Source: an optimization exercise on an open RTL-to-GDS flow (aim: a short achievable clock period and few clock cycles). Production flows keep margins and buffers that such runs may drop.
The RTL was checked by simulation tests, not by an equivalence proof against the original design.
The series may have gaps, and a smaller design here may also do less where the tests do not look.
The flow treats the clock pin as an ideal source, which a real chip does not have.

[flow/design.v]
module SCPU (
    input        clk,       
    input        reset,     
    input [31:0] inst_in,   
    input [31:0] Data_in,   
    output        mem_w,      
    output [31:0] PC_out,     
    output [31:0] Addr_out,   
    output [31:0] Data_out,   
    input [4:0] reg_sel,   
    output [31:0] reg_data,   
    output [2:0] DMType_out,
    output MemRead_out
);
  wire        MemWrite;
  wire        MemRead;
  wire        RegWrite;   
  wire [ 5:0] EXTOp;   
  wire [ 4:0] ALUOp;   
  wire [ 2:0] NPCOp;   
  wire [ 1:0] WDSel;   
  wire [ 1:0] GPRSel;   
  wire        ALUSrc;   
  wire        Zero;   
  wire [31:0] NPC;   
  wire [ 4:0] rs1;   
  wire [ 4:0] rs2;   
  wire [ 4:0] rd;   
  wire [ 6:0] Op;   
  wire [ 6:0] Funct7;   
  wire [ 2:0] Funct3;   
  wire [11:0] Imm12;   
  wire [31:0] Imm32;   
  wire [19:0] IMM;   
  wire [ 4:0] A3;   
  reg  [31:0] WD;   
  wire [31:0] RD1, RD2;   
  wire [31:0] B;   
  wire [ 2:0] DMType;
  wire [ 4:0] iimm_shamt;
  wire [11:0] iimm, simm, bimm;
  wire [19:0] uimm, jimm;
  wire [31:0] immout;
  wire [31:0] aluout;
  assign B = (ALUSrc) ? immout : RD2;
  wire Stall;
  reg [31:0] ALU_A;   
  reg [31:0] ALU_B;
  reg [31:0] ALU_RD2;
  reg IF_ID_valid;
  reg IF_Flush;
  reg [31:0] IF_ID_PC, IF_ID_Inst;
  always @(posedge clk) begin
    if (reset) begin
      IF_ID_valid <= 0;
      IF_ID_Inst <= 32'h00000013;
    end else if (Stall) begin
      IF_ID_PC   <= IF_ID_PC;
      IF_ID_Inst <= IF_ID_Inst;
    end else if (IF_Flush) begin
      IF_ID_PC   <= 32'hffffffff;   
      IF_ID_Inst <= 32'h00000013;
    end else begin
      IF_ID_valid <= 1;
      IF_ID_PC <= PC_out;
      IF_ID_Inst <= inst_in;
    end
  end
  assign iimm_shamt = IF_ID_Inst[24:20];
  assign iimm = IF_ID_Inst[31:20];
  assign simm = {IF_ID_Inst[31:25], IF_ID_Inst[11:7]};
  assign bimm = {IF_ID_Inst[31], IF_ID_Inst[7], IF_ID_Inst[30:25], IF_ID_Inst[11:8]};
  assign uimm = IF_ID_Inst[31:12];
  assign jimm = {IF_ID_Inst[31], IF_ID_Inst[19:12], IF_ID_Inst[20], IF_ID_Inst[30:21]};
  assign Op = IF_ID_Inst[6:0];   
  assign Funct7 = IF_ID_Inst[31:25];   
  assign Funct3 = IF_ID_Inst[14:12];   
  assign rs1 = IF_ID_Inst[19:15];   
  assign rs2 = IF_ID_Inst[24:20];   
  assign rd = IF_ID_Inst[11:7];   
  assign Imm12 = IF_ID_Inst[31:20];   
  assign IMM = IF_ID_Inst[31:12];   
  reg ID_EX_valid;
  reg [31:0] ID_EX_PC, ID_EX_RD1, ID_EX_RD2, ID_EX_Imm, ID_EX_Inst;
  reg [4:0] ID_EX_rs1, ID_EX_rs2, ID_EX_rd;
  reg [4:0] ID_EX_ALUOp;
  reg [2:0] ID_EX_NPCOp;
  reg ID_EX_ALUSrc, ID_EX_RegWrite, ID_EX_MemWrite, ID_EX_MemRead;
  reg [1:0] ID_EX_WDSel;
  reg [2:0] ID_EX_DMType;
  always @(posedge clk) begin
    if (reset) begin
      ID_EX_valid <= 0;
      ID_EX_NPCOp <= 3'b000;   
      ID_EX_PC <= 0;
      ID_EX_RegWrite <= 0;
      ID_EX_MemWrite <= 0;
      ID_EX_MemRead <= 0;
      ID_EX_rd <= 0;
    end   
    else if (Stall) begin
      ID_EX_Inst <= 32'h00000013;
      ID_EX_PC <= 32'hffffffff;
      ID_EX_NPCOp <= 3'b000;   
      ID_EX_MemRead <= 0;
      ID_EX_ALUOp <= 0;
      ID_EX_RegWrite <= 0;
      ID_EX_DMType <= 0;
      ID_EX_MemWrite <= 0;
      ID_EX_rd <= 0;
      ID_EX_rs1 <= 0;
      ID_EX_rs2 <= 0;
      ID_EX_WDSel <= 0;
    end else begin   
      ID_EX_Inst <= IF_ID_Inst;
      ID_EX_valid <= IF_ID_valid;
      ID_EX_PC <= IF_ID_PC;   
      ID_EX_RD1 <= RD1;
      ID_EX_RD2 <= RD2;
      ID_EX_Imm <= immout;
      ID_EX_rs1 <= rs1;
      ID_EX_rs2 <= rs2;
      ID_EX_rd <= rd;
      ID_EX_ALUOp <= ALUOp;
      ID_EX_ALUSrc <= ALUSrc;
      ID_EX_RegWrite <= RegWrite;
      ID_EX_WDSel <= WDSel;
      ID_EX_DMType <= DMType;
      ID_EX_MemWrite <= MemWrite;
      ID_EX_NPCOp <= NPCOp;
      ID_EX_MemRead <= MemRead;
    end
  end
  reg EX_MEM_valid;
  reg [31:0] EX_MEM_ALUResult, EX_MEM_RD2, EX_MEM_PC, EX_MEM_Inst;
  reg [4:0] EX_MEM_rd;
  reg EX_MEM_RegWrite, EX_MEM_MemWrite, EX_MEM_MemRead;
  reg [2:0] EX_MEM_NPCOp;
  reg [1:0] EX_MEM_WDSel;
  reg [2:0] EX_MEM_DMType;
  always @(posedge clk) begin
    if (reset) begin
      EX_MEM_valid <= 0;
      EX_MEM_RegWrite <= 0;
      EX_MEM_MemWrite <= 0;
      EX_MEM_MemRead <= 0;
      EX_MEM_rd <= 0;
    end
    else if (0) begin
      EX_MEM_Inst <= 32'h00000013;
      EX_MEM_PC   <= 32'hffffffff;
    end else begin
      EX_MEM_Inst <= ID_EX_Inst;
      EX_MEM_valid <= ID_EX_valid;
      EX_MEM_PC <= ID_EX_PC;   
      EX_MEM_ALUResult <= (ID_EX_WDSel == 2'b10) ? ID_EX_PC + 32'd4 : aluout;
      EX_MEM_NPCOp <= NPCOp;
      EX_MEM_RD2 <= ALU_RD2;   
      EX_MEM_rd <= ID_EX_rd;
      EX_MEM_RegWrite <= ID_EX_RegWrite;
      EX_MEM_MemWrite <= ID_EX_MemWrite;
      EX_MEM_WDSel <= ID_EX_WDSel;
      EX_MEM_DMType <= ID_EX_DMType;
      EX_MEM_MemRead <= ID_EX_MemRead;
    end
  end
  reg MEM_WB_valid;
  reg [31:0] MEM_WB_MemData, MEM_WB_ALUResult, MEM_WB_PC, MEM_WB_RD2, MEM_WB_Inst;
  reg [4:0] MEM_WB_rd;
  reg MEM_WB_RegWrite, MEM_WB_MemWrite, MEM_WB_MemRead;
  reg [1:0] MEM_WB_WDSel;
  always @(posedge clk) begin
    if (reset) begin
      MEM_WB_valid <= 0;
      MEM_WB_RegWrite <= 0;
      MEM_WB_MemRead <= 0;
      MEM_WB_rd <= 0;
    end
    else begin
      MEM_WB_Inst <= EX_MEM_Inst;
      MEM_WB_PC <= EX_MEM_PC;
      MEM_WB_valid <= EX_MEM_valid;
      MEM_WB_MemData <= Data_in;  
      MEM_WB_ALUResult <= EX_MEM_ALUResult;
      MEM_WB_rd <= EX_MEM_rd;
      MEM_WB_RD2 <= EX_MEM_RD2;
      MEM_WB_RegWrite <= EX_MEM_RegWrite;
      MEM_WB_WDSel <= EX_MEM_WDSel;
      MEM_WB_MemWrite <= EX_MEM_MemWrite;
      MEM_WB_MemRead <= EX_MEM_MemRead;
    end
  end
  ctrl U_ctrl (
      .Op(Op),
      .Funct7(Funct7),
      .Funct3(Funct3),
      .Zero(Zero),
      .RegWrite(RegWrite),
      .MemWrite(MemWrite),
      .EXTOp(EXTOp),
      .ALUOp(ALUOp),
      .NPCOp(NPCOp),
      .ALUSrc(ALUSrc),
      .GPRSel(GPRSel),
      .WDSel(WDSel),
      .DMType(DMType),
      .MemRead(MemRead)
  );
  PC U_PC (
      .clk(clk),
      .rst(reset),
      .NPC(NPC),
      .PC(PC_out),
      .Stall(Stall)
  );
  reg [31:0] True_PC_for_next;
  reg [2:0] True_NPCOp;
  wire Can_Branch;
  always @* begin
    case (NPCOp)
      3'b100, 3'b010: begin
        True_PC_for_next <= IF_ID_PC;
        True_NPCOp <= NPCOp;
      end
      3'b001: begin
        if (Can_Branch == 1) begin
          True_PC_for_next <= IF_ID_PC;
          True_NPCOp <= NPCOp;
        end else begin
          True_PC_for_next <= PC_out;
          True_NPCOp <= 3'b000;
        end
      end
      default: begin
        True_PC_for_next <= PC_out;
        True_NPCOp <= 3'b000;
      end
    endcase
  end
  reg  [31:0] RD1_For_Jalr;
  wire [31:0] jalr_next = RD1_For_Jalr + immout;
  always @* begin
    case (NPCOp)
      3'b100: IF_Flush = 1'b1;
      3'b010: IF_Flush = 1'b1;
      3'b001: begin
        if (Can_Branch == 1) IF_Flush = 1'b1;
        else IF_Flush = 1'b0;
      end
      default:   IF_Flush = 1'b0;
    endcase
  end
  NPC U_NPC (
      .PC(True_PC_for_next),
      .NPCOp(True_NPCOp),
      .IMM(immout),
      .aluout(jalr_next),
      .NPC(NPC)
  );
  EXT U_EXT (
      .iimm_shamt(iimm_shamt),
      .iimm(iimm),
      .simm(simm),
      .bimm(bimm),
      .uimm(uimm),
      .jimm(jimm),
      .EXTOp(EXTOp),
      .immout(immout)
  );
  RF U_RF (
      .clk(clk),
      .rst(reset),
      .RFWr(MEM_WB_RegWrite),
      .A1(rs1),
      .A2(rs2),
      .A3(MEM_WB_rd),
      .WD(WD),   
      .RD1(RD1),
      .RD2(RD2),
      .reg_sel(reg_sel),
      .reg_data(reg_data)
  );
  always @(*) begin
    if (ID_EX_ALUSrc) ALU_B = ID_EX_Imm;
    else ALU_B = ALU_RD2;
  end
  alu U_alu (
      .A(ALU_A),
      .B(ALU_B),   
      .ALUOp(ID_EX_ALUOp),
      .C(aluout),
      .Zero(Zero),
      .PC(ID_EX_PC)
  );
  reg  [31:0] ALU_A_Btype;
  reg  [31:0] ALU_B_Btype;
  reg [31:0] ALU_RD2_Btype;
  always @(*) begin
    if (ALUSrc) ALU_B_Btype = immout;
    else ALU_B_Btype = ALU_RD2_Btype;
  end
  wire [31:0] not_used;
  alu U_alu_Btype (
      .A(ALU_A_Btype),
      .B(ALU_B_Btype),
      .ALUOp(ALUOp),
      .C(not_used),
      .Zero(Can_Branch),
      .PC(IF_ID_PC)
  );
  assign Addr_out = EX_MEM_ALUResult;  
  assign Data_out = EX_MEM_RD2;      
  assign mem_w = EX_MEM_MemWrite;    
  assign DMType_out = EX_MEM_DMType;
  assign MemRead_out = EX_MEM_MemRead;
  always @* begin
    case (MEM_WB_WDSel)
      2'b00: WD = MEM_WB_ALUResult;
      2'b01: WD = MEM_WB_MemData;
      2'b10:  WD = MEM_WB_PC + 4;
      default:        WD = 32'hffffffff;
    endcase
  end
  wire [3:0] ForwardA;
  wire [3:0] ForwardB;
  Forward_unit U_Forward_unit (
      .ID_EX_rs1(ID_EX_rs1),
      .ID_EX_rs2(ID_EX_rs2),
      .EX_MEM_rd(EX_MEM_rd),
      .MEM_WB_rd(MEM_WB_rd),
      .EX_MEM_RegWrite(EX_MEM_RegWrite),
      .MEM_WB_RegWrite(MEM_WB_RegWrite),
      .NPCOp(NPCOp),
      .rs1(rs1),
      .rs2(rs2),
      .ForwardA(ForwardA),
      .ForwardB(ForwardB),
      .EX_MEM_MemRead(EX_MEM_MemRead),
      .MEM_WB_MemRead(MEM_WB_MemRead)
  );
  Hazard_detection U_Hazard_Detection (
      .ID_EX_MemRead (ID_EX_MemRead),
      .EX_MEM_MemRead(EX_MEM_MemRead),
      .ID_EX_RegWrite(ID_EX_RegWrite),
      .rs1           (rs1),
      .rs2           (rs2),
      .ID_EX_rd      (ID_EX_rd),
      .EX_MEM_rd     (EX_MEM_rd),
      .Stall         (Stall),
      .NPCOp         (NPCOp)
  );
  always @(*) begin
    case (ForwardA[1:0])
      2'b00: ALU_A <= ID_EX_RD1;
      2'b01: ALU_A <= WD;
      2'b10: ALU_A <= EX_MEM_ALUResult;
      default ALU_A <= ID_EX_RD1;
    endcase
    case (ForwardB[1:0])
      2'b00: ALU_RD2 <= ID_EX_RD2;
      2'b01: ALU_RD2 <= WD;
      2'b10: ALU_RD2 <= EX_MEM_ALUResult;
      default ALU_RD2 <= ID_EX_RD2;
    endcase
  end
  always @(*) begin
    case (ForwardA[3:2])
      2'b00:   ALU_A_Btype = RD1;
      2'b01:   ALU_A_Btype = MEM_WB_MemData;
      2'b10:   ALU_A_Btype = EX_MEM_ALUResult;
      default: ALU_A_Btype = RD1;
    endcase
    case (ForwardB[3:2])
      2'b00:   ALU_RD2_Btype = RD2;
      2'b01:   ALU_RD2_Btype = MEM_WB_MemData;
      2'b10:   ALU_RD2_Btype = EX_MEM_ALUResult;
      default: ALU_RD2_Btype = RD2;
    endcase
  end
  always @(*) begin
    case (ForwardA[3:2])
      2'b00:   RD1_For_Jalr = RD1;
      2'b01:   RD1_For_Jalr = WD;
      2'b10:   RD1_For_Jalr = EX_MEM_ALUResult;
      default: RD1_For_Jalr = RD1;
    endcase
  end
endmodule
module ctrl (
    Op,
    Funct7,
    Funct3,
    Zero,
    RegWrite,
    MemWrite,
    EXTOp,
    ALUOp,
    NPCOp,
    ALUSrc,
    GPRSel,
    WDSel,
    DMType,
    MemRead
);
  input [6:0] Op;   
  input [6:0] Funct7;   
  input [2:0] Funct3;   
  input Zero;
  output RegWrite;   
  output MemWrite;   
  output [5:0] EXTOp;   
  output [4:0] ALUOp;   
  output [2:0] NPCOp;   
  output ALUSrc;   
  output [2:0] DMType;
  output [1:0] GPRSel;   
  output [1:0] WDSel;   
  output MemRead;
  wire is_rtype = (Op == 7'b0110011);
  wire is_itype_l = (Op == 7'b0000011);   
  wire is_itype_r = (Op == 7'b0010011);   
  wire is_stype = (Op == 7'b0100011);
  wire is_sbtype = (Op == 7'b1100011);
  wire is_jal = (Op == 7'b1101111);
  wire is_jalr = (Op == 7'b1100111);
  wire is_lui = (Op == 7'b0110111);
  wire is_auipc = (Op == 7'b0010111);
  wire is_add = is_rtype & (Funct3 == 3'b000) & (Funct7 == 7'b0000000);
  wire is_sub = is_rtype & (Funct3 == 3'b000) & (Funct7 == 7'b0100000);
  wire is_or = is_rtype & (Funct3 == 3'b110) & (Funct7 == 7'b0000000);
  wire is_and = is_rtype & (Funct3 == 3'b111) & (Funct7 == 7'b0000000);
  wire is_xor = is_rtype & (Funct3 == 3'b100) & (Funct7 == 7'b0000000);
  wire is_sll = is_rtype & (Funct3 == 3'b001) & (Funct7 == 7'b0000000);
  wire is_slt = is_rtype & (Funct3 == 3'b010) & (Funct7 == 7'b0000000);
  wire is_sltu = is_rtype & (Funct3 == 3'b011) & (Funct7 == 7'b0000000);
  wire is_sra = is_rtype & (Funct3 == 3'b101) & (Funct7 == 7'b0100000);
  wire is_srl = is_rtype & (Funct3 == 3'b101) & (Funct7 == 7'b0000000);
  wire is_lw = is_itype_l & (Funct3 == 3'b010);
  wire is_lb = is_itype_l & (Funct3 == 3'b000);
  wire is_lh = is_itype_l & (Funct3 == 3'b001);
  wire is_lbu = is_itype_l & (Funct3 == 3'b100);
  wire is_lhu = is_itype_l & (Funct3 == 3'b101);
  wire is_addi = is_itype_r & (Funct3 == 3'b000);
  wire is_ori = is_itype_r & (Funct3 == 3'b110);
  wire is_andi = is_itype_r & (Funct3 == 3'b111);
  wire is_xori = is_itype_r & (Funct3 == 3'b100);
  wire is_slli = is_itype_r & (Funct3 == 3'b001) & (Funct7 == 7'b0000000);
  wire is_slti = is_itype_r & (Funct3 == 3'b010);
  wire is_sltiu = is_itype_r & (Funct3 == 3'b011);
  wire is_srai = is_itype_r & (Funct3 == 3'b101) & (Funct7 == 7'b0100000);
  wire is_srli = is_itype_r & (Funct3 == 3'b101) & (Funct7 == 7'b0000000);
  wire is_sw = is_stype & (Funct3 == 3'b010);
  wire is_sb = is_stype & (Funct3 == 3'b000);
  wire is_sh = is_stype & (Funct3 == 3'b001);
  wire is_beq = is_sbtype & (Funct3 == 3'b000);
  wire is_blt = is_sbtype & (Funct3 == 3'b100);
  wire is_bltu = is_sbtype & (Funct3 == 3'b110);
  wire is_bne = is_sbtype & (Funct3 == 3'b001);
  wire is_bge = is_sbtype & (Funct3 == 3'b101);
  wire is_bgeu = is_sbtype & (Funct3 == 3'b111);
  assign RegWrite = is_rtype | is_itype_r | is_jalr | is_jal | is_lui | is_auipc | is_itype_l;
  assign MemWrite = is_stype;
  assign ALUSrc = is_itype_r | is_stype | is_jal | is_jalr | is_itype_l | is_lui | is_auipc;
  assign EXTOp[5] = is_slli | is_srli | is_srai;
  assign EXTOp[4] = is_itype_l | is_addi | is_ori | is_andi | is_xori | is_jalr | is_slti | is_sltiu;
  assign EXTOp[3] = is_stype;
  assign EXTOp[2] = is_sbtype && Zero;
  assign EXTOp[1] = is_lui | is_auipc;
  assign EXTOp[0] = is_jal;
  assign WDSel[0] = is_itype_l;
  assign WDSel[1] = is_jal | is_jalr;
  assign NPCOp[0] = is_sbtype;
  assign NPCOp[1] = is_jal;
  assign NPCOp[2] = is_jalr;
  assign ALUOp[0] = is_itype_l | is_stype | is_addi | is_ori | is_add | is_or | is_lui | is_slli | is_sll | is_sltu | is_sltiu | is_jalr | is_bne | is_bge | is_bgeu | is_sra | is_srai;
  assign ALUOp[1] = is_jalr | is_itype_l | is_stype | is_add | is_addi | is_and | is_andi | is_auipc | is_slli | is_sll | is_slt | is_sltu | is_slti | is_sltiu | is_blt | is_bge;
  assign ALUOp[2] = is_andi | is_and | is_ori | is_or | is_sub | is_xori | is_xor | is_slli | is_sll | is_blt | is_bne | is_bge | is_beq;
  assign ALUOp[3] = is_andi | is_and | is_ori | is_or | is_xori | is_xor | is_slli | is_sll | is_slt | is_sltu | is_slti | is_sltiu | is_bltu | is_bgeu;
  assign ALUOp[4] = is_sra | is_srl | is_srai | is_srli;
  assign DMType[0] = is_lh | is_sh | is_sb | is_lb;
  assign DMType[1] = is_lhu | is_sb | is_lb;
  assign DMType[2] = is_lbu;
  assign MemRead = is_itype_l;
endmodule
module EXT (
    input [4:0] iimm_shamt,
    input [11:0] iimm,   
    input [11:0] simm,   
    input [11:0] bimm,   
    input [19:0] uimm,
    input [19:0] jimm,
    input [5:0] EXTOp,
    output reg [31:0] immout
);
  always @(*)
    case (EXTOp)
      6'b100000: immout = {27'b0, iimm_shamt[4:0]};
      6'b010000: immout = {{20{iimm[11]}}, iimm[11:0]};
      6'b001000: immout = {{20{simm[11]}}, simm[11:0]};
      6'b000100: immout = {{19{bimm[11]}}, bimm[11:0], 1'b0};
      6'b000010: immout = {uimm[19:0], 12'b0};
      6'b000001: immout = {{11{jimm[19]}}, jimm[19:0], 1'b0};
      default: immout = 32'h0;
    endcase
endmodule
module Forward_unit (
    input  [4:0] ID_EX_rs1,         
    input  [4:0] ID_EX_rs2,         
    input  [4:0] EX_MEM_rd,         
    input  [4:0] MEM_WB_rd,         
    input        EX_MEM_RegWrite,   
    input        MEM_WB_RegWrite,   
    input EX_MEM_MemRead,
    input MEM_WB_MemRead,
    input  [2:0] NPCOp,
    input  [4:0] rs1,
    input [4:0] rs2,
    output [3:0] ForwardA,
    output [3:0] ForwardB
);
  wire EX_MEM_ForwardA = (EX_MEM_rd != 0) && (EX_MEM_rd == ID_EX_rs1) && EX_MEM_RegWrite && (!EX_MEM_MemRead);
  wire MEM_WB_ForwardA = (MEM_WB_rd != 0) && (MEM_WB_rd == ID_EX_rs1) && (MEM_WB_RegWrite || MEM_WB_MemRead) && !EX_MEM_ForwardA;
  wire ID_EX_ForwardA = (EX_MEM_rd != 0) && (EX_MEM_rd == rs1) && (EX_MEM_RegWrite) && (!EX_MEM_MemRead) && (NPCOp == 3'b001 || NPCOp == 3'b100);
  wire ID_MEM_ForwardA = (MEM_WB_rd != 0) && (MEM_WB_rd == rs1) && MEM_WB_MemRead && (NPCOp == 3'b001 || NPCOp == 3'b100) && !ID_EX_ForwardA;
  wire EX_MEM_ForwardB = (EX_MEM_rd != 0) && (EX_MEM_rd == ID_EX_rs2) && EX_MEM_RegWrite;
  wire MEM_WB_ForwardB = (MEM_WB_rd != 0) && (MEM_WB_rd == ID_EX_rs2) && (MEM_WB_RegWrite || MEM_WB_MemRead) && !EX_MEM_ForwardB;
  wire ID_EX_ForwardB = (EX_MEM_rd != 0) && (EX_MEM_rd == rs2) && (EX_MEM_RegWrite) && (!EX_MEM_MemRead) && (NPCOp == 3'b001 || NPCOp == 3'b100);
  wire ID_MEM_ForwardB = (MEM_WB_rd != 0) && (MEM_WB_rd == rs2) && MEM_WB_MemRead && (NPCOp == 3'b001 || NPCOp == 3'b100) && !ID_EX_ForwardB;
  assign ForwardA = {ID_EX_ForwardA, ID_MEM_ForwardA, EX_MEM_ForwardA, MEM_WB_ForwardA};
  assign ForwardB = {ID_EX_ForwardB, ID_MEM_ForwardB, EX_MEM_ForwardB, MEM_WB_ForwardB};
endmodule
module Hazard_detection (
    input            ID_EX_MemRead,
    input            EX_MEM_MemRead,
    input            ID_EX_RegWrite,
    input      [4:0] rs1,
    input      [4:0] rs2,
    input      [4:0] ID_EX_rd,
    input      [4:0] EX_MEM_rd,
    input      [2:0] NPCOp,
    output reg       Stall
);
  always @(*) begin
    Stall = 1'b0;   
    if (ID_EX_MemRead && (ID_EX_rd != 5'd0) && ((ID_EX_rd == rs1) || (ID_EX_rd == rs2))) begin
      Stall = 1'b1;
    end
    if ((NPCOp == 3'b001 || NPCOp == 3'b100) &&
      ID_EX_RegWrite && (ID_EX_rd != 5'd0) &&
      ((ID_EX_rd == rs1) || (ID_EX_rd == rs2))) begin
      Stall = 1'b1;
    end
    if (EX_MEM_MemRead && (EX_MEM_rd != 5'd0) && ((EX_MEM_rd == rs1) || (EX_MEM_rd == rs2))) begin
      Stall = 1'b1;
    end
  end
endmodule
module NPC(PC, NPCOp, IMM, NPC,aluout);   
   input  [31:0] PC;         
   input  [2:0]  NPCOp;      
   input  [31:0] IMM;        
	input [31:0] aluout;
   output reg [31:0] NPC;    
   wire [31:0] PCPLUS4;
   assign PCPLUS4 = PC + 4;  
   always @(*) begin
      case (NPCOp)
          3'b000:  NPC = PCPLUS4;
          3'b001: NPC = PC+IMM;
          3'b010:   NPC = PC+IMM;
		  3'b100:	NPC =aluout;
          default:     NPC = PCPLUS4;
      endcase
   end  
endmodule
module PC (
    clk,
    rst,
    NPC,
    PC,
    Stall
);
  input clk;
  input rst;
  input [31:0] NPC;
  input Stall;
  output reg [31:0] PC;
  always @(posedge clk, posedge rst)
    if (rst) PC <= 32'h0000_0000;
    else if (Stall == 0) PC <= NPC;
endmodule
module RF (
    input         clk,
    input         rst,
    input         RFWr,
    input  [ 4:0] A1,
    A2,
    A3,
    input  [31:0] WD,
    output [31:0] RD1,
    RD2,
    input  [ 4:0] reg_sel,
    output [31:0] reg_data
);
  reg [31:0] rf[31:0];
  integer i;
  always @(posedge clk, posedge rst)
    if (rst) begin   
      for (i = 1; i < 32; i = i + 1) rf[i] <= 0;   
    end else if (RFWr && A3) begin
      rf[A3] <= WD;
    end
  assign RD1 = (A1 == 0) ? 32'b0 : (RFWr && A1 == A3) ? WD : rf[A1];
  assign RD2 = (A2 == 0) ? 32'b0 : (RFWr && A2 == A3) ? WD : rf[A2];
  assign reg_data = (reg_sel != 0) ? rf[reg_sel] : 0;
endmodule
module alu (
    A,
    B,
    ALUOp,
    C,
    Zero,
    PC
);
  input signed [31:0] A, B;
  input [4:0] ALUOp;
  input [31:0] PC;
  output reg signed [31:0] C;
  output Zero;
  integer    i;
  always @(*) begin
    case (ALUOp)
      5'b00000: C = A;
      5'b00001: C = B;
      5'b00010: C = PC + B;
      5'b00011: C = A + B;
      5'b00100: C = A - B;
      5'b00101: C = {31'b0, (A == B)};
      5'b00110: C = {31'b0, (A >= B)};
      5'b00111: C = {31'b0, (A < B)};
      5'b01000: C = {31'b0, ($unsigned(A) >= $unsigned(B))};
      5'b01001: C = {31'b0, ($unsigned(A) < $unsigned(B))};
      5'b01010: C = {31'b0, (A < B)};
      5'b01011: C = {31'b0, ($unsigned(A) < $unsigned(B))};
      5'b01100: C = A ^ B;
      5'b01101: C = A | B;
      5'b01110: C = A & B;
      5'b01111: C = A << B[4:0];
      5'b10000: C = A >> B[4:0];
      5'b10001: C = A >>> B[4:0];
      default: C = 32'b0;
    endcase
  end   
  assign Zero = (C == 32'b0);
endmodule
[flow/run.sh]
#!/bin/bash
# synth_recipe.tcl (not shown) runs the flow's synth.tcl, then flattens the netlist and writes it again
# the make line also repeats each setting of config.mk as NAME=value (left out here)
make -C /OpenROAD-flow-scripts/flow DESIGN_CONFIG=/design/flow/config.mk WORK_HOME=/design/flow/orfs CLKGATE_MAP_FILE= SYNTH_SCRIPT=/design/flow/synth_recipe.tcl finish
[flow/constraint.sdc]
create_clock -name core_clock -period 15.0 [get_ports {clk}]
set_input_delay 3.0000 -clock core_clock [delete_from_list [all_inputs] [get_ports {clk}]]
set_output_delay 3.0000 -clock core_clock [all_outputs]
set_load 0.01 [all_outputs]
[flow/config.mk]
export PLATFORM = sky130hd
export DESIGN_NAME = SCPU
export DESIGN_NICKNAME = SCPU
export VERILOG_FILES = /design/flow/design.v
export SDC_FILE = /design/flow/constraint.sdc
export NUM_CORES = 8
export LEC_CHECK = 0
export CAP_MARGIN = 20
export CORE_MARGIN = 2
export CORE_UTILIZATION = 25
export PLACE_DENSITY = 0.4
export SETUP_SLACK_MARGIN = 0.5
export SLEW_MARGIN = 20
Figure 1. Sequential cells coloured by instance or generate block (run 1).
Drawn at 1 px/um. Other sequential cells in the stronger grey, the rest of the logic in the fainter grey.
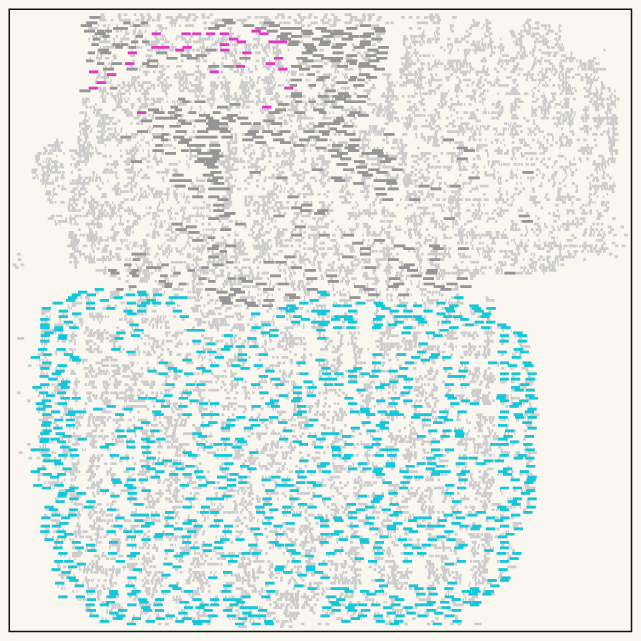
- `U_PC`: magenta (flops 32)
- `U_RF`: cyan (flops 992)
- not coloured: 435

Figure 2. M3 wires (run 1).
Drawn at 1 px/um.
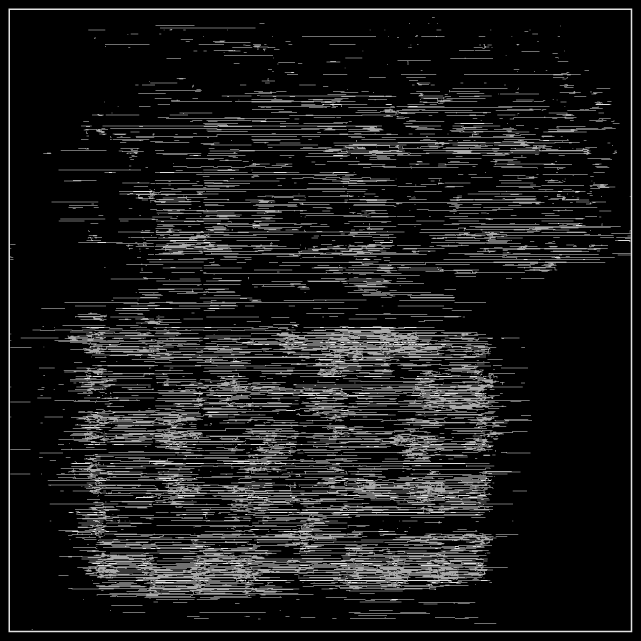
- wire length on this layer: 93.3 mm
- share of all routed wire: 12%
- main direction: horizontal
- longest straight run: 279 um

==> metrics.md, run 1 <==
| Metric | Value |
|---|---|
| Die width | approximately 620 um |
| Post-synth EDFFs | ~350 |
| Hold_ws | 0.417 ns |
| Tap cells | about 5.0k |
| WL met2 | 295 mm |
| Post_cts resized | 57 |
| Placer congestion estimate | 1.04 |
| Met2 usage | between 50 and 60% |
| Area of the core | between 300,000 and 400,000 sq um |
| Max Used Layer | met5 |
| Final Util | 31.6% |
| RSZ-0062 raised after global routing | false |
| # DRC | 0 |
| Die Y | 621 um |
| Insertion delay to the later sink of the worst-skew pair | 0.98 ns |
| Synthesized cell area | roughly 95,000 sq um |
| Arr. time, crit path | 14.94 ns |
| Commonest non-fill, non-tap cell in the layout | nand2_1 |
| Detailed-routing wirelength on met1 | 296 mm |
| Post-Place Cells | 17.0k |
| Num ports | around 200 |
| Wirelength per Cell | 42.9 um |
| H-tree Lvls | 4 |
| Post-DP Area | roughly 110,000 sq um |
| Most Crowded Layer GR | met2 |
| Cts hold-fix bufs | 0 |
| Worst Setup SP | EX_MEM_RegWrite$_SDFF_PP0_ |
| Critical Path Sink Type | flop |
| Rows | 226 |
| Critical Path Most Common Cell | buf_4 |
| Req. time, crit path | 15.77 ns |
| Total number of vias | 114k |
| WHS Endpoint | MEM_WB_PC[3]$_DFFE_PN_ |
| Worst clock skew | 0.132 ns |
| Port bufs | 203 |
| Final period util | 94.5% |
| TritonCTS clock tree | done |
| Total Nets Final | 12.5k |
| Post-synthesis cell type count | 107 |
| Clk cell area share | 5.10% |
| Initial antenna violation count | 111 |
| R2R depth | 63 |
| CTS max path bufs | 4 |
| Worst hold path type | flop to flop |
| Cells after Synth | 11.4k |
| Fraction of area in multi-input gates | 45.8% |
| Clock sinks | 1,459 |
| Largest net degree at the start of global routing | 163 |
| Fill cell count | 39.7k |
| Die footprint | 385,000 sq um |
| DRT Wirelength | 748 mm |
| Yosys reg bits | between 1k and 1.5k |
| Seq/Total Area, Yosys | about two fifths |
| Max Clk Rate | 0.0706 GHz |
| Most frequent cells in the layout | nand2_1, buf_4, o21ai_0 |
| Met1 Resource Use GR | 48.5% |
| Initial Util | between 20% and 30% |
| Setup bufs post-CTS | 3 |
| Worst Tran Pin Value | roughly 1.4 ns |
| Worst rel slew slack | 7.81% |
| Slowest-stage cell, CP | a21oi_1 |
| Post-route worst setup slack | approximately 0.83 ns |
| Async SR Flop Fraction | 70.2% |
| GRT overflow | 0 |
| ANT cells | just under 90 |
| TritonCTS buffer count | between 150 and 200 |
| Seq_cells | 1,459 |
| Multi-input logic area | 54,900 sq um |
| Family with the most delay on the worst path | compound AO/OA/AOI/OAI gates |
| Crit Path Max Fanout | 15 |
| Met3 wire len | between 90 and 100 mm |
| Critical path endpoint | U_PC.PC[31]$_DFFE_PP0N_ |
| Synth warnings | 8 |
| 1st-pass router iterations | 15 |
| Setup crit start kind | flop |
| Leading cell kind | multi-input combinational cells |
| DP Worst Slack | -0.181 ns |
| Area Growth Syn to Fin | 26.0% |
| Max-cap viol count | 0 |
| Status | complete, no violations |
| Clock slew at reported path FFs | 0.06 ns |
| Predominant post-synthesis flop cell | dfrtp_1 |
| Buffers, non-clock | 1,624 |
| CP Depth | 63 |
| Tot GR Track Use | 37.4% |
| Avg Vias per Cell | 6.56 |
| Grt met3 use | 13.5% |
| Final hold violation count | 0 |
| Hold Path Depth | 0 |
| Reg2reg end | U_PC.PC[31]$_DFFE_PP0N_ |
| Sequential share of cell area | 31.6% |
| Worst r2r src | EX_MEM_RegWrite$_SDFF_PP0_ |
| Total negative slack | 0 ns |
| Logic inverters | 257 |
| Finish-stage setup viols | 0 |
| Minimum clock period | roughly 14 ns |
| Slowest stage delay, CP | 0.91 ns |
| Count of multi-input gates | about 8.7k |
| Hold Startpoint | EX_MEM_PC[3]$_DFFE_PN_ |
| Max Slew Vio Count | 0 |
| Crit Path Class | flop to flop |
| Buffers and inverters on the worst path | 12 |
| Storage element area | 37,800 sq um |
Testbench counts for the RTL of run 1, summed over its fixed seeds: cycles 86,218.
Figure 3. Met1 routing (run 1).
Drawn at 1 px/um. Supply wires on this layer in grey.
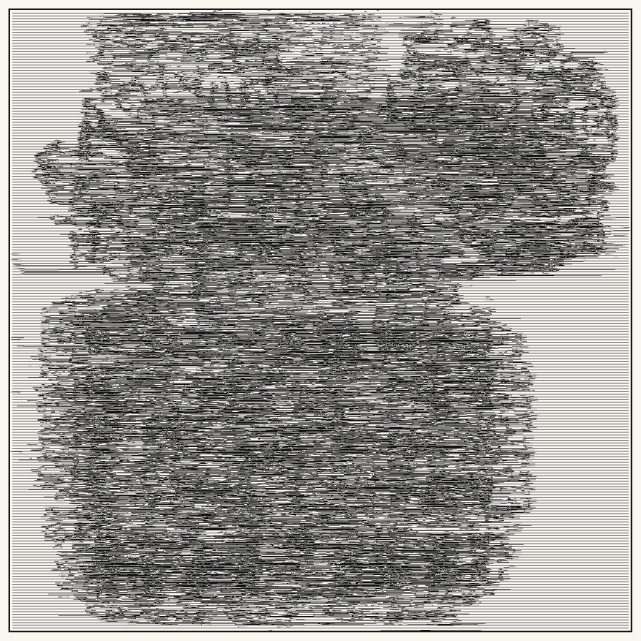
- share of all routed wire: 40%
- nets with wire on the layer: 11,842
- main direction: horizontal

==> run 1: kinds of logic after synthesis <==
| family | synth area share, % |
|---|---|
| AO/OA/AOI/OAI | 28.0 |
| XOR/XNOR | 1.56 |
| adder cells (fa/ha/maj) | 3.13 |
| buffers and inverters | 5.06 |
| flip-flops | 39.8 |
| multiplexers | 1.92 |
| AND/OR/NAND/NOR | 20.6 |
==> run 1: Yosys cell counts (all sizes together) (88+ instances only) <==
cell type	instances	area share, %
nor2	750	3.0
a211oi	88	0.71
o211ai	98	0.79
nand2	1528	6.0
edfxtp	348	11
dfrtp	1024	27
clkbuf	889	3.5
inv	255	1.0
xnor2	101	0.93
nand4	252	1.7
nor3	178	0.94
a22oi	663	5.2
a22o	201	1.9
a21oi	509	2.7
a2111oi	94	0.87
ha	228	3.0
and3	366	2.4
o21ai	1313	6.9
mux2i	128	1.4
nand3	480	2.5
a221oi	251	2.3
nand2b	96	0.63
buf	116	0.53
Figure 4. Nets reached from selected ports (run 1).
Drawn at 1 px/um.
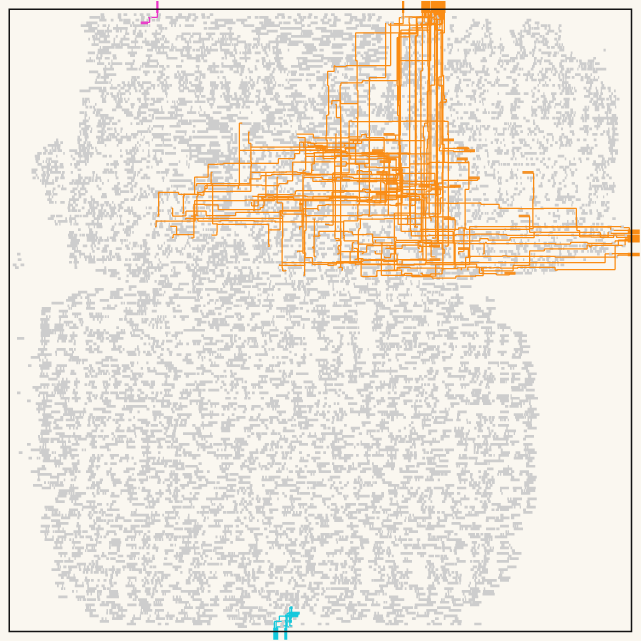

--- run 2 (changed files replaced; the others as in run 1) ---
==> flow/design.v <==
module SCPU (
    input        clk,       
    input        reset,     
    input [31:0] inst_in,   
    input [31:0] Data_in,   
    output        mem_w,      
    output [31:0] PC_out,     
    output [31:0] Addr_out,   
    output [31:0] Data_out,   
    input [4:0] reg_sel,   
    output [31:0] reg_data,   
    output [2:0] DMType_out,
    output MemRead_out
);
  reg        v;    
  reg [31:0] pc;   
  reg [31:0] ir;
  wire [4:0] op = ir[6:2];
  wire [2:0] f3 = ir[14:12];
  wire [4:0] rs1 = ir[19:15];
  wire [4:0] rs2 = ir[24:20];
  wire [4:0] rd = ir[11:7];
  wire is_lui   = (op == 5'b01101);
  wire is_auipc = (op == 5'b00101);
  wire is_jal   = (op == 5'b11011);
  wire is_jalr  = (op == 5'b11001);
  wire is_br    = (op == 5'b11000);
  wire is_ld    = (op == 5'b00000);
  wire is_st    = (op == 5'b01000);
  wire is_opi   = (op == 5'b00100);
  wire is_op    = (op == 5'b01100);
  wire [31:0] imm_i = {{20{ir[31]}}, ir[31:20]};
  wire [31:0] imm_s = {{20{ir[31]}}, ir[31:25], ir[11:7]};
  wire [31:0] imm_b = {{19{ir[31]}}, ir[31], ir[7], ir[30:25], ir[11:8], 1'b0};
  wire [31:0] imm_u = {ir[31:12], 12'b0};
  wire [31:0] imm_j = {{11{ir[31]}}, ir[31], ir[19:12], ir[20], ir[30:21], 1'b0};
  wire [31:0] rv1, rv2;
  wire        rf_we;
  wire [31:0] rf_wd;
  RF U_RF (
      .clk(clk),
      .rst(reset),
      .we(rf_we),
      .A1(rs1),
      .A2(rs2),
      .A3(rd),
      .WD(rf_wd),
      .RD1(rv1),
      .RD2(rv2),
      .reg_sel(reg_sel),
      .reg_data(reg_data)
  );
  wire [31:0] alu_b = is_op ? rv2 : imm_i;
  wire [31:0] alu_c;
  alu U_alu (
      .A(rv1),
      .B(alu_b),
      .f3(f3),
      .sub(is_op & ir[30]),
      .sra(ir[30]),
      .C(alu_c)
  );
  wire [31:0] pc4 = pc + 32'd4;
  wire [31:0] result = is_lui ? imm_u :
                       is_auipc ? pc + imm_u :
                       (is_jal | is_jalr) ? pc4 :
                       is_ld ? Data_in : alu_c;
  assign rf_we = v & (rd != 5'd0) & ~is_br & ~is_st;
  assign rf_wd = result;
  wire br_eq  = (rv1 == rv2);
  wire br_lt  = {~rv1[31], rv1[30:0]} < {~rv2[31], rv2[30:0]};
  wire br_ltu = rv1 < rv2;
  reg  br_c;
  always @(*) begin
    case ({f3[2], f3[1]})
      2'b00:   br_c = br_eq;
      2'b10:   br_c = br_lt;
      default: br_c = br_ltu;
    endcase
  end
  wire taken = is_jal | (is_br & (br_c ^ f3[0]));
  wire [31:0] tgt_pc = pc + (is_jal ? imm_j : imm_b);
  wire [31:0] tgt_jalr = (rv1 + imm_i) & ~32'd1;
  wire [31:0] npc = is_jalr ? tgt_jalr : taken ? tgt_pc : pc4;
  assign PC_out = v ? npc : pc;
  always @(posedge clk, posedge reset)
    if (reset) begin
      v  <= 1'b0;
      pc <= 32'b0;
    end else begin
      v  <= 1'b1;
      pc <= PC_out;
    end
  always @(posedge clk) ir <= inst_in;
  assign Addr_out = rv1 + (is_st ? imm_s : imm_i);
  assign Data_out = rv2;
  assign mem_w = v & is_st;
  assign MemRead_out = v & is_ld;
  assign DMType_out = f3[2] ? {~f3[0], f3[0], 1'b0} :
                      f3[1] ? 3'b000 : {1'b0, ~f3[0], 1'b1};
endmodule
module RF (
    input         clk,
    input         rst,
    input         we,
    input  [ 4:0] A1,
    input  [ 4:0] A2,
    input  [ 4:0] A3,
    input  [31:0] WD,
    output [31:0] RD1,
    output [31:0] RD2,
    input  [ 4:0] reg_sel,
    output [31:0] reg_data
);
  reg  [31:0] rf[1:31];
  wire [31:0] rv[0:31];
  assign rv[0] = 32'b0;
  genvar g;
  generate
    for (g = 1; g < 32; g = g + 1) begin : gr
      always @(posedge clk, posedge rst)
        if (rst) rf[g] <= 32'b0;
        else if (we && A3 == g) rf[g] <= WD;
      assign rv[g] = rf[g];
    end
  endgenerate
  assign RD1 = rv[A1];
  assign RD2 = rv[A2];
  assign reg_data = rv[reg_sel];
endmodule
module alu (
    input  [31:0] A,
    input  [31:0] B,
    input  [ 2:0] f3,
    input         sub,    
    input         sra,    
    output reg [31:0] C
);
  wire [31:0] sum = sub ? A - B : A + B;
  wire lt  = {~A[31], A[30:0]} < {~B[31], B[30:0]};
  wire ltu = A < B;
  wire signed [32:0] sx = {sra & A[31], A};
  wire [32:0] sr = sx >>> B[4:0];
  always @(*) begin
    case (f3)
      3'd0: C = sum;
      3'd1: C = A << B[4:0];
      3'd2: C = {31'b0, lt};
      3'd3: C = {31'b0, ltu};
      3'd4: C = A ^ B;
      3'd5: C = sr[31:0];
      3'd6: C = A | B;
      default: C = A & B;
    endcase
  end
endmodule
Figure 5. Nets reached from selected ports (run 2).
Drawn at 1 px/um.
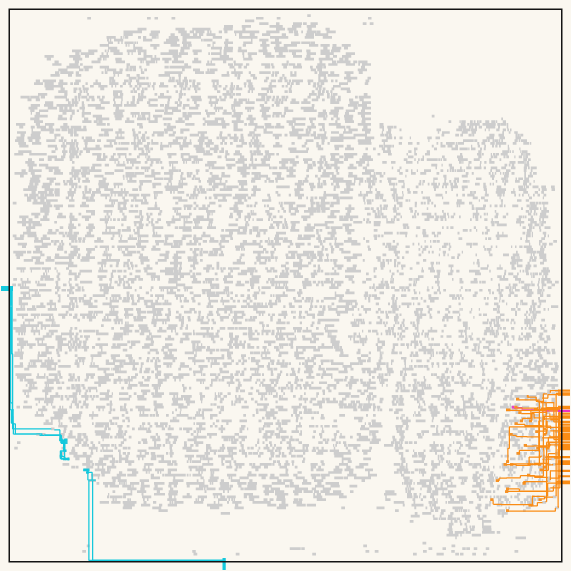
- `reg_sel`: cyan (bits 5; direction input; end cells 13; buffers 5; wire 1,190 um)
- `mem_w`: magenta (bits 1; direction output; end cells 1; buffers 1; wire 46.3 um)
- `Addr_out`: orange (bits 32; direction output; end cells 32; buffers 32; wire 1,930 um)

Figure 6. Met1 routing (run 2).
Drawn at 1 px/um. Supply wires on this layer in grey.
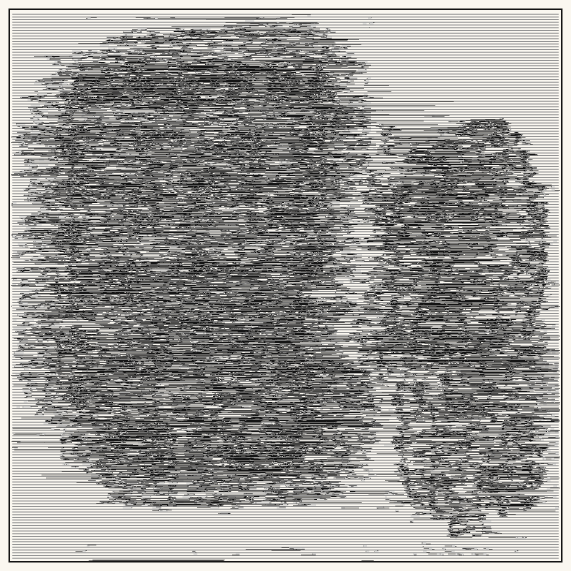
- nets with wire on the layer: 8,308
- share of all routed wire: 38%
- wire length on this layer: 223 mm
- main direction: horizontal

Figure 7. Final layout (run 2).
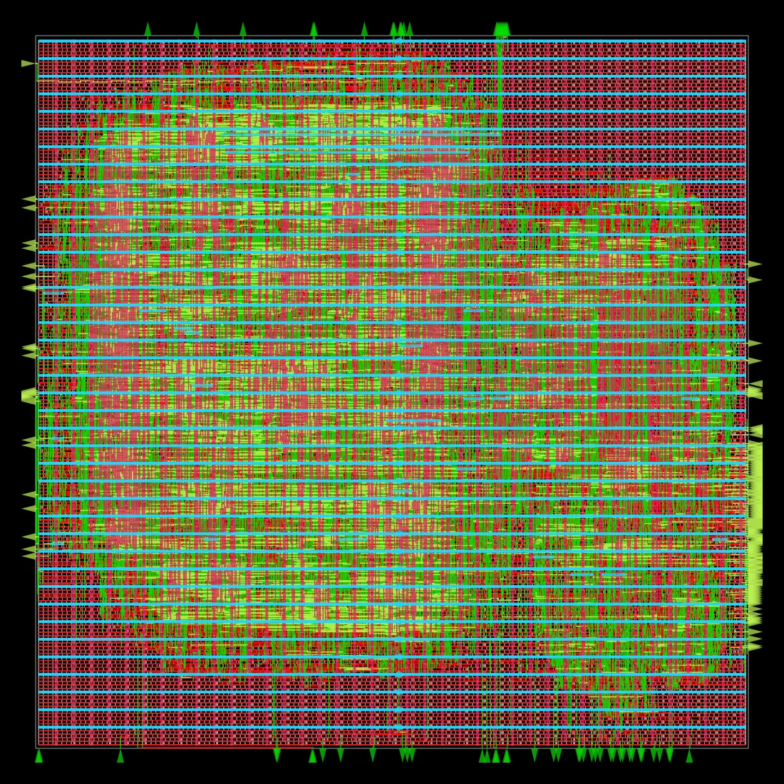
die footprint: 303,000 sq um
Rows: 200
fin cells: 12.7k
DRT Wirelength: 589 mm

==> metrics.md, run 2 <==
| Metric | Value |
|---|---|
| Area of the core | 297,000 sq um (-22%) |
| Post_cts resized | 0 (-100%) |
| Max-cap viol count | 0 (unchanged) |
| Top post-synthesis cells by area | dfrtp_1, a22oi_1, mux2_2 |
| Critical path, cell by cell | buf_4, nand2_1, nor2_4, buf_4, a22oi_1, and4_1, nand3_1, buf_4, ha_1, a21o_1, a21o_1, a2111oi_0, o31a_1, o21ai_0, nand2_1, a21oi_1, o31a_2, buf_4, nand2_1, o211ai_1, o211ai_1, o21ai_0, clkdlybuf4s50_1 |
| Multi-input logic area | 45,700 sq um (-17%) |
| RSZ-0062 raised after global routing | false |
| Synth warnings | 4 (-4) |
| Worst r2r src | ir[23]$_DFF_P_ |
| Async SR Flop Fraction | 97.2% (+27 points) |
| Iter 0 DRT Violations | around 15k |
| Clock sinks | 1,055 (-28%) |
| 1st-pass router iterations | 10 (-5) |
| Tot GR Track Use | 37.4% (about the same) |
| First-pass GRT wire length | roughly 770 mm |
| Predominant post-synthesis flop cell | dfrtp_1 |
| Post-synth top cells | dfrtp_1, nand2_1, a22oi_1 |
| Share of cells above drive strength 1 | 15.8% |
| WHS Endpoint | U_RF.rf[21][3]$_DFFE_PP0P_ |
| Final instance area | 87,600 sq um |
| Vias in the first global route | between 70k and 80k |
| Most frequent cell after synthesis | dfrtp_1 |
| Post-synthesis cell type count | 105 (-1.9%) |
| Reg-to-reg slack, setup | 4.98 ns |
| Number of antenna-violating nets in the routed design | 0 |
| Port bufs | 201 (-0.99%) |
| Placer congestion estimate | 1.02 (-1.9%) |
| Family with the most delay on the worst path | compound AO/OA/AOI/OAI gates |
| Worst rel slew slack | 10.8% (+3.0 points) |
| Cells after Synth | 8,645 (-24%) |
| Clock slew at reported path FFs | 0.05 ns (about the same) |
| Final hold violation count | 0 (unchanged) |
| Worst Tran Pin Value | 1.34 ns (-0.0478 ns) |
| Die Y | 551 um (-11%) |
| Die width | 551 um (-11%) |
| Met2 usage | 52.5% (+0.76 points) |
| Yosys reg bits | 1,055 (-28%) |
| Initial Util | 25.2% (+0.052 points) |
| Critical Path Most Common Cell | buf_4 |
| GRT overflow | 0 (unchanged) |
| Worst hold path type | flop to flop |
| Post-Place Cells | 12.3k (-27%) |
| Max reg flops | 992 |
| Max Used Layer | met5 |
| Detailed-routing wirelength on met1 | 223 mm (-25%) |
| Total Nets Final | 8,853 (-29%) |
| Avg Cell Area, Syn | 8.65 sq um |
| Most frequent cells in the layout | dfrtp_1, nand2_1, a22oi_1 |
| Hold Startpoint | U_RF.rf[21][3]$_DFFE_PP0P_ |
| Slowest stage delay, CP | 0.90 ns (about the same) |
| Minimum clock period | 12.80 ns (-1.37 ns) |
| Arr. time, crit path | 9.80 ns (-5.14 ns) |
| Crit Path Class | flop to primary output |
| Avg Vias per Cell | 6.84 (+4.3%) |
| Insertion delay to the later sink of the worst-skew pair | 0.90 ns (-0.08 ns) |
| Largest regs | U_RF.rf: 992 flops, pc: 32 flops, ir: 30 flops |
| H-tree Lvls | 4 (unchanged) |
| Reg2reg end | U_RF.rf[4][31]$_DFFE_PP0P_ |
| Max Slew Vio Count | 0 (unchanged) |
| Grt met3 use | 14.4% (+0.91 points) |
| CTS max path bufs | 4 (unchanged) |
| Critical path endpoint | PC_out[21] |
| Yosys top cell area share | 34.3% (+7.4 points) |
| Max Clk Rate | 0.0781 GHz (+11%) |
| Finish-stage setup viols | 0 (unchanged) |
| Final period util | 85.3% (-9.1 points) |
| WL met2 | 236 mm (-20%) |
| Seq/Total Area, Yosys | 35.1% (-4.7 points) |
| Cell taking the most area after synthesis | dfrtp_1 |
| Commonest non-fill, non-tap cell in the layout | dfrtp_1 |
| Hold Path Depth | 2 (+2) |
| Num ports | 204 (unchanged) |
| Storage element area | 26,300 sq um (-31%) |
| Met1 Resource Use GR | 45.9% (-2.5 points) |
| Req. time, crit path | 12.00 ns (-3.77 ns) |
| Fill cell count | 31.5k (-21%) |
| TritonCTS buffer count | 144 (-20%) |
| Cts hold-fix bufs | 0 (unchanged) |
| Status | complete, no violations |
| R2R depth | 24 (-62%) |
| Crit Path Max Fanout | 24 (+9) |
| Met3 wire len | 75.0 mm (-20%) |
| Top reg by flops | U_RF.rf |
| Wirelength per Cell | 46.5 um (+8.4%) |
| Clock root buffer master | clkbuf_16 |
| Post-DP Area | 82,600 sq um (-26%) |
| Critical Path Sink Type | primary output |
| Slowest-stage cell, CP | nor2_4 |
| Initial antenna violation count | 77 (-31%) |
| Setup crit start kind | flop |
| TritonCTS clock tree | done |
| Area Growth Syn to Fin | 17.1% |
| Total number of vias | 86.7k (-24%) |
| CP Depth | 23 (-63%) |
| Post-synth EDFFs | 0 (-100%) |
| Buffers and inverters on the worst path | 5 (-7) |
| Synthesized cell area | 74,800 sq um (-21%) |
| # DRC | 0 (unchanged) |
| Most Crowded Layer GR | met2 |
| Final HPWL DP | roughly 380 mm |
| Worst clock skew | 0.123 ns (-0.00973 ns) |
| Worst Setup SP | ir[19]$_DFF_P_ |
| Setup bufs post-CTS | 0 (-3) |
| Largest net degree at the start of global routing | 140 (-14%) |
Testbench counts for the RTL of run 2, summed over its fixed seeds: cycles 49,715.
## run 2: cell type report
class | count | area share [%]
clock inverters | 42 | 0.596
inverters | 170 | 0.733
flip-flops and latches | 1055 | 30.0
repair buffers | 590 | 5.85
clock buffers | 202 | 4.78
multi-input cells | 6598 | 52.2
well taps | 3939 | 5.63
diodes | 71 | 0.203
## run 2: logic make-up after synthesis
group | share of synthesized area (%)
mux | 8.08
xor+xnor | 1.75
simple gates | 18.3
flops | 35.1
other cells | 0.00502
compound gates | 27.6
fa+ha+maj | 3.79
buf+inv | 5.42
## run 2: stage by stage
step	util (%)	setup WS, ns	hold WS, ns	TNS [ns]
after floorplan	-	-2.13	0.477	-2181.12
after global placement	27.8	3.34	0.509	0
after detailed placement	27.8	3.37	0.521	0
after CTS	29.4	2.49	0.534	0
after global routing	29.4	2.23	0.563	0
final	29.5	2.20	0.543	0
--- run 3 (changed files replaced; the others as in run 2) ---
removed: flow/run.sh
==> flow/design.v <==
module SCPU (
    input        clk,       
    input        reset,     
    input [31:0] inst_in,   
    input [31:0] Data_in,   
    output        mem_w,      
    output [31:0] PC_out,     
    output [31:0] Addr_out,   
    output [31:0] Data_out,   
    input [4:0] reg_sel,   
    output [31:0] reg_data,   
    output [2:0] DMType_out,
    output MemRead_out
);
  reg        v;       
  reg [11:0] pc0;     
  reg [11:0] pc0n;    
  reg [11:0] ppc;     
  reg        pv;      
  reg [31:0] ir0;
  reg lui0, auipc0, jal0, jalr0, br0, ld0, st0, op0, wr0, sub0, sra0;
  reg [2:0] dm0;
  reg [31:0] imma0, immm0, immc0, immu0;
  reg [31:0] o0a, o0b;   
  reg [31:0] ir1;
  reg lui1, auipc1, jal1, jalr1, br1, ld1, st1, op1, wr1, sub1, sra1;
  reg [2:0] dm1;
  reg [31:0] imma1, immm1, immu1;
  reg [31:0] o1a, o1b;   
  reg [11:0] s1;      
  reg [11:0] s1n;     
  reg        j1;      
  reg [11:0] t1;      
  reg        pok;     
  reg        fa, fb;  
  reg        bp1;     
  wire [11:0] pc4 = pc0n;
  wire [11:0] pc2 = s1n;
  wire [31:0] link0 = {17'd0, pc0n == 12'd0, pc0n, 2'b00};   
  wire [31:0] link1 = {17'd0, s1n == 12'd0, s1n, 2'b00};
  wire [11:0] npc;
  wire [31:0] alu0;
  alu U_alu0 (.A(o0a), .B(o0b), .f3(ir0[14:12]), .sub(sub0), .sra(sra0), .C(alu0));
  wire c0;
  NPC U_br0 (.a(o0a), .b(o0b), .f3(ir0[14:12]), .cond(c0));
  wire taken0 = br0 & c0;
  wire [31:0] res0 = lui0 ? immu0 :
                     auipc0 ? {18'd0, pc0, 2'b00} + immu0 :
                     (jal0 | jalr0) ? link0 :
                     ld0 ? Data_in : alu0;
  wire we0 = v & wr0;
  wire ex1 = v & pok & (j1 ? (jal0 | taken0) : ~(jal0 | taken0));
  wire [31:0] a1 = fa ? res0 : o1a;
  wire [31:0] b1 = fb ? res0 : o1b;
  wire [31:0] alu1;
  alu U_alu1 (.A(a1), .B(b1), .f3(ir1[14:12]), .sub(sub1), .sra(sra1), .C(alu1));
  wire c1;
  NPC U_br1 (.a(o1a), .b(o1b), .f3(ir1[14:12]), .cond(c1));
  wire c1f;   
  NPC U_br1f (.a(a1), .b(b1), .f3(ir1[14:12]), .cond(c1f));
  reg  [1:0] bpc[0:15];
  reg [15:0] bpv;   
  wire [3:0] bpi = s1[3:0];
  wire [1:0] bps = bpv[bpi] ? bpc[bpi] : {ir1[31], 1'b0};
  wire pred1 = bps[1];
  wire taken1 = br1 & (bp1 ? pred1 : c1);
  wire mis = ex1 & bp1 & (c1f != pred1);
  wire bpu = ex1 & bp1;   
  wire [1:0] bpn = c1f ? ((bps == 2'b11) ? 2'b11 : (bps == 2'b10) ? 2'b11 : (bps == 2'b01) ? 2'b10 : 2'b01) :
                         ((bps == 2'b00) ? 2'b00 : (bps == 2'b01) ? 2'b00 : (bps == 2'b10) ? 2'b01 : 2'b10);
  always @(posedge clk, posedge reset)
    if (reset) bpv <= 16'd0;
    else if (bpu) bpv[bpi] <= 1'b1;
  always @(posedge clk)
    if (bpu) bpc[bpi] <= bpn;
  wire [31:0] res1 = lui1 ? immu1 :
                     auipc1 ? {18'd0, s1, 2'b00} + immu1 :
                     (jal1 | jalr1) ? link1 :
                     ld1 ? Data_in : alu1;
  wire we1 = ex1 & wr1;
  wire [11:0] tgt0 = pc0 + immc0[13:2];
  wire [11:0] tgt1 = t1;
  wire [13:0] jt0s = o0a[13:0] + imma0[13:0];
  wire [13:0] jt1s = o1a[13:0] + imma1[13:0];
  wire [11:0] jt0 = jt0s[13:2];
  wire [11:0] jt1 = jt1s[13:2];
  wire [11:0] npc0 = jalr0 ? jt0 : (jal0 | taken0) ? tgt0 : pc4;
  wire [11:0] npc1 = jalr1 ? jt1 : (jal1 | taken1) ? tgt1 : pc2;
  assign npc = ~v ? pc0 : ex1 ? npc1 : npc0;
  assign PC_out = {18'd0, npc, 2'b00};
  wire mem0 = ld0 | st0;
  assign Addr_out = mem0 ? o0a + immm0 : o1a + immm1;
  assign Data_out = mem0 ? o0b : o1b;
  assign mem_w = v & (st0 | (st1 & ex1));
  assign MemRead_out = v & (ld0 | (ld1 & ex1));
  assign DMType_out = mem0 ? dm0 : dm1;
  wire n_lui0, n_auipc0, n_jal0, n_jalr0, n_br0, n_ld0, n_st0, n_op0, n_u10, n_u20, n_wr0;
  wire n_sub0, n_sra0;
  wire [2:0] n_dm0;
  wire [31:0] n_imma0, n_immm0, n_immc0, n_immu0;
  ctrl U_ctrl0 (
      .ir(inst_in), .is_lui(n_lui0), .is_auipc(n_auipc0), .is_jal(n_jal0), .is_jalr(n_jalr0),
      .is_br(n_br0), .is_ld(n_ld0), .is_st(n_st0), .is_op(n_op0), .use1(n_u10), .use2(n_u20),
      .wr(n_wr0), .sub(n_sub0), .sra(n_sra0), .dmtype(n_dm0),
      .imm_a(n_imma0), .imm_m(n_immm0), .imm_c(n_immc0), .imm_u(n_immu0)
  );
  wire [31:0] nword;
  wire [11:0] nspc, ntgt;
  wire        njmp;
  wire        hit;
  PC U_IS (
      .clk(clk), .rst(reset),
      .we(v & pv), .wpc(ppc), .spc(pc0), .wdat(ir0),
      .rpc(npc), .rdat(nword), .rspc(nspc),
      .rjmp(njmp), .rtgt(ntgt), .hit(hit)
  );
  wire n_lui1, n_auipc1, n_jal1, n_jalr1, n_br1, n_ld1, n_st1, n_op1, n_u11, n_u21, n_wr1;
  wire n_sub1, n_sra1;
  wire [2:0] n_dm1;
  wire [31:0] n_imma1, n_immm1, n_immc1, n_immu1;
  ctrl U_ctrl1 (
      .ir(nword), .is_lui(n_lui1), .is_auipc(n_auipc1), .is_jal(n_jal1), .is_jalr(n_jalr1),
      .is_br(n_br1), .is_ld(n_ld1), .is_st(n_st1), .is_op(n_op1), .use1(n_u11), .use2(n_u21),
      .wr(n_wr1), .sub(n_sub1), .sra(n_sra1), .dmtype(n_dm1),
      .imm_a(n_imma1), .imm_m(n_immm1), .imm_c(n_immc1), .imm_u(n_immu1)
  );
  wire n_fa = n_wr0 & n_u11 & (inst_in[11:7] == nword[19:15]);
  wire n_fb = n_wr0 & n_u21 & (inst_in[11:7] == nword[24:20]);
  wire n_dep = n_fa | n_fb;
  wire n_mem0 = n_ld0 | n_st0;
  wire n_mem1 = n_ld1 | n_st1;
  wire n_pok = hit & ~n_jalr0 & ~(n_mem0 & n_mem1) & ~(n_dep & (n_mem1 | n_jalr1));
  wire [31:0] r0a, r0b, r1a, r1b;
  RF U_RF (
      .clk(clk), .rst(reset),
      .we0(we0), .wa0(ir0[11:7]), .wd0(res0),
      .we1(we1), .wa1(ir1[11:7]), .wd1(res1),
      .ra0(inst_in[19:15]), .ra1(inst_in[24:20]), .ra2(nword[19:15]), .ra3(nword[24:20]),
      .rd0(r0a), .rd1(r0b), .rd2(r1a), .rd3(r1b),
      .reg_sel(reg_sel), .reg_data(reg_data)
  );
  wire [31:0] n0a, n0b, n1a, n1b;
  Forward_unit U_F0a (.ra(inst_in[19:15]), .rfv(r0a), .we0(we0), .wa0(ir0[11:7]), .wd0(res0),
                      .we1(we1), .wa1(ir1[11:7]), .wd1(res1), .v(n0a));
  Forward_unit U_F0b (.ra(inst_in[24:20]), .rfv(r0b), .we0(we0), .wa0(ir0[11:7]), .wd0(res0),
                      .we1(we1), .wa1(ir1[11:7]), .wd1(res1), .v(n0b));
  Forward_unit U_F1a (.ra(nword[19:15]), .rfv(r1a), .we0(we0), .wa0(ir0[11:7]), .wd0(res0),
                      .we1(we1), .wa1(ir1[11:7]), .wd1(res1), .v(n1a));
  Forward_unit U_F1b (.ra(nword[24:20]), .rfv(r1b), .we0(we0), .wa0(ir0[11:7]), .wd0(res0),
                      .we1(we1), .wa1(ir1[11:7]), .wd1(res1), .v(n1b));
  wire [11:0] pcn = mis ? (c1f ? tgt1 : pc2) : npc;   
  always @(posedge clk, posedge reset)
    if (reset) begin
      v   <= 1'b0;
      pc0 <= 12'd0;
      pc0n <= 12'd1;
      pv  <= 1'b0;
      pok <= 1'b0;
    end else begin
      v   <= ~mis;
      pc0 <= pcn;
      pc0n <= pcn + 12'd1;
      pok <= n_pok;
      if (v) pv <= 1'b1;
    end
  always @(posedge clk) begin
    if (v) ppc <= ex1 ? s1 : pc0;
    ir0 <= inst_in;
    {lui0, auipc0, jal0, jalr0, br0, ld0, st0, op0, wr0, sub0, sra0} <=
        {n_lui0, n_auipc0, n_jal0, n_jalr0, n_br0, n_ld0, n_st0, n_op0, n_wr0, n_sub0, n_sra0};
    dm0 <= n_dm0;
    imma0 <= n_imma0;
    immm0 <= n_immm0;
    immc0 <= n_immc0;
    immu0 <= n_immu0;
    o0a <= n0a;
    o0b <= n_u20 ? n0b : n_imma0;
    ir1 <= nword;
    {lui1, auipc1, jal1, jalr1, br1, ld1, st1, op1, wr1, sub1, sra1} <=
        {n_lui1, n_auipc1, n_jal1, n_jalr1, n_br1, n_ld1, n_st1, n_op1, n_wr1, n_sub1, n_sra1};
    dm1 <= n_dm1;
    imma1 <= n_imma1;
    immm1 <= n_immm1;
    immu1 <= n_immu1;
    o1a <= n1a;
    o1b <= n_u21 ? n1b : n_imma1;
    s1 <= nspc;
    s1n <= nspc + 12'd1;
    j1 <= njmp;
    t1 <= ntgt;
    fa <= n_fa;
    fb <= n_fb;
    bp1 <= n_dep & n_br1;
  end
endmodule
module ctrl (
    input  [31:0] ir,
    output        is_lui,
    output        is_auipc,
    output        is_jal,
    output        is_jalr,
    output        is_br,
    output        is_ld,
    output        is_st,
    output        is_op,     
    output        use1,      
    output        use2,      
    output        wr,        
    output        sub,       
    output        sra,       
    output [ 2:0] dmtype,    
    output [31:0] imm_a,     
    output [31:0] imm_m,     
    output [31:0] imm_c,     
    output [31:0] imm_u      
);
  wire [4:0] op = ir[6:2];
  wire [2:0] f3 = ir[14:12];
  assign is_lui   = (op == 5'b01101);
  assign is_auipc = (op == 5'b00101);
  assign is_jal   = (op == 5'b11011);
  assign is_jalr  = (op == 5'b11001);
  assign is_br    = (op == 5'b11000);
  assign is_ld    = (op == 5'b00000);
  assign is_st    = (op == 5'b01000);
  assign is_op    = (op == 5'b01100);
  wire   is_opi   = (op == 5'b00100);
  assign use1 = is_op | is_opi | is_ld | is_st | is_br | is_jalr;
  assign use2 = is_op | is_st | is_br;
  assign wr = ~is_br & ~is_st & (ir[11:7] != 5'd0);
  assign sub = is_op & ir[30];
  assign sra = ir[30];
  assign dmtype = f3[2] ? {~f3[0], f3[0], 1'b0} : f3[1] ? 3'b000 : {1'b0, ~f3[0], 1'b1};
  wire [31:0] imm_i = {{20{ir[31]}}, ir[31:20]};
  wire [31:0] imm_s = {{20{ir[31]}}, ir[31:25], ir[11:7]};
  wire [31:0] imm_b = {{19{ir[31]}}, ir[31], ir[7], ir[30:25], ir[11:8], 1'b0};
  wire [31:0] imm_j = {{11{ir[31]}}, ir[31], ir[19:12], ir[20], ir[30:21], 1'b0};
  assign imm_a = imm_i;
  assign imm_m = is_st ? imm_s : imm_i;
  assign imm_c = is_jal ? imm_j : imm_b;
  assign imm_u = {ir[31:12], 12'b0};
endmodule
module Forward_unit (
    input  [ 4:0] ra,
    input  [31:0] rfv,    
    input         we0,
    input  [ 4:0] wa0,
    input  [31:0] wd0,
    input         we1,
    input  [ 4:0] wa1,
    input  [31:0] wd1,
    output [31:0] v
);
  assign v = (we1 && wa1 == ra) ? wd1 : (we0 && wa0 == ra) ? wd0 : rfv;
endmodule
module NPC (
    input  [31:0] a,
    input  [31:0] b,
    input  [ 2:0] f3,
    output        cond
);
  wire eq  = (a == b);
  wire lt  = {~a[31], a[30:0]} < {~b[31], b[30:0]};
  wire ltu = a < b;
  reg  c;
  always @(*) begin
    case (f3[2:1])
      2'b00:   c = eq;
      2'b10:   c = lt;
      default: c = ltu;
    endcase
  end
  assign cond = c ^ f3[0];
endmodule
module PC #(
    parameter IW = 6   
) (
    input             clk,
    input             rst,
    input             we,
    input      [11:0] wpc,    
    input      [11:0] spc,    
    input      [31:0] wdat,
    input      [11:0] rpc,    
    output     [31:0] rdat,   
    output     [11:0] rspc,   
    output            rjmp,   
    output     [11:0] rtgt,   
    output            hit
);
  localparam N = 1 << IW;
  localparam TW = 12 - IW;   
  reg [N-1:0] cv;
  reg [TW-1:0] ctag[0:N-1];
  reg [11:0] cspc[0:N-1];
  reg [N-1:0] cjmp;
  reg [11:0] ctgt[0:N-1];
  reg [31:0] cdat[0:N-1];
  wire [IW-1:0] widx = wpc[IW-1:0];
  wire is_jal = (wdat[6:2] == 5'b11011);
  wire [31:0] imm_b = {{19{wdat[31]}}, wdat[31], wdat[7], wdat[30:25], wdat[11:8], 1'b0};
  wire [31:0] imm_j = {{11{wdat[31]}}, wdat[31], wdat[19:12], wdat[20], wdat[30:21], 1'b0};
  wire [31:0] imm = is_jal ? imm_j : imm_b;
  wire [11:0] tgt = spc + imm[13:2];
  always @(posedge clk, posedge rst)
    if (rst) cv <= {N{1'b0}};
    else if (we) cv[widx] <= 1'b1;
  always @(posedge clk)
    if (we) begin
      ctag[widx] <= wpc[11:IW];
      cspc[widx] <= spc;
      cjmp[widx] <= (spc != wpc + 12'd1);
      ctgt[widx] <= tgt;
      cdat[widx] <= wdat;
    end
  wire [IW-1:0] ridx = rpc[IW-1:0];
  assign rdat = cdat[ridx];
  assign rspc = cspc[ridx];
  assign rjmp = cjmp[ridx];
  assign rtgt = ctgt[ridx];
  assign hit = cv[ridx] && (ctag[ridx] == rpc[11:IW]);
endmodule
module RF (
    input         clk,
    input         rst,
    input         we0,
    input  [ 4:0] wa0,
    input  [31:0] wd0,
    input         we1,
    input  [ 4:0] wa1,
    input  [31:0] wd1,
    input  [ 4:0] ra0,
    input  [ 4:0] ra1,
    input  [ 4:0] ra2,
    input  [ 4:0] ra3,
    output [31:0] rd0,
    output [31:0] rd1,
    output [31:0] rd2,
    output [31:0] rd3,
    input  [ 4:0] reg_sel,
    output [31:0] reg_data
);
  reg  [31:0] rf[1:31];
  wire [31:0] rv[0:31];
  assign rv[0] = 32'b0;
  genvar g;
  generate
    for (g = 1; g < 32; g = g + 1) begin : gr
      always @(posedge clk, posedge rst)
        if (rst) rf[g] <= 32'b0;
        else if (we1 && wa1 == g) rf[g] <= wd1;
        else if (we0 && wa0 == g) rf[g] <= wd0;
      assign rv[g] = rf[g];
    end
  endgenerate
  assign rd0 = rv[ra0];
  assign rd1 = rv[ra1];
  assign rd2 = rv[ra2];
  assign rd3 = rv[ra3];
  assign reg_data = rv[reg_sel];
endmodule
module alu (
    input  [31:0] A,
    input  [31:0] B,
    input  [ 2:0] f3,
    input         sub,    
    input         sra,    
    output reg [31:0] C
);
  wire [31:0] sum = sub ? A - B : A + B;
  wire lt  = {~A[31], A[30:0]} < {~B[31], B[30:0]};
  wire ltu = A < B;
  wire signed [32:0] sx = {sra & A[31], A};
  wire [32:0] sr = sx >>> B[4:0];
  always @(*) begin
    case (f3)
      3'd0: C = sum;
      3'd1: C = A << B[4:0];
      3'd2: C = {31'b0, lt};
      3'd3: C = {31'b0, ltu};
      3'd4: C = A ^ B;
      3'd5: C = sr[31:0];
      3'd6: C = A | B;
      default: C = A & B;
    endcase
  end
endmodule
==> flow/flow/run.sh <==
#!/bin/bash
# Own layout flow: the standard flow (standard.sh), with the standard synthesis
# unchanged, and then a layout that works harder on timing:
#  - the port buffers are plain buffers (buf_4) that the resizer may size freely
#    (MATCH_CELL_FOOTPRINT=0 lets it swap to any equivalent cell);
#  - setup repair aims at a margin below the design's clock period, on the worst
#    endpoints (TNS_END_PERCENT), so the achieved period comes out shorter;
#  - after clock tree synthesis, flow/post_cts.tcl runs one more repair pass over all
#    endpoints that miss the margin.
# The clock period, the constraints and the clock tree are the design's.
# Each tool's output is in the ORFS logs (orfs/logs/...); make's in log_*.txt here.
set -uo pipefail
bash standard.sh synth > log_synth.txt 2>&1 || exit 1
bash standard.sh \
  MATCH_CELL_FOOTPRINT=0 \
  "BUFFER_PORTS_ARGS=-buffer_cell sky130_fd_sc_hd__buf_4" \
  SETUP_SLACK_MARGIN=8 \
  TNS_END_PERCENT=5 \
  POST_CTS_TCL=$(pwd)/flow/post_cts.tcl \
  finish > log_layout.txt 2>&1 || exit 1
==> flow/flow/post_cts.tcl <==
# Sourced by ORFS's cts.tcl after its own setup repair (POST_CTS_TCL): one more
# setup repair pass over all endpoints that miss the margin, then legalize.
log_cmd repair_timing -setup -setup_margin 7 -repair_tns 100 -max_iterations 3000 -verbose
detailed_placement
check_placement -verbose
log_cmd estimate_parasitics -placement
report_worst_slack -max
==> flow/standard.sh <==
#!/bin/bash
# synth_recipe.tcl (not shown) runs the flow's synth.tcl, then flattens the netlist and writes it again
# the make line also repeats each setting of config.mk as NAME=value (left out here)
make -C /OpenROAD-flow-scripts/flow DESIGN_CONFIG=/design/flow/config.mk WORK_HOME=/design/flow/orfs CLKGATE_MAP_FILE= SYNTH_SCRIPT=/design/flow/synth_recipe.tcl "${@:-finish}"
==> flow/config.mk <==
export PLATFORM = sky130hd
export DESIGN_NAME = SCPU
export DESIGN_NICKNAME = SCPU
export VERILOG_FILES = /design/flow/design.v
export SDC_FILE = /design/flow/constraint.sdc
export NUM_CORES = 8
export LEC_CHECK = 0
export CAP_MARGIN = 20
export CORE_MARGIN = 2
export CORE_UTILIZATION = 40
export PLACE_DENSITY = 0.6
export SLEW_MARGIN = 20
==> metrics.md, run 3 <==
| Metric | Value |
|---|---|
| Post-synthesis simple-gate area fraction | 7.81% (-10 points) |
| Die Y | 819 um (+49%) |
| Async SR Flop Fraction | 20.7% (-76 points) |
| Rows | 299 (+50%) |
| Post-Place Cells | 29.3k (+140%) |
| Adder-Cell Fraction of Synth Area | 1.71% (-2.1 points) |
| Cell taking the most area after synthesis | edfxtp_1 |
| Post-synth top cells | edfxtp_1, nand2_1, nor2_1 |
| Seq/Total Area, Yosys | 56.9% (+22 points) |
| Largest family of logic cells by synthesized area | compound AO/OA/AOI/OAI gates |
| Post-DP Area | 281,000 sq um (+240%) |
| Top post-synthesis cells by area | edfxtp_1, dfrtp_1, mux4_2 |
| GRT overflow | 1 |
| Yosys reg bits | 5,310 (+400%) |
| Tool Error | [ERROR GRT-0232] Routing congestion too high. Check the congestion heatmap in the GUI. |
| Post-Synth XOR/XNOR Area | 0.711% (-1.0 points) |
| Fail Step | 5_1_grt |
| Status | stopped before the end |
| Die width | 819 um (+49%) |
| Most frequent cell after synthesis | edfxtp_1 |
| Synth Area in Compound Gates | 17.7% (-9.9 points) |
| Initial Util | 40.1% (+15 points) |
| Yosys top cell area share | 44.6% (+10 points) |
| Synth warnings | 6 (+2) |
| Avg Cell Area, Syn | 12.6 sq um (+46%) |
| Post-synthesis cell type count | 114 (+8.6%) |
| Synthesized cell area | 266,000 sq um (+260%) |
| Predominant post-synthesis flop cell | edfxtp_1 |
| Placer congestion estimate | 1.13 (+11%) |
| Final HPWL DP | 925 mm (+140%) |
| Clock sinks | 5,310 (+400%) |
| Cells after Synth | 21.1k (+140%) |
| DP Worst Slack | 2.70 ns (-0.670 ns) |
| Tot GR Track Use | 49.5% |
| Port bufs | 181 (-10%) |
| Mux share of post-synthesis cell area | 11.7% (+3.6 points) |
| Post-synth EDFFs | 3,948 (+3,948) |
| Largest net degree at the start of global routing | 134 |
| Num ports | 204 (unchanged) |
Testbench counts for the RTL of run 3, summed over its fixed seeds: cycles 29,069.
run 3: cell types whose count changed after synthesis, moves of 411 or more:
cell,previous run,this run
mux2i_1,52,537
nand2_1,888,1617
a21oi_1,342,1039
mux4_2,3,1078
o211ai_1,57,468
a22o_1,152,660
a211oi_1,45,659
clkbuf_1,685,1253
a221oi_1,178,657
nor2_1,375,1345
edfxtp_1,0,3948
run 3: kinds of logic after synthesis:
| family | after synthesis |
|---|---|
| fa+ha+maj | 358 |
| compound gates | 6667 |
| flops | 5310 |
| mux | 1733 |
| buf+inv | 2199 |
| other cells | 1 |
| simple gates | 4587 |
| xor+xnor | 216 |
run 3: how the worst max path moves through the flow:
stage | endpoint | from | slack [ns]
2_1_floorplan | U_IS.cv[0]$_DFFE_PP0P_ | reset | -3.16
3_3_place_gp | o1a[9]$_DFF_P_ | o0b[3]$_DFF_P_ | 2.82
3_5_place_dp | o1a[9]$_DFF_P_ | o0b[3]$_DFF_P_ | 2.70
run 3: metal layers:
metal,GRT overflow,track usage (%)
met3,0,33.2
met2,0,61.2
met4,0,40.7
met1,1,56.4
met5,0,20.1
## Run 4: what changed since run 3
--- a/flow/design.v
+++ b/flow/design.v
@@ -16,3 +16,2 @@
   reg [11:0] pc0;     
-  reg [11:0] pc0n;    
   reg [11:0] ppc;     
@@ -24,2 +23,3 @@
   reg [31:0] o0a, o0b;   
+  reg [31:0] o0c, o0d, o0m, o0s;
   reg [31:0] ir1;
@@ -29,2 +29,3 @@
   reg [31:0] o1a, o1b;   
+  reg [31:0] o1c, o1d, o1m, o1s;
   reg [11:0] s1;      
@@ -36,2 +37,3 @@
   reg        bp1;     
+  reg  [11:0] pc0n;   
   wire [11:0] pc4 = pc0n;
@@ -44,3 +46,3 @@
   wire c0;
-  NPC U_br0 (.a(o0a), .b(o0b), .f3(ir0[14:12]), .cond(c0));
+  NPC U_br0 (.a(o0c), .b(o0d), .f3(ir0[14:12]), .cond(c0));
   wire taken0 = br0 & c0;
@@ -51,3 +53,5 @@
   wire we0 = v & wr0;
-  wire ex1 = v & pok & (j1 ? (jal0 | taken0) : ~(jal0 | taken0));
+  wire ex1_0 = v & pok & (j1 ? jal0 : ~jal0);
+  wire ex1_1 = v & pok & (j1 ? (jal0 | br0) : ~(jal0 | br0));
+  wire ex1 = c0 ? ex1_1 : ex1_0;
   wire [31:0] a1 = fa ? res0 : o1a;
@@ -57,3 +61,3 @@
   wire c1;
-  NPC U_br1 (.a(o1a), .b(o1b), .f3(ir1[14:12]), .cond(c1));
+  NPC U_br1 (.a(o1c), .b(o1d), .f3(ir1[14:12]), .cond(c1));
   wire c1f;   
@@ -62,9 +66,9 @@
   reg [15:0] bpv;   
+  reg  [1:0] bps;   
   wire [3:0] bpi = s1[3:0];
-  wire [1:0] bps = bpv[bpi] ? bpc[bpi] : {ir1[31], 1'b0};
   wire pred1 = bps[1];
-  wire taken1 = br1 & (bp1 ? pred1 : c1);
-  wire mis = ex1 & bp1 & (c1f != pred1);
-  wire bpu = ex1 & bp1;   
-  wire [1:0] bpn = c1f ? ((bps == 2'b11) ? 2'b11 : (bps == 2'b10) ? 2'b11 : (bps == 2'b01) ? 2'b10 : 2'b01) :
+  wire c1x = bp1 ? c1f : c1;   
+  wire mis = ex1 & br1 & (c1x != pred1);
+  wire bpu = ex1 & br1;   
+  wire [1:0] bpn = c1x ? ((bps == 2'b11) ? 2'b11 : (bps == 2'b10) ? 2'b11 : (bps == 2'b01) ? 2'b10 : 2'b01) :
                          ((bps == 2'b00) ? 2'b00 : (bps == 2'b01) ? 2'b00 : (bps == 2'b10) ? 2'b01 : 2'b10);
@@ -79,18 +83,37 @@
                      ld1 ? Data_in : alu1;
-  wire we1 = ex1 & wr1;
+  wire we1 = c0 ? ex1_1 & wr1 : ex1_0 & wr1;
   wire [11:0] tgt0 = pc0 + immc0[13:2];
   wire [11:0] tgt1 = t1;
-  wire [13:0] jt0s = o0a[13:0] + imma0[13:0];
-  wire [13:0] jt1s = o1a[13:0] + imma1[13:0];
+  wire [13:0] jt0s = o0c[13:0] + imma0[13:0];
+  wire [13:0] jt1s = o1c[13:0] + imma1[13:0];
   wire [11:0] jt0 = jt0s[13:2];
   wire [11:0] jt1 = jt1s[13:2];
-  wire [11:0] npc0 = jalr0 ? jt0 : (jal0 | taken0) ? tgt0 : pc4;
-  wire [11:0] npc1 = jalr1 ? jt1 : (jal1 | taken1) ? tgt1 : pc2;
-  assign npc = ~v ? pc0 : ex1 ? npc1 : npc0;
+  wire [11:0] npc0_0 = jalr0 ? jt0 : jal0 ? tgt0 : pc4;
+  wire [11:0] npc0_1 = jalr0 ? jt0 : (jal0 | br0) ? tgt0 : pc4;
+  wire [11:0] npc1 = jalr1 ? jt1 : (jal1 | (br1 & pred1)) ? tgt1 : pc2;
+  wire [11:0] npc_0 = ~v ? pc0 : ex1_0 ? npc1 : npc0_0;
+  wire [11:0] npc_1 = ~v ? pc0 : ex1_1 ? npc1 : npc0_1;
+  assign npc = c0 ? npc_1 : npc_0;
+  wire [11:0] jt0p, tgt0p, pc4p, jt1p, t1p, s1p;
+  inc12 U_i0 (.a(jt0), .y(jt0p));
+  inc12 U_i1 (.a(tgt0), .y(tgt0p));
+  inc12 U_i2 (.a(pc0n), .y(pc4p));
+  inc12 U_i3 (.a(jt1), .y(jt1p));
+  inc12 U_i4 (.a(t1), .y(t1p));
+  inc12 U_i5 (.a(s1n), .y(s1p));
+  wire [11:0] npc0p_0 = jalr0 ? jt0p : jal0 ? tgt0p : pc4p;
+  wire [11:0] npc0p_1 = jalr0 ? jt0p : (jal0 | br0) ? tgt0p : pc4p;
+  wire [11:0] npc1p = jalr1 ? jt1p : (jal1 | (br1 & pred1)) ? t1p : s1p;
+  wire [11:0] npcp_0 = ~v ? pc0n : ex1_0 ? npc1p : npc0p_0;
+  wire [11:0] npcp_1 = ~v ? pc0n : ex1_1 ? npc1p : npc0p_1;
+  wire [11:0] npcp = c0 ? npcp_1 : npcp_0;
   assign PC_out = {18'd0, npc, 2'b00};
   wire mem0 = ld0 | st0;
-  assign Addr_out = mem0 ? o0a + immm0 : o1a + immm1;
-  assign Data_out = mem0 ? o0b : o1b;
-  assign mem_w = v & (st0 | (st1 & ex1));
-  assign MemRead_out = v & (ld0 | (ld1 & ex1));
+  wire [31:0] ad0, ad1;
+  agu U_agu0 (.base(o0m), .off(immm0), .addr(ad0));
+  agu U_agu1 (.base(o1m), .off(immm1), .addr(ad1));
+  assign Addr_out = mem0 ? ad0 : ad1;
+  assign Data_out = mem0 ? o0s : o1s;
+  assign mem_w = c0 ? v & (st0 | (st1 & ex1_1)) : v & (st0 | (st1 & ex1_0));
+  assign MemRead_out = c0 ? v & (ld0 | (ld1 & ex1_1)) : v & (ld0 | (ld1 & ex1_0));
   assign DMType_out = mem0 ? dm0 : dm1;
@@ -106,6 +129,5 @@
   );
-  wire [31:0] nword;
-  wire [11:0] nspc, ntgt;
-  wire        njmp;
-  wire        hit;
+  wire [31:0] nword_0, nword_1;
+  wire [11:0] nspc_0, nspc_1, ntgt_0, ntgt_1;
+  wire        njmp_0, njmp_1, hit_0, hit_1;
   PC U_IS (
@@ -113,5 +135,10 @@
       .we(v & pv), .wpc(ppc), .spc(pc0), .wdat(ir0),
-      .rpc(npc), .rdat(nword), .rspc(nspc),
-      .rjmp(njmp), .rtgt(ntgt), .hit(hit)
+      .rpc0(npc_0), .rdat0(nword_0), .rspc0(nspc_0), .rjmp0(njmp_0), .rtgt0(ntgt_0), .hit0(hit_0),
+      .rpc1(npc_1), .rdat1(nword_1), .rspc1(nspc_1), .rjmp1(njmp_1), .rtgt1(ntgt_1), .hit1(hit_1)
   );
+  wire [31:0] nword = c0 ? nword_1 : nword_0;
+  wire [11:0] nspc = c0 ? nspc_1 : nspc_0;
+  wire [11:0] ntgt = c0 ? ntgt_1 : ntgt_0;
+  wire        njmp = c0 ? njmp_1 : njmp_0;
+  wire        hit = c0 ? hit_1 : hit_0;
   wire n_lui1, n_auipc1, n_jal1, n_jalr1, n_br1, n_ld1, n_st1, n_op1, n_u11, n_u21, n_wr1;
@@ -150,3 +177,4 @@
                       .we1(we1), .wa1(ir1[11:7]), .wd1(res1), .v(n1b));
-  wire [11:0] pcn = mis ? (c1f ? tgt1 : pc2) : npc;   
+  wire [11:0] pcn = mis ? (c1x ? tgt1 : pc2) : npc;   
+  wire [11:0] pcnp = mis ? (c1x ? t1p : s1p) : npcp;   
   always @(posedge clk, posedge reset)
@@ -161,3 +189,3 @@
       pc0 <= pcn;
-      pc0n <= pcn + 12'd1;
+      pc0n <= pcnp;
       pok <= n_pok;
@@ -177,2 +205,6 @@
     o0b <= n_u20 ? n0b : n_imma0;
+    o0c <= (n_br0 | n_jalr0) ? n0a : 32'd0;
+    o0d <= n_br0 ? n0b : 32'd0;
+    o0m <= (n_ld0 | n_st0) ? n0a : 32'd0;
+    o0s <= n_st0 ? n0b : 32'd0;
     ir1 <= nword;
@@ -186,3 +218,9 @@
     o1b <= n_u21 ? n1b : n_imma1;
+    o1c <= (n_br1 | n_jalr1) ? n1a : 32'd0;
+    o1d <= n_br1 ? n1b : 32'd0;
+    o1m <= (n_ld1 | n_st1) ? n1a : 32'd0;
+    o1s <= n_st1 ? n1b : 32'd0;
     s1 <= nspc;
+    bps <= (bpu && nspc[3:0] == bpi) ? bpn :
+           bpv[nspc[3:0]] ? bpc[nspc[3:0]] : {nword[31], 1'b0};
     s1n <= nspc + 12'd1;
@@ -242,2 +280,9 @@
 endmodule
+module agu (
+    input  [31:0] base,
+    input  [31:0] off,
+    output [31:0] addr
+);
+  assign addr = base + off;
+endmodule
 module Forward_unit (
@@ -255,2 +300,9 @@
 endmodule
+module Hazard_detection (
+    input  [32*32-1:0] rv,    
+    input  [ 4:0]      sel,
+    output [31:0]      q
+);
+  assign q = rv[32*sel +: 32];
+endmodule
 module NPC (
@@ -274,2 +326,8 @@
 endmodule
+module inc12 (
+    input  [11:0] a,
+    output [11:0] y
+);
+  assign y = a + 12'd1;
+endmodule
 module PC #(
@@ -283,8 +341,14 @@
     input      [31:0] wdat,
-    input      [11:0] rpc,    
-    output     [31:0] rdat,   
-    output     [11:0] rspc,   
-    output            rjmp,   
-    output     [11:0] rtgt,   
-    output            hit
+    input      [11:0] rpc0,    
+    output     [31:0] rdat0,   
+    output     [11:0] rspc0,   
+    output            rjmp0,   
+    output     [11:0] rtgt0,   
+    output            hit0,
+    input      [11:0] rpc1,
+    output     [31:0] rdat1,
+    output     [11:0] rspc1,
+    output            rjmp1,
+    output     [11:0] rtgt1,
+    output            hit1
 );
@@ -315,8 +379,14 @@
     end
-  wire [IW-1:0] ridx = rpc[IW-1:0];
-  assign rdat = cdat[ridx];
-  assign rspc = cspc[ridx];
-  assign rjmp = cjmp[ridx];
-  assign rtgt = ctgt[ridx];
-  assign hit = cv[ridx] && (ctag[ridx] == rpc[11:IW]);
+  wire [IW-1:0] ridx0 = rpc0[IW-1:0];
+  assign rdat0 = cdat[ridx0];
+  assign rspc0 = cspc[ridx0];
+  assign rjmp0 = cjmp[ridx0];
+  assign rtgt0 = ctgt[ridx0];
+  assign hit0 = cv[ridx0] && (ctag[ridx0] == rpc0[11:IW]);
+  wire [IW-1:0] ridx1 = rpc1[IW-1:0];
+  assign rdat1 = cdat[ridx1];
+  assign rspc1 = cspc[ridx1];
+  assign rjmp1 = cjmp[ridx1];
+  assign rtgt1 = ctgt[ridx1];
+  assign hit1 = cv[ridx1] && (ctag[ridx1] == rpc1[11:IW]);
 endmodule
@@ -343,4 +413,4 @@
   reg  [31:0] rf[1:31];
-  wire [31:0] rv[0:31];
-  assign rv[0] = 32'b0;
+  wire [32*32-1:0] rv;   
+  assign rv[31:0] = 32'b0;
   genvar g;
@@ -352,10 +422,10 @@
         else if (we0 && wa0 == g) rf[g] <= wd0;
-      assign rv[g] = rf[g];
+      assign rv[32*g+31:32*g] = rf[g];
     end
   endgenerate
-  assign rd0 = rv[ra0];
-  assign rd1 = rv[ra1];
-  assign rd2 = rv[ra2];
-  assign rd3 = rv[ra3];
-  assign reg_data = rv[reg_sel];
+  Hazard_detection U_r0 (.rv(rv), .sel(ra0), .q(rd0));
+  Hazard_detection U_r1 (.rv(rv), .sel(ra1), .q(rd1));
+  Hazard_detection U_r2 (.rv(rv), .sel(ra2), .q(rd2));
+  Hazard_detection U_r3 (.rv(rv), .sel(ra3), .q(rd3));
+  Hazard_detection U_rd (.rv(rv), .sel(reg_sel), .q(reg_data));
 endmodule
--- a/flow/flow/run.sh
+++ b/flow/flow/run.sh
@@ -9,2 +9,4 @@
 #    endpoints that miss the margin.
+# If global routing finds the layout too congested, the layout is redone from the
+# floorplan with a lower utilization.
 # The clock period, the constraints and the clock tree are the design's.
@@ -13,8 +15,19 @@
 bash standard.sh synth > log_synth.txt 2>&1 || exit 1
-bash standard.sh \
-  MATCH_CELL_FOOTPRINT=0 \
-  "BUFFER_PORTS_ARGS=-buffer_cell sky130_fd_sc_hd__buf_4" \
-  SETUP_SLACK_MARGIN=8 \
-  TNS_END_PERCENT=5 \
-  POST_CTS_TCL=$(pwd)/flow/post_cts.tcl \
-  finish > log_layout.txt 2>&1 || exit 1
+common=(
+  MATCH_CELL_FOOTPRINT=0
+  "BUFFER_PORTS_ARGS=-buffer_cell sky130_fd_sc_hd__buf_4"
+  SETUP_SLACK_MARGIN=8
+  TNS_END_PERCENT=5
+  POST_CTS_TCL=$(pwd)/flow/post_cts.tcl
+)
+if bash standard.sh "${common[@]}" finish > log_layout.txt 2>&1; then
+  exit 0
+fi
+res=orfs/results/sky130hd/SCPU/base
+if [[ -f $res/5_1_grt.odb || ! -f $res/4_1_cts.odb ]]; then
+  exit 1  # failed elsewhere than in global routing
+fi
+mkdir -p logs_try1
+cp -r orfs/logs logs_try1/ 2>/dev/null
+rm -f $res/2_* $res/3_* $res/4_* $res/5_* $res/6_* $res/route.guide
+bash standard.sh "${common[@]}" CORE_UTILIZATION=28 PLACE_DENSITY=0.48 finish > log_layout2.txt 2>&1 || exit 1
--- a/flow/config.mk
+++ b/flow/config.mk
@@ -9,4 +9,5 @@
 export CORE_MARGIN = 2
-export CORE_UTILIZATION = 40
-export PLACE_DENSITY = 0.6
+export CORE_UTILIZATION = 35
+export PLACE_DENSITY = 0.55
 export SLEW_MARGIN = 20
+export SYNTH_HIERARCHICAL = 1
Figure 8. Met1 routing (run 4).
Supply wires on this layer in grey.
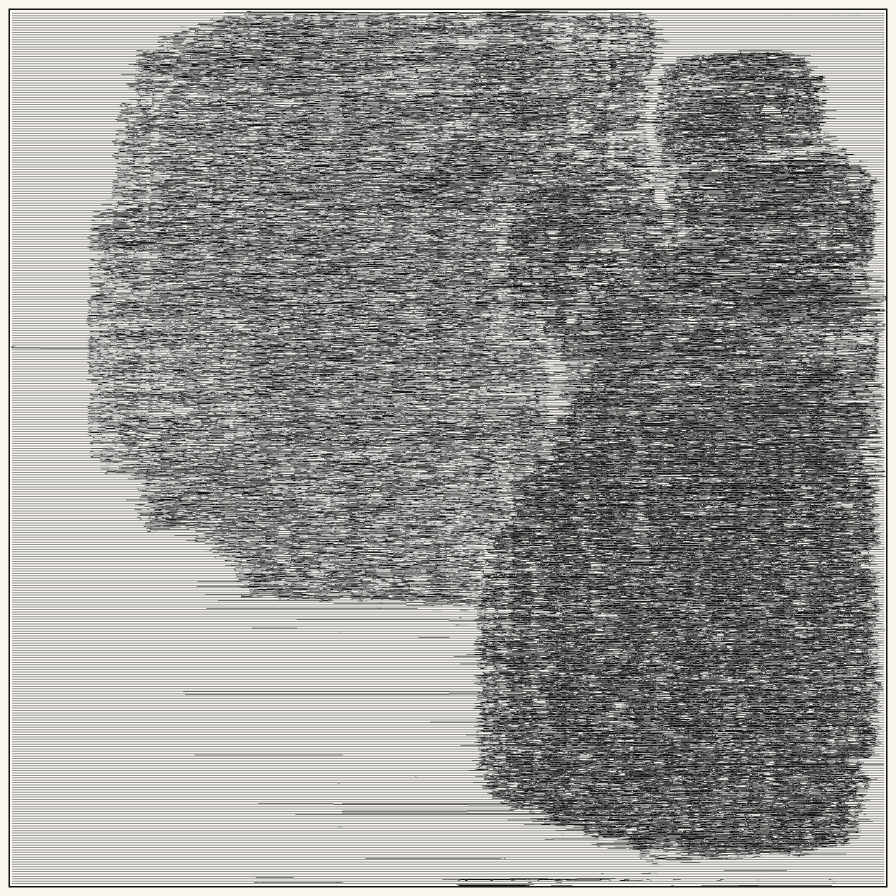
- share of all routed wire: 35%
- nets with wire on the layer: 26,283
- longest straight run: 301 um
- wire length on this layer: 594 mm
- main direction: horizontal

Figure 9. M3 wires (run 4).
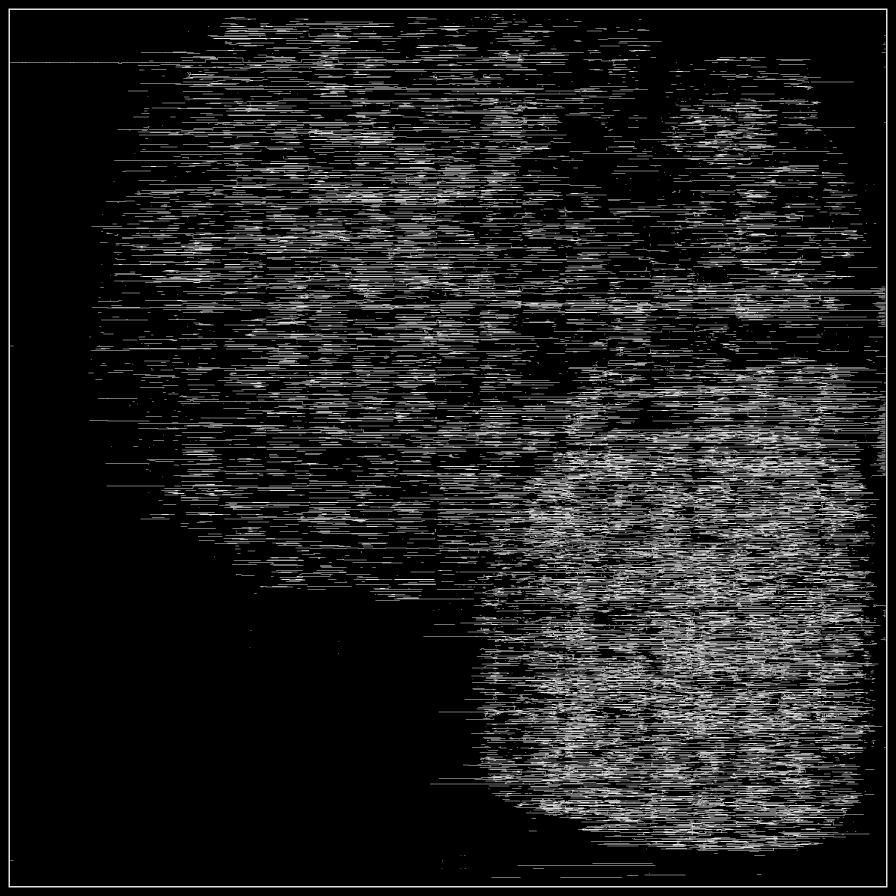
- wire length on this layer: 239 mm
- longest straight run: 375 um
- main direction: horizontal
- nets with wire on the layer: 4,212

Figure 10. Final layout (run 4).
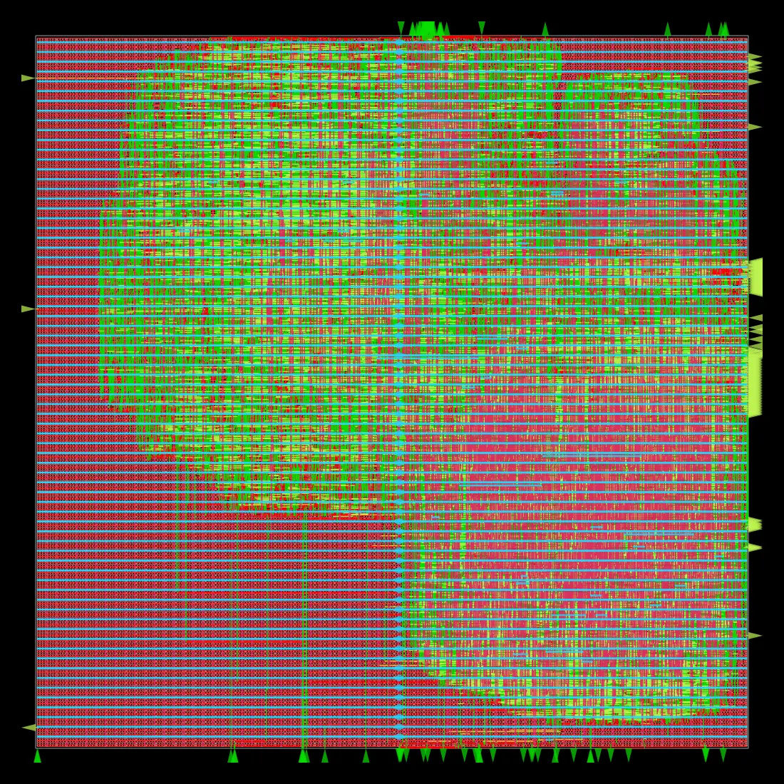
Rows: 362
die footprint: 982,000 sq um
fin cells: 41.0k
DRT Wirelength: 1690 mm

==> metrics.md, run 4 <==
| Metric | Value |
|---|---|
| Final HPWL DP | 957 mm (+3.5%) |
| Worst r2r src | pc0[0]$_DFF_PP0_ |
| R2R depth | 21 |
| Clock slew at reported path FFs | 0.06 ns |
| Post-Place Cells | 38.6k (+32%) |
| DP Worst Slack | 3.56 ns (+0.861 ns) |
| WHS Endpoint | bpv[13]$_DFFE_PP0P_ |
| Met3 wire len | 239 mm |
| WL met2 | 692 mm |
| Hold_ws | 0.456 ns |
| Hold Startpoint | bpv[13]$_DFFE_PP0P_ |
| Met1 Resource Use GR | 41.4% |
| Top reg by flops | U_IS.cdat |
| Hold Path Depth | 1 |
| Req. time, crit path | between 10 and 15 ns |
| Final hold violation count | 0 |
| Insertion delay to the later sink of the worst-skew pair | roughly 1.2 ns |
| Detailed-routing wirelength on met1 | 594 mm |
| Setup crit start kind | input pin |
| First-pass GRT wire length | about 2300 mm |
| Die Y | 991 um (+21%) |
| Total negative slack | 0 ns |
| Met2 usage | 46.1% |
| Avg Vias per Cell | roughly 7.0 |
| 1st-pass router iterations | 10 |
| Area Growth Syn to Fin | 16.3% |
| Worst Setup SP | reg_sel[0] |
| Largest net degree at the start of global routing | 181 |
| Cells after Synth | 27.4k (+30%) |
| Max-cap viol count | 0 |
| Worst Tran Pin Value | between 1 and 1.5 ns |
| Initial Util | 35.1% (-5.0 points) |
| Number of antenna-violating nets in the routed design | 0 |
| TritonCTS clock tree | done |
| Reg2reg end | o1b[9]$_DFF_P_ |
| Worst clock skew | roughly 0.15 ns |
| Synthesized cell area | 341,000 sq um (+28%) |
| Worst hold path type | flop to flop |
| Max Slew Vio Count | 0 |
| Commonest non-fill, non-tap cell in the layout | edfxtp_1 |
| RSZ-0062 raised after global routing | true |
| Fill cell count | 89.7k |
| Num ports | 204 (unchanged) |
| Final Util | 40.8% |
| Port bufs | 181 (unchanged) |
| Die width | 991 um (+21%) |
| Finish-stage setup viols | 0 |
| Status | complete, no violations |
| Minimum clock period | between 8 and 9 ns |
| Reg-to-reg slack, setup | 7.03 ns |
| Synth warnings | 12 (+6) |
| Area of the core | 972,000 sq um |
| Total Nets Final | around 28k |
| Arr. time, crit path | 5.03 ns |
| Max Used Layer | met5 |
| Post-route worst setup slack | between 6 and 7 ns |
| Worst rel slew slack | 3.42% |
| GRT overflow | 0 |
| Most Crowded Layer GR | met2 |
| Post-DP Area | 355,000 sq um (+26%) |
| Max Clk Rate | 0.125 GHz |
| Critical path endpoint | reg_data[19] |
| Tot GR Track Use | 32.9% |
| Vias in the first global route | 263k |
| Clock sinks | 5,705 (+7.4%) |
| Max reg flops | roughly 1.9k |
| Final instance area | 396,000 sq um |
| Largest regs | U_IS.cdat: 1920 flops, U_RF.rf: 992 flops |
| Grt met3 use | between 10% and 20% |
| Critical Path Sink Type | primary output |
| Total number of vias | approximately 290k |
| Crit Path Max Fanout | 30 |
| Iter 0 DRT Violations | 51.8k |
| Crit Path Class | input pin to primary output |
| Initial antenna violation count | 204 |
| Most frequent cells in the layout | edfxtp_1, mux2i_1, mux4_2 |
| Avg Cell Area, Syn | 12.5 sq um (-1.3%) |
| Wirelength per Cell | 41.3 um |
| Share of cells above drive strength 1 | 25.5% |
| Placer congestion estimate | 0.980 (-13%) |
| # DRC | 0 |
| Final period util | 53.5% |
Testbench counts for the RTL of run 4, summed over its fixed seeds: cycles 29,276.
-- run 4: cell type report --
type | count | area, sq um | area share, %
Timing Repair Buffer | 1792 | 20500 | 5.18
Sequential cell | 5705 | 159000 | 40.2
Multi-Input combinational cell | 18500 | 176000 | 44.4
Antenna cell | 393 | 983 | 0.248
Tap cell | 12900 | 16200 | 4.08
Clock inverter | 293 | 2970 | 0.750
Inverter | 463 | 1950 | 0.491
Clock buffer | 877 | 18500 | 4.67
Timing Repair inverter | 4 | 33.8 | 0.00852
-- run 4: worst max-delay path, stage by stage --
cell and delay [ns]:
buf_4 0.14, nor2b_4 0.16, buf_12 0.20, buf_12 0.17
buf_12 0.31, a22o_1 0.21, nor3_1 0.06, a31oi_1 0.20
nand3_1 0.26, buf_4 0.25
Figure 11. Sequential cells coloured by instance or generate block (run 4).
Other sequential cells in the stronger grey, the rest of the logic in the fainter grey.
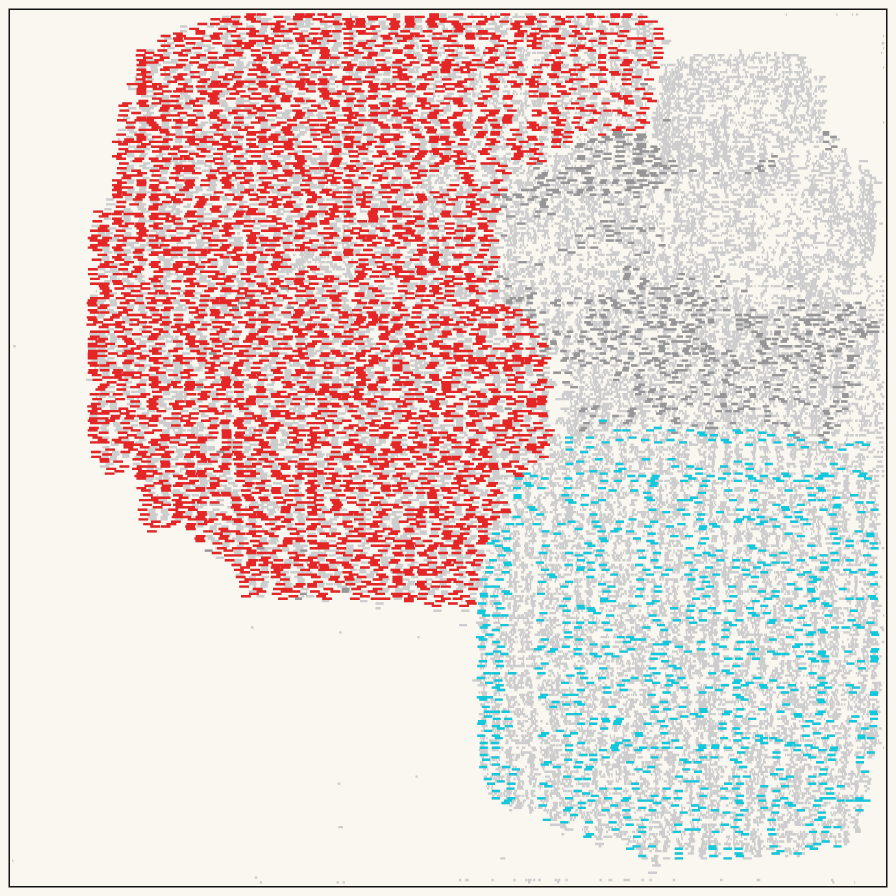

## Run 5: what changed since run 4
--- a/flow/design.v
+++ b/flow/design.v
@@ -37,2 +37,3 @@
   reg        bp1;     
+  reg        alu0s, alu1s;   
   reg  [11:0] pc0n;   
@@ -48,6 +49,5 @@
   wire taken0 = br0 & c0;
-  wire [31:0] res0 = lui0 ? immu0 :
-                     auipc0 ? {18'd0, pc0, 2'b00} + immu0 :
-                     (jal0 | jalr0) ? link0 :
-                     ld0 ? Data_in : alu0;
+  wire [31:0] oth0 = lui0 ? immu0 : auipc0 ? {18'd0, pc0, 2'b00} + immu0 : link0;
+  wire [31:0] res0;
+  mux32 U_res0 (.s(alu0s), .a(alu0), .b(ld0 ? Data_in : oth0), .y(res0));
   wire we0 = v & wr0;
@@ -56,4 +56,5 @@
   wire ex1 = c0 ? ex1_1 : ex1_0;
-  wire [31:0] a1 = fa ? res0 : o1a;
-  wire [31:0] b1 = fb ? res0 : o1b;
+  wire [31:0] a1, b1;
+  mux32 U_a1 (.s(fa), .a(res0), .b(o1a), .y(a1));
+  mux32 U_b1 (.s(fb), .a(res0), .b(o1b), .y(b1));
   wire [31:0] alu1;
@@ -79,6 +80,5 @@
     if (bpu) bpc[bpi] <= bpn;
-  wire [31:0] res1 = lui1 ? immu1 :
-                     auipc1 ? {18'd0, s1, 2'b00} + immu1 :
-                     (jal1 | jalr1) ? link1 :
-                     ld1 ? Data_in : alu1;
+  wire [31:0] oth1 = lui1 ? immu1 : auipc1 ? {18'd0, s1, 2'b00} + immu1 : link1;
+  wire [31:0] res1;
+  mux32 U_res1 (.s(alu1s), .a(alu1), .b(ld1 ? Data_in : oth1), .y(res1));
   wire we1 = c0 ? ex1_1 & wr1 : ex1_0 & wr1;
@@ -90,7 +90,15 @@
   wire [11:0] jt1 = jt1s[13:2];
-  wire [11:0] npc0_0 = jalr0 ? jt0 : jal0 ? tgt0 : pc4;
-  wire [11:0] npc0_1 = jalr0 ? jt0 : (jal0 | br0) ? tgt0 : pc4;
-  wire [11:0] npc1 = jalr1 ? jt1 : (jal1 | (br1 & pred1)) ? tgt1 : pc2;
-  wire [11:0] npc_0 = ~v ? pc0 : ex1_0 ? npc1 : npc0_0;
-  wire [11:0] npc_1 = ~v ? pc0 : ex1_1 ? npc1 : npc0_1;
+  wire [11:0] npc_0, npc_1, lpc_0, lpc_1;
+  npcsel U_npc (
+      .v(v), .pc0(pc0), .ex1_0(ex1_0), .ex1_1(ex1_1),
+      .jalr0(jalr0), .jal0(jal0), .br0(br0), .jt0(jt0), .tgt0(tgt0), .pc4(pc4),
+      .jalr1(jalr1), .jal1(jal1), .br1(br1), .pred1(pred1), .jt1(jt1), .tgt1(tgt1), .pc2(pc2),
+      .npc_0(npc_0), .npc_1(npc_1)
+  );
+  npcsel U_lpc (
+      .v(v), .pc0(pc0), .ex1_0(ex1_0), .ex1_1(ex1_1),
+      .jalr0(jalr0), .jal0(jal0), .br0(br0), .jt0(jt0), .tgt0(tgt0), .pc4(pc4),
+      .jalr1(jalr1), .jal1(jal1), .br1(br1), .pred1(pred1), .jt1(jt1), .tgt1(tgt1), .pc2(pc2),
+      .npc_0(lpc_0), .npc_1(lpc_1)
+  );
   assign npc = c0 ? npc_1 : npc_0;
@@ -135,4 +143,4 @@
       .we(v & pv), .wpc(ppc), .spc(pc0), .wdat(ir0),
-      .rpc0(npc_0), .rdat0(nword_0), .rspc0(nspc_0), .rjmp0(njmp_0), .rtgt0(ntgt_0), .hit0(hit_0),
-      .rpc1(npc_1), .rdat1(nword_1), .rspc1(nspc_1), .rjmp1(njmp_1), .rtgt1(ntgt_1), .hit1(hit_1)
+      .rpc0(lpc_0), .rdat0(nword_0), .rspc0(nspc_0), .rjmp0(njmp_0), .rtgt0(ntgt_0), .hit0(hit_0),
+      .rpc1(lpc_1), .rdat1(nword_1), .rspc1(nspc_1), .rjmp1(njmp_1), .rtgt1(ntgt_1), .hit1(hit_1)
   );
@@ -231,2 +239,4 @@
     bp1 <= n_dep & n_br1;
+    alu0s <= ~(n_lui0 | n_auipc0 | n_jal0 | n_jalr0 | n_ld0);
+    alu1s <= ~(n_lui1 | n_auipc1 | n_jal1 | n_jalr1 | n_ld1);
   end
@@ -300,2 +310,10 @@
 endmodule
+module mux32 (
+    input         s,
+    input  [31:0] a,
+    input  [31:0] b,
+    output [31:0] y
+);
+  assign y = s ? a : b;
+endmodule
 module Hazard_detection (
@@ -332,4 +350,31 @@
 endmodule
+module npcsel (
+    input         v,
+    input  [11:0] pc0,
+    input         ex1_0,
+    input         ex1_1,
+    input         jalr0,
+    input         jal0,
+    input         br0,
+    input  [11:0] jt0,
+    input  [11:0] tgt0,
+    input  [11:0] pc4,
+    input         jalr1,
+    input         jal1,
+    input         br1,
+    input         pred1,
+    input  [11:0] jt1,
+    input  [11:0] tgt1,
+    input  [11:0] pc2,
+    output [11:0] npc_0,
+    output [11:0] npc_1
+);
+  wire [11:0] n0_0 = jalr0 ? jt0 : jal0 ? tgt0 : pc4;
+  wire [11:0] n0_1 = jalr0 ? jt0 : (jal0 | br0) ? tgt0 : pc4;
+  wire [11:0] n1 = jalr1 ? jt1 : (jal1 | (br1 & pred1)) ? tgt1 : pc2;
+  assign npc_0 = ~v ? pc0 : ex1_0 ? n1 : n0_0;
+  assign npc_1 = ~v ? pc0 : ex1_1 ? n1 : n0_1;
+endmodule
 module PC #(
-    parameter IW = 6   
+    parameter IW = 5   
 ) (
--- a/flow/flow/run.sh
+++ b/flow/flow/run.sh
@@ -6,5 +6,3 @@
 #  - setup repair aims at a margin below the design's clock period, on the worst
-#    endpoints (TNS_END_PERCENT), so the achieved period comes out shorter;
-#  - after clock tree synthesis, flow/post_cts.tcl runs one more repair pass over all
-#    endpoints that miss the margin.
+#    endpoints (TNS_END_PERCENT), so the achieved period comes out shorter.
 # If global routing finds the layout too congested, the layout is redone from the
@@ -20,3 +18,2 @@
   TNS_END_PERCENT=5
-  POST_CTS_TCL=$(pwd)/flow/post_cts.tcl
 )
--- a/flow/config.mk
+++ b/flow/config.mk
@@ -8,2 +8,4 @@
 export CAP_MARGIN = 20
+export CELL_PAD_IN_SITES_DETAIL_PLACEMENT = 1
+export CELL_PAD_IN_SITES_GLOBAL_PLACEMENT = 2
 export CORE_MARGIN = 2
removed: flow/flow/post_cts.tcl
Figure 12. Sequential cells coloured by instance or generate block (run 5).
Drawn at 1 px/um. Other sequential cells in the stronger grey, the rest of the logic in the fainter grey.
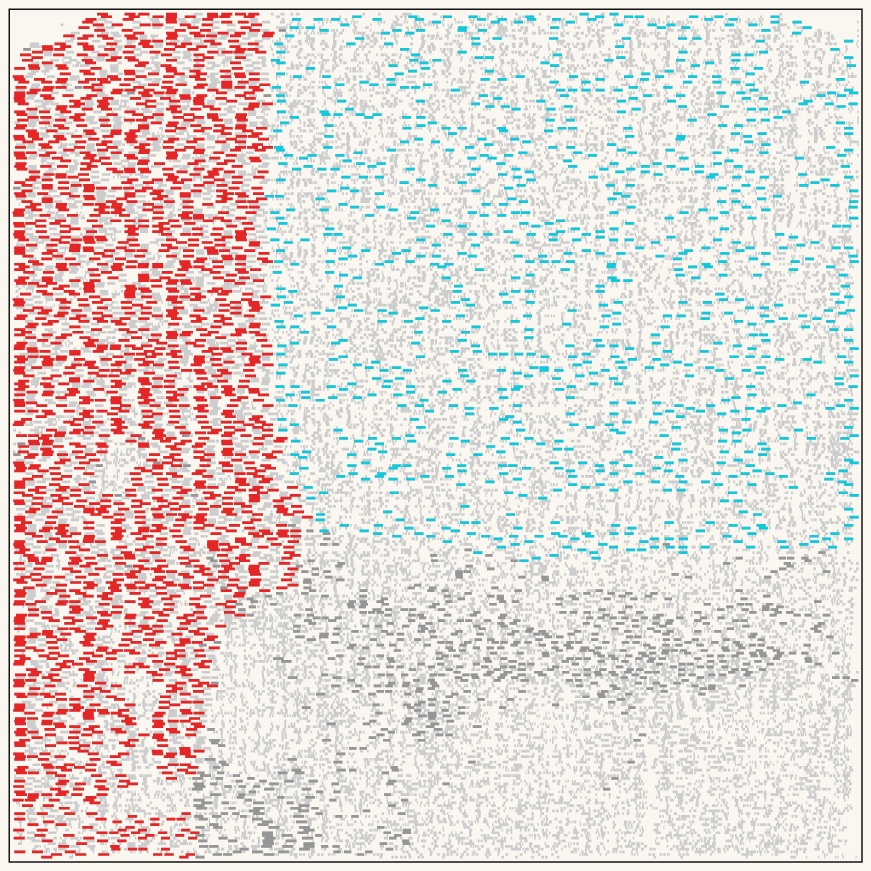
fin cells: 33.5k
Final Util: 40.6%
die footprint: 725,000 sq um

Figure 13. M3 wires (run 5).
Drawn at 1 px/um.
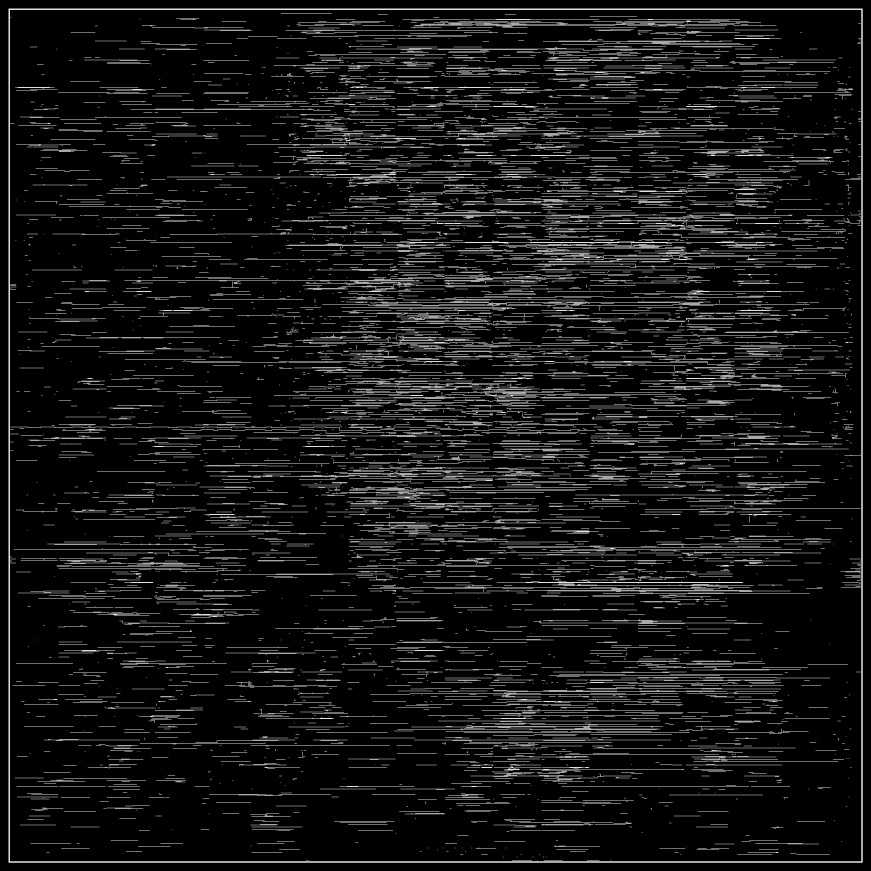
- longest straight run: 362 um
- main direction: horizontal

Figure 14. Final layout (run 5).
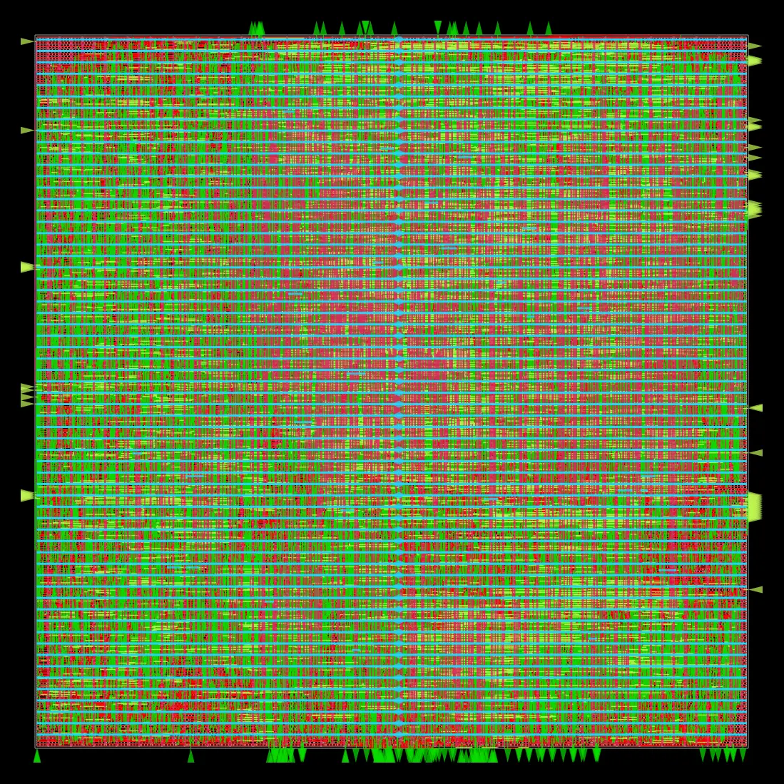
DRT Wirelength: 1580 mm
Die Y: 851 um

==> metrics.md, run 5 <==
| Metric | Value |
|---|---|
| R2R depth | 24 (+14%) |
| CP Depth | 10 (unchanged) |
| Reg-to-reg slack, setup | 7.10 ns (+0.07 ns) |
| Insertion delay to the later sink of the worst-skew pair | 1.17 ns (+0.02 ns) |
| Total Nets Final | 23.7k (-15%) |
| Share of cells above drive strength 1 | 21.4% (-4.2 points) |
| Crit Path Class | input pin to primary output |
| Iter 0 DRT Violations | 28.8k (-44%) |
| Post-route worst setup slack | 6.93 ns (-0.0382 ns) |
| Tot GR Track Use | 41.3% (+8.4 points) |
| Avg Vias per Cell | 6.78 (-2.7%) |
| Family with the most delay on the worst path | buffers and inverters |
| Die width | 851 um (-14%) |
| Slowest stage delay, CP | 0.27 ns (-0.04 ns) |
| Worst hold path type | flop to flop |
| Clock slew at reported path FFs | 0.06 ns (about the same) |
| Vias in the first global route | 221k (-16%) |
| Clock sinks | 3,755 (-34%) |
| Initial antenna violation count | 209 (+2.5%) |
| Clock root buffer master | clkbuf_16 |
| Cells after Synth | 23.6k (-14%) |
| Worst r2r src | o0a[1]$_DFF_P_ |
| CTS max path bufs | 4 |
| Critical Path Sink Type | primary output |
| Final hold violation count | 0 (unchanged) |
| Reg2reg end | o0b[1]$_DFF_P_ |
| Buffers and inverters on the worst path | 5 (unchanged) |
| Largest regs | U_RF.rf: 992 flops, U_IS.cdat: 960 flops |
| Fail Reasons | capacitance limit, slew limit |
| Synthesized cell area | 251,000 sq um (-26%) |
| Max Clk Rate | 0.124 GHz (-0.47%) |
| Crit Path Max Fanout | 17 (-43%) |
| Placer congestion estimate | 0.913 (-6.8%) |
| Worst Tran Pin Value | 4.70 ns (+3.25 ns) |
| Max reg flops | 992 (-48%) |
| Worst clock skew | 0.117 ns (-0.0361 ns) |
| Critical path endpoint | reg_data[2] |
| TritonCTS clock tree | done |
| First-pass GRT wire length | 2060 mm (-8.4%) |
| Cts hold-fix bufs | 0 |
| Total number of vias | 227k (-20%) |
| Finish-stage setup viols | 0 (unchanged) |
| WHS Endpoint | bpv[4]$_DFFE_PP0P_ |
| Final HPWL DP | 930 mm (-2.8%) |
| Worst rel slew slack | -217% (-220 points) |
| Arr. time, crit path | 5.07 ns (+0.04 ns) |
| Number of antenna-violating nets in the routed design | 0 (unchanged) |
| Largest net degree at the start of global routing | 140 (-23%) |
| Setup crit start kind | input pin |
| Commonest non-fill, non-tap cell in the layout | mux2i_1 |
| Hold Startpoint | bpv[4]$_DFFE_PP0P_ |
| Hold Path Depth | 1 (unchanged) |
| Minimum clock period | 8.07 ns (+0.0382 ns) |
| Slowest-stage cell, CP | a31oi_1 |
| Wirelength per Cell | 47.1 um (+14%) |
| GRT overflow | 0 (unchanged) |
| Critical path, cell by cell | buf_16, nor2b_4, buf_12, buf_12, buf_16, a22o_1, nor3_1, a31oi_1, nand3_2, buf_4 |
| RSZ-0062 raised after global routing | true |
| H-tree Lvls | 5 |
| Total negative slack | 0 ns (unchanged) |
| Area Growth Syn to Fin | 15.7% |
| Synth warnings | 12 (unchanged) |
| Post_cts resized | about 1.2k |
| Req. time, crit path | 12.00 ns (about the same) |
| 1st-pass router iterations | 6 (-4) |
| Num ports | 204 (unchanged) |
| TritonCTS buffer count | 460 |
| Final period util | 53.8% (+0.25 points) |
| Max-cap viol count | 5 (+5) |
| Setup bufs post-CTS | 289 |
| # DRC | 0 (unchanged) |
| Worst Setup SP | reg_sel[2] |
| Rows | 311 (-14%) |
| Initial Util | 35.1% (about the same) |
| Most frequent cells in the layout | mux2i_1, nand2_1, edfxtp_1 |
| Max Slew Vio Count | 15 (+15) |
| DP Worst Slack | 3.61 ns (+0.0439 ns) |
| Status | complete, but fails checks |
| Avg Cell Area, Syn | 10.7 sq um (-15%) |
| Area of the core | 716,000 sq um (-26%) |
| Port bufs | 181 (unchanged) |
| Top reg by flops | U_RF.rf |
Testbench counts for the RTL of run 5, summed over its fixed seeds: cycles 29,704.
-- run 5: cell type report --
class / count / area, sq um
clock inverter: 236 / 2670
inverter: 401 / 1620
tap: 9546 / 11900
fill: 76400 / 426000
antenna: 409 / 1020
multi-input combinational: 17100 / 144000
sequential: 3755 / 101000
clock buffer: 627 / 12900
timing repair buffer: 1411 / 15600
-- run 5: stage by stage --
| step | instance area [sq um] | std cells | hold WS [ns] |
|---|---|---|---|
| 3_5_place_dp | 260000 | 31700 | 0.444 |
| 6_report | 291000 | 33500 | 0.456 |
| 3_3_place_gp | 260000 | 31700 | 0.438 |
| 2_1_floorplan | 252000 | 23800 | 0.427 |
| 4_1_cts | 286000 | 32900 | 0.458 |
| 5_1_grt | 291000 | 33400 | 0.469 |
-- run 5: layer usage --
metal | up-vias | share of wire [%] | wire length [um] | track usage, %
li1 | 89700 | - | - | -
met1 | 121000 | 40 | 627000 | 53.7
met2 | 12600 | 43 | 680000 | 61.9
met3 | 3416 | 8.3 | 131000 | 7.79
met4 | 52 | 8.7 | 137000 | 29.1
met5 | - | 0.022 | 339 | 0.0197
Figure 15. Nets reached from selected ports (run 5).
Drawn at 1 px/um.
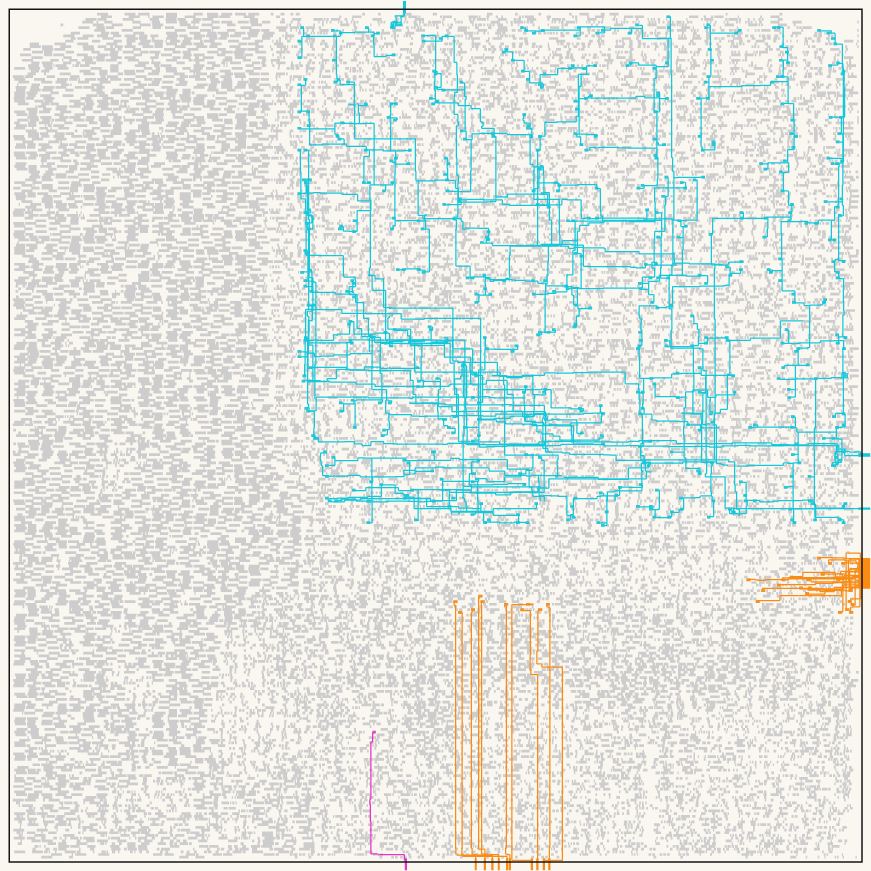

## Run 6: what changed since run 5
--- a/flow/design.v
+++ b/flow/design.v
@@ -378,3 +378,3 @@
 module PC #(
-    parameter IW = 5   
+    parameter IW = 6   
 ) (
--- a/flow/flow/run.sh
+++ b/flow/flow/run.sh
@@ -6,3 +6,5 @@
 #  - setup repair aims at a margin below the design's clock period, on the worst
-#    endpoints (TNS_END_PERCENT), so the achieved period comes out shorter.
+#    endpoints (TNS_END_PERCENT), so the achieved period comes out shorter;
+#  - after global routing, flow/post_grt.tcl fixes any max slew / capacitance
+#    violation that the timing repair left.
 # If global routing finds the layout too congested, the layout is redone from the
@@ -18,2 +20,3 @@
   TNS_END_PERCENT=5
+  POST_GLOBAL_ROUTE_TCL=$(pwd)/flow/post_grt.tcl
 )
==> flow/flow/post_grt.tcl (new file) <==
# Sourced by ORFS's global_route.tcl at its end (POST_GLOBAL_ROUTE_TCL). The setup
# repair there can leave max slew / max capacitance violations; fix them, keeping the
# global routing up to date as global_route.tcl does for its own repairs.
puts "Repair max slew and capacitance left after the timing repair..."
log_cmd global_route -start_incremental
repair_design_helper
log_cmd detailed_placement
log_cmd global_route -end_incremental
log_cmd estimate_parasitics -global_routing
report_check_types -max_slew -max_cap -violators
report_worst_slack -max
Figure 16. Nets reached from selected ports (run 6).
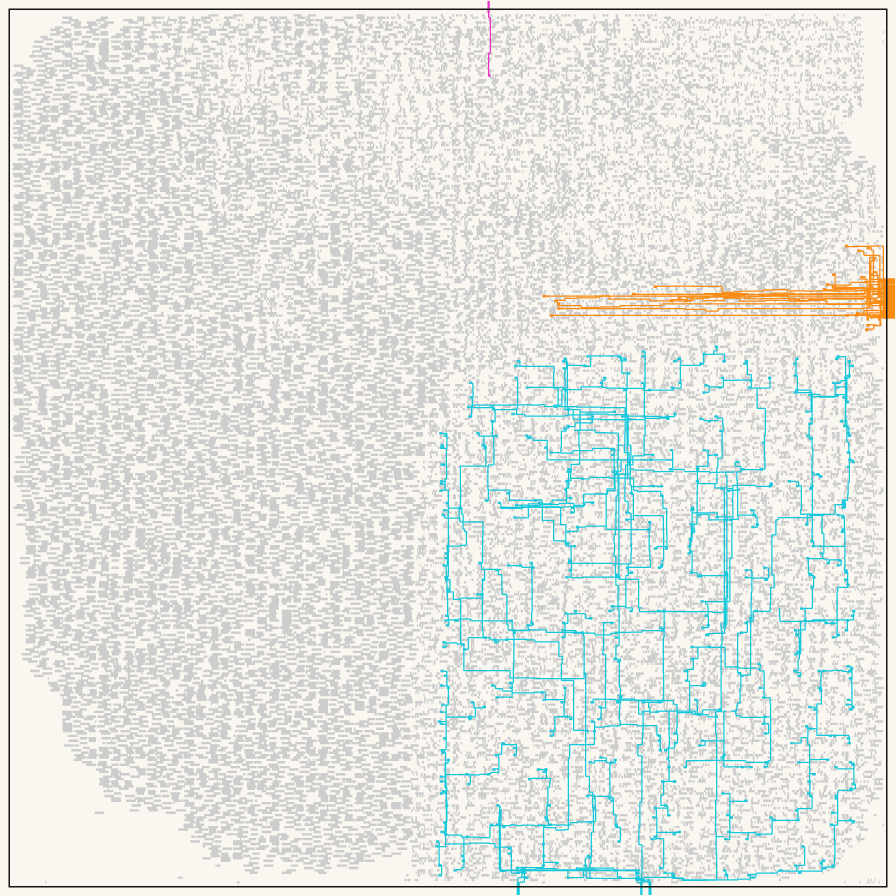
- `reg_sel`: cyan (bits 5; direction input; end cells 521; buffers 38; wire 17,300 um)
- `Addr_out`: orange (bits 32; direction output; end cells 32; buffers 32; wire 4,450 um)
- `mem_w`: magenta (bits 1; direction output; end cells 1; buffers 1; wire 80.4 um)

Figure 17. M3 wires (run 6).
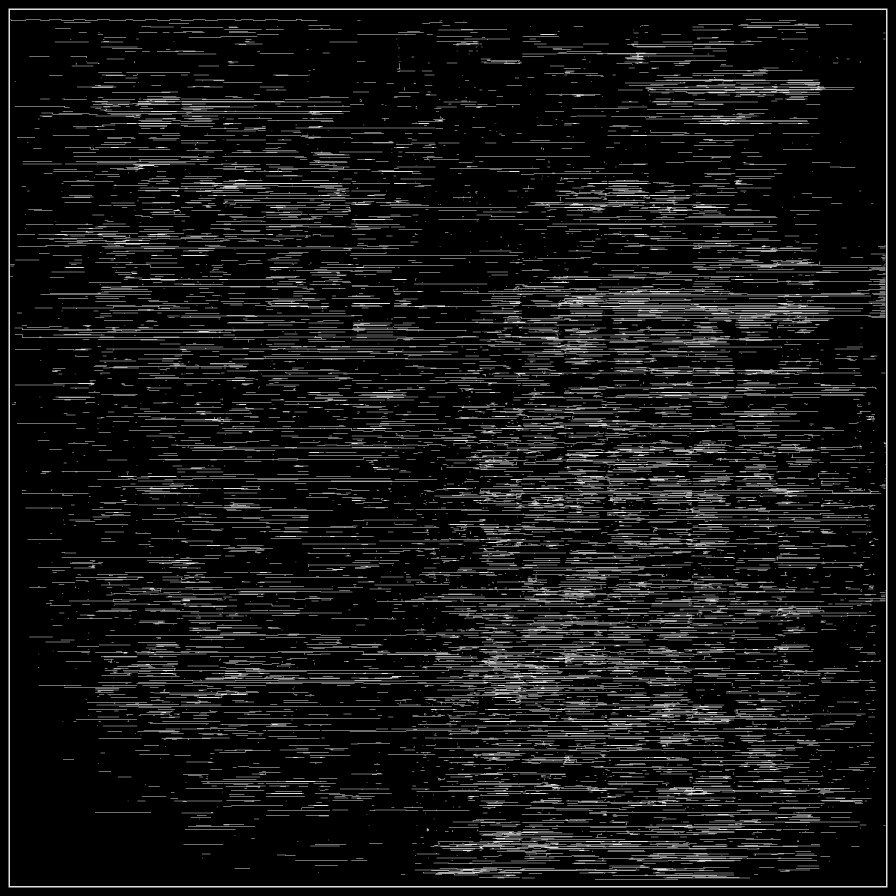
- wire length on this layer: 166 mm
- share of all routed wire: 8.4%
- nets with wire on the layer: 3,124
- main direction: horizontal
- longest straight run: 435 um

Figure 18. Met1 routing (run 6).
Supply wires on this layer in grey.
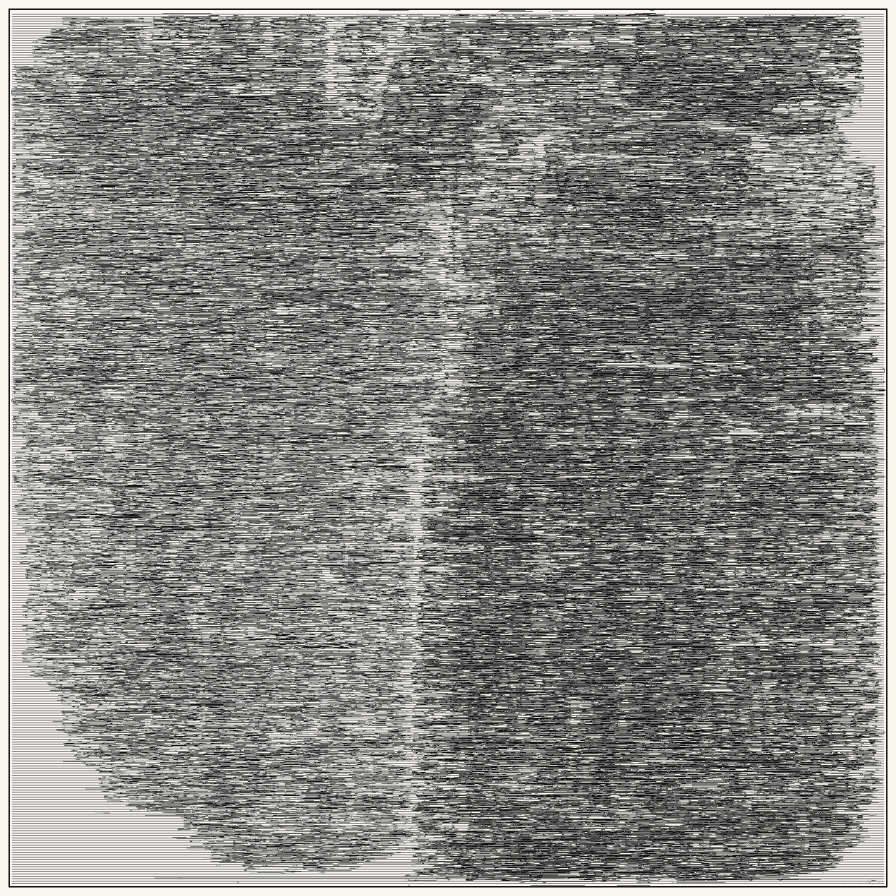
met1 Resource Use GR: 48.7%
DRT Wirelength: 1990 mm
total number of vias: 279k

==> metrics.md, run 6 <==
| Metric | Value |
|---|---|
| Arr. time, crit path | 9.12 ns (+4.05 ns) |
| Slowest stage delay, CP | 0.48 ns (+0.21 ns) |
| Top reg by flops | U_IS.cdat |
| # DRC | 0 (unchanged) |
| Critical Path Sink Type | flop |
| Critical path endpoint | U_RF.rf[8][0]$_DFFE_PP0P_ |
| Largest regs | U_IS.cdat: 1920 flops, U_RF.rf: 992 flops |
| Largest net degree at the start of global routing | 132 (-5.7%) |
| Post_cts resized | 1,321 (+12%) |
| Cells after Synth | 27.3k (+16%) |
| Clock sinks | 5,707 (+52%) |
| Worst hold path type | flop to flop |
| Finish-stage setup viols | 0 (unchanged) |
| Area Growth Syn to Fin | 16.7% |
| Port bufs | 181 (unchanged) |
| Wirelength per Cell | 48.0 um (+2.0%) |
| Placer congestion estimate | 0.902 (-1.2%) |
| H-tree Lvls | 6 (+1) |
| Storage element area | 159,000 sq um (+58%) |
| Max Slew Vio Count | 0 (-15) |
| Setup crit start kind | flop |
| Worst rel slew slack | 9.43% (+230 points) |
| Iter 0 DRT Violations | 35.6k (+24%) |
| Synthesized cell area | 342,000 sq um (+36%) |
| CTS max path bufs | 5 (+1) |
| Multi-input logic area | 175,000 sq um (+21%) |
| Post-DP Area | 356,000 sq um (+37%) |
| TritonCTS buffer count | 708 (+54%) |
| Crit Path Max Fanout | 7 (-10) |
| Reg-to-reg slack, setup | 6.78 ns (-0.32 ns) |
| Max Clk Rate | 0.122 GHz (-1.9%) |
| Status | complete, no violations |
| Post-Place Cells | 38.7k (+22%) |
| Worst clock skew | 0.104 ns (-0.0137 ns) |
| Worst Setup SP | o0b[0]$_DFF_P_ |
Testbench counts for the RTL of run 6, summed over its fixed seeds: cycles 29,276.
==> run 6: cell type report <==
cell class	count	area share, %
multi-input cells	18600	43.8
flip-flops and latches	5707	40.0
repair buffers	1892	5.61
clock buffers	942	4.83
well taps	12900	4.05
clock inverters	329	0.851
diodes	701	0.440
inverters	381	0.382
repair inverters	3	0.00847
==> run 6: metrics by stage <==
stage	worst slack (ns)	hold WS (ns)	setup TNS [ns]
2_1_floorplan	-1.67	0.427	-1653.00
3_3_place_gp	3.93	0.438	0
3_5_place_dp	4.11	0.444	0
4_1_cts	6.59	0.458	0
6_report	6.78	0.458	0
==> run 6: worst max-delay path: cells and delay by family, from the launching register on <==
family | cells | cell delay (ns)
AOI/OAI and AO/OA | 15 | 3.26
DFF | 1 | 0.36
and+or+nand+nor | 5 | 0.86
adders and majority gates | 4 | 1.11
buffers and inverters | 7 | 1.27
muxes | 3 | 1.10

## static timing again, ports no longer ideal
In the flow no input, the clock included, has a driving cell. The finished layouts below were timed again as built, in two steps.
Step 1 sets driving cells, clkbuf_16 on the clock port and buf_2 on the other inputs (assumed; they add their load-dependent delay and slew).
Step 2, shift: input delay + t, output delay - t, t = (earliest + latest rising clock arrival at the registers) / 2. This alone moves slack from input paths to output paths.
a / b / c = ideal / step 1 / step 2; a / b = the first two.
run	t (ns)	setup WS [ns]	worst hold slack (ns)	worst register clock-pin slew, ns
run 1	1.018	0.831 / 0.831 / 0.831	0.417 / 0.417 / 0.417	0.07 / 0.07
run 2	0.950	2.200 / 2.089 / 3.039	0.543 / 0.543 / 0.543	0.07 / 0.07
run 4	1.267	6.970 / 6.548 / 5.970	0.456 / 0.456 / 0.456	0.07 / 0.07
run 5	1.265	6.932 / 6.581 / 6.281	0.456 / 0.456 / 0.456	0.08 / 0.08
run 6	1.279	6.777 / 6.529 / 6.281	0.458 / 0.458 / 0.458	0.07 / 0.07
The setup slack of run 4, which loses most, moves by -0.422 ns with the drivers and by -1.000 ns with both steps.
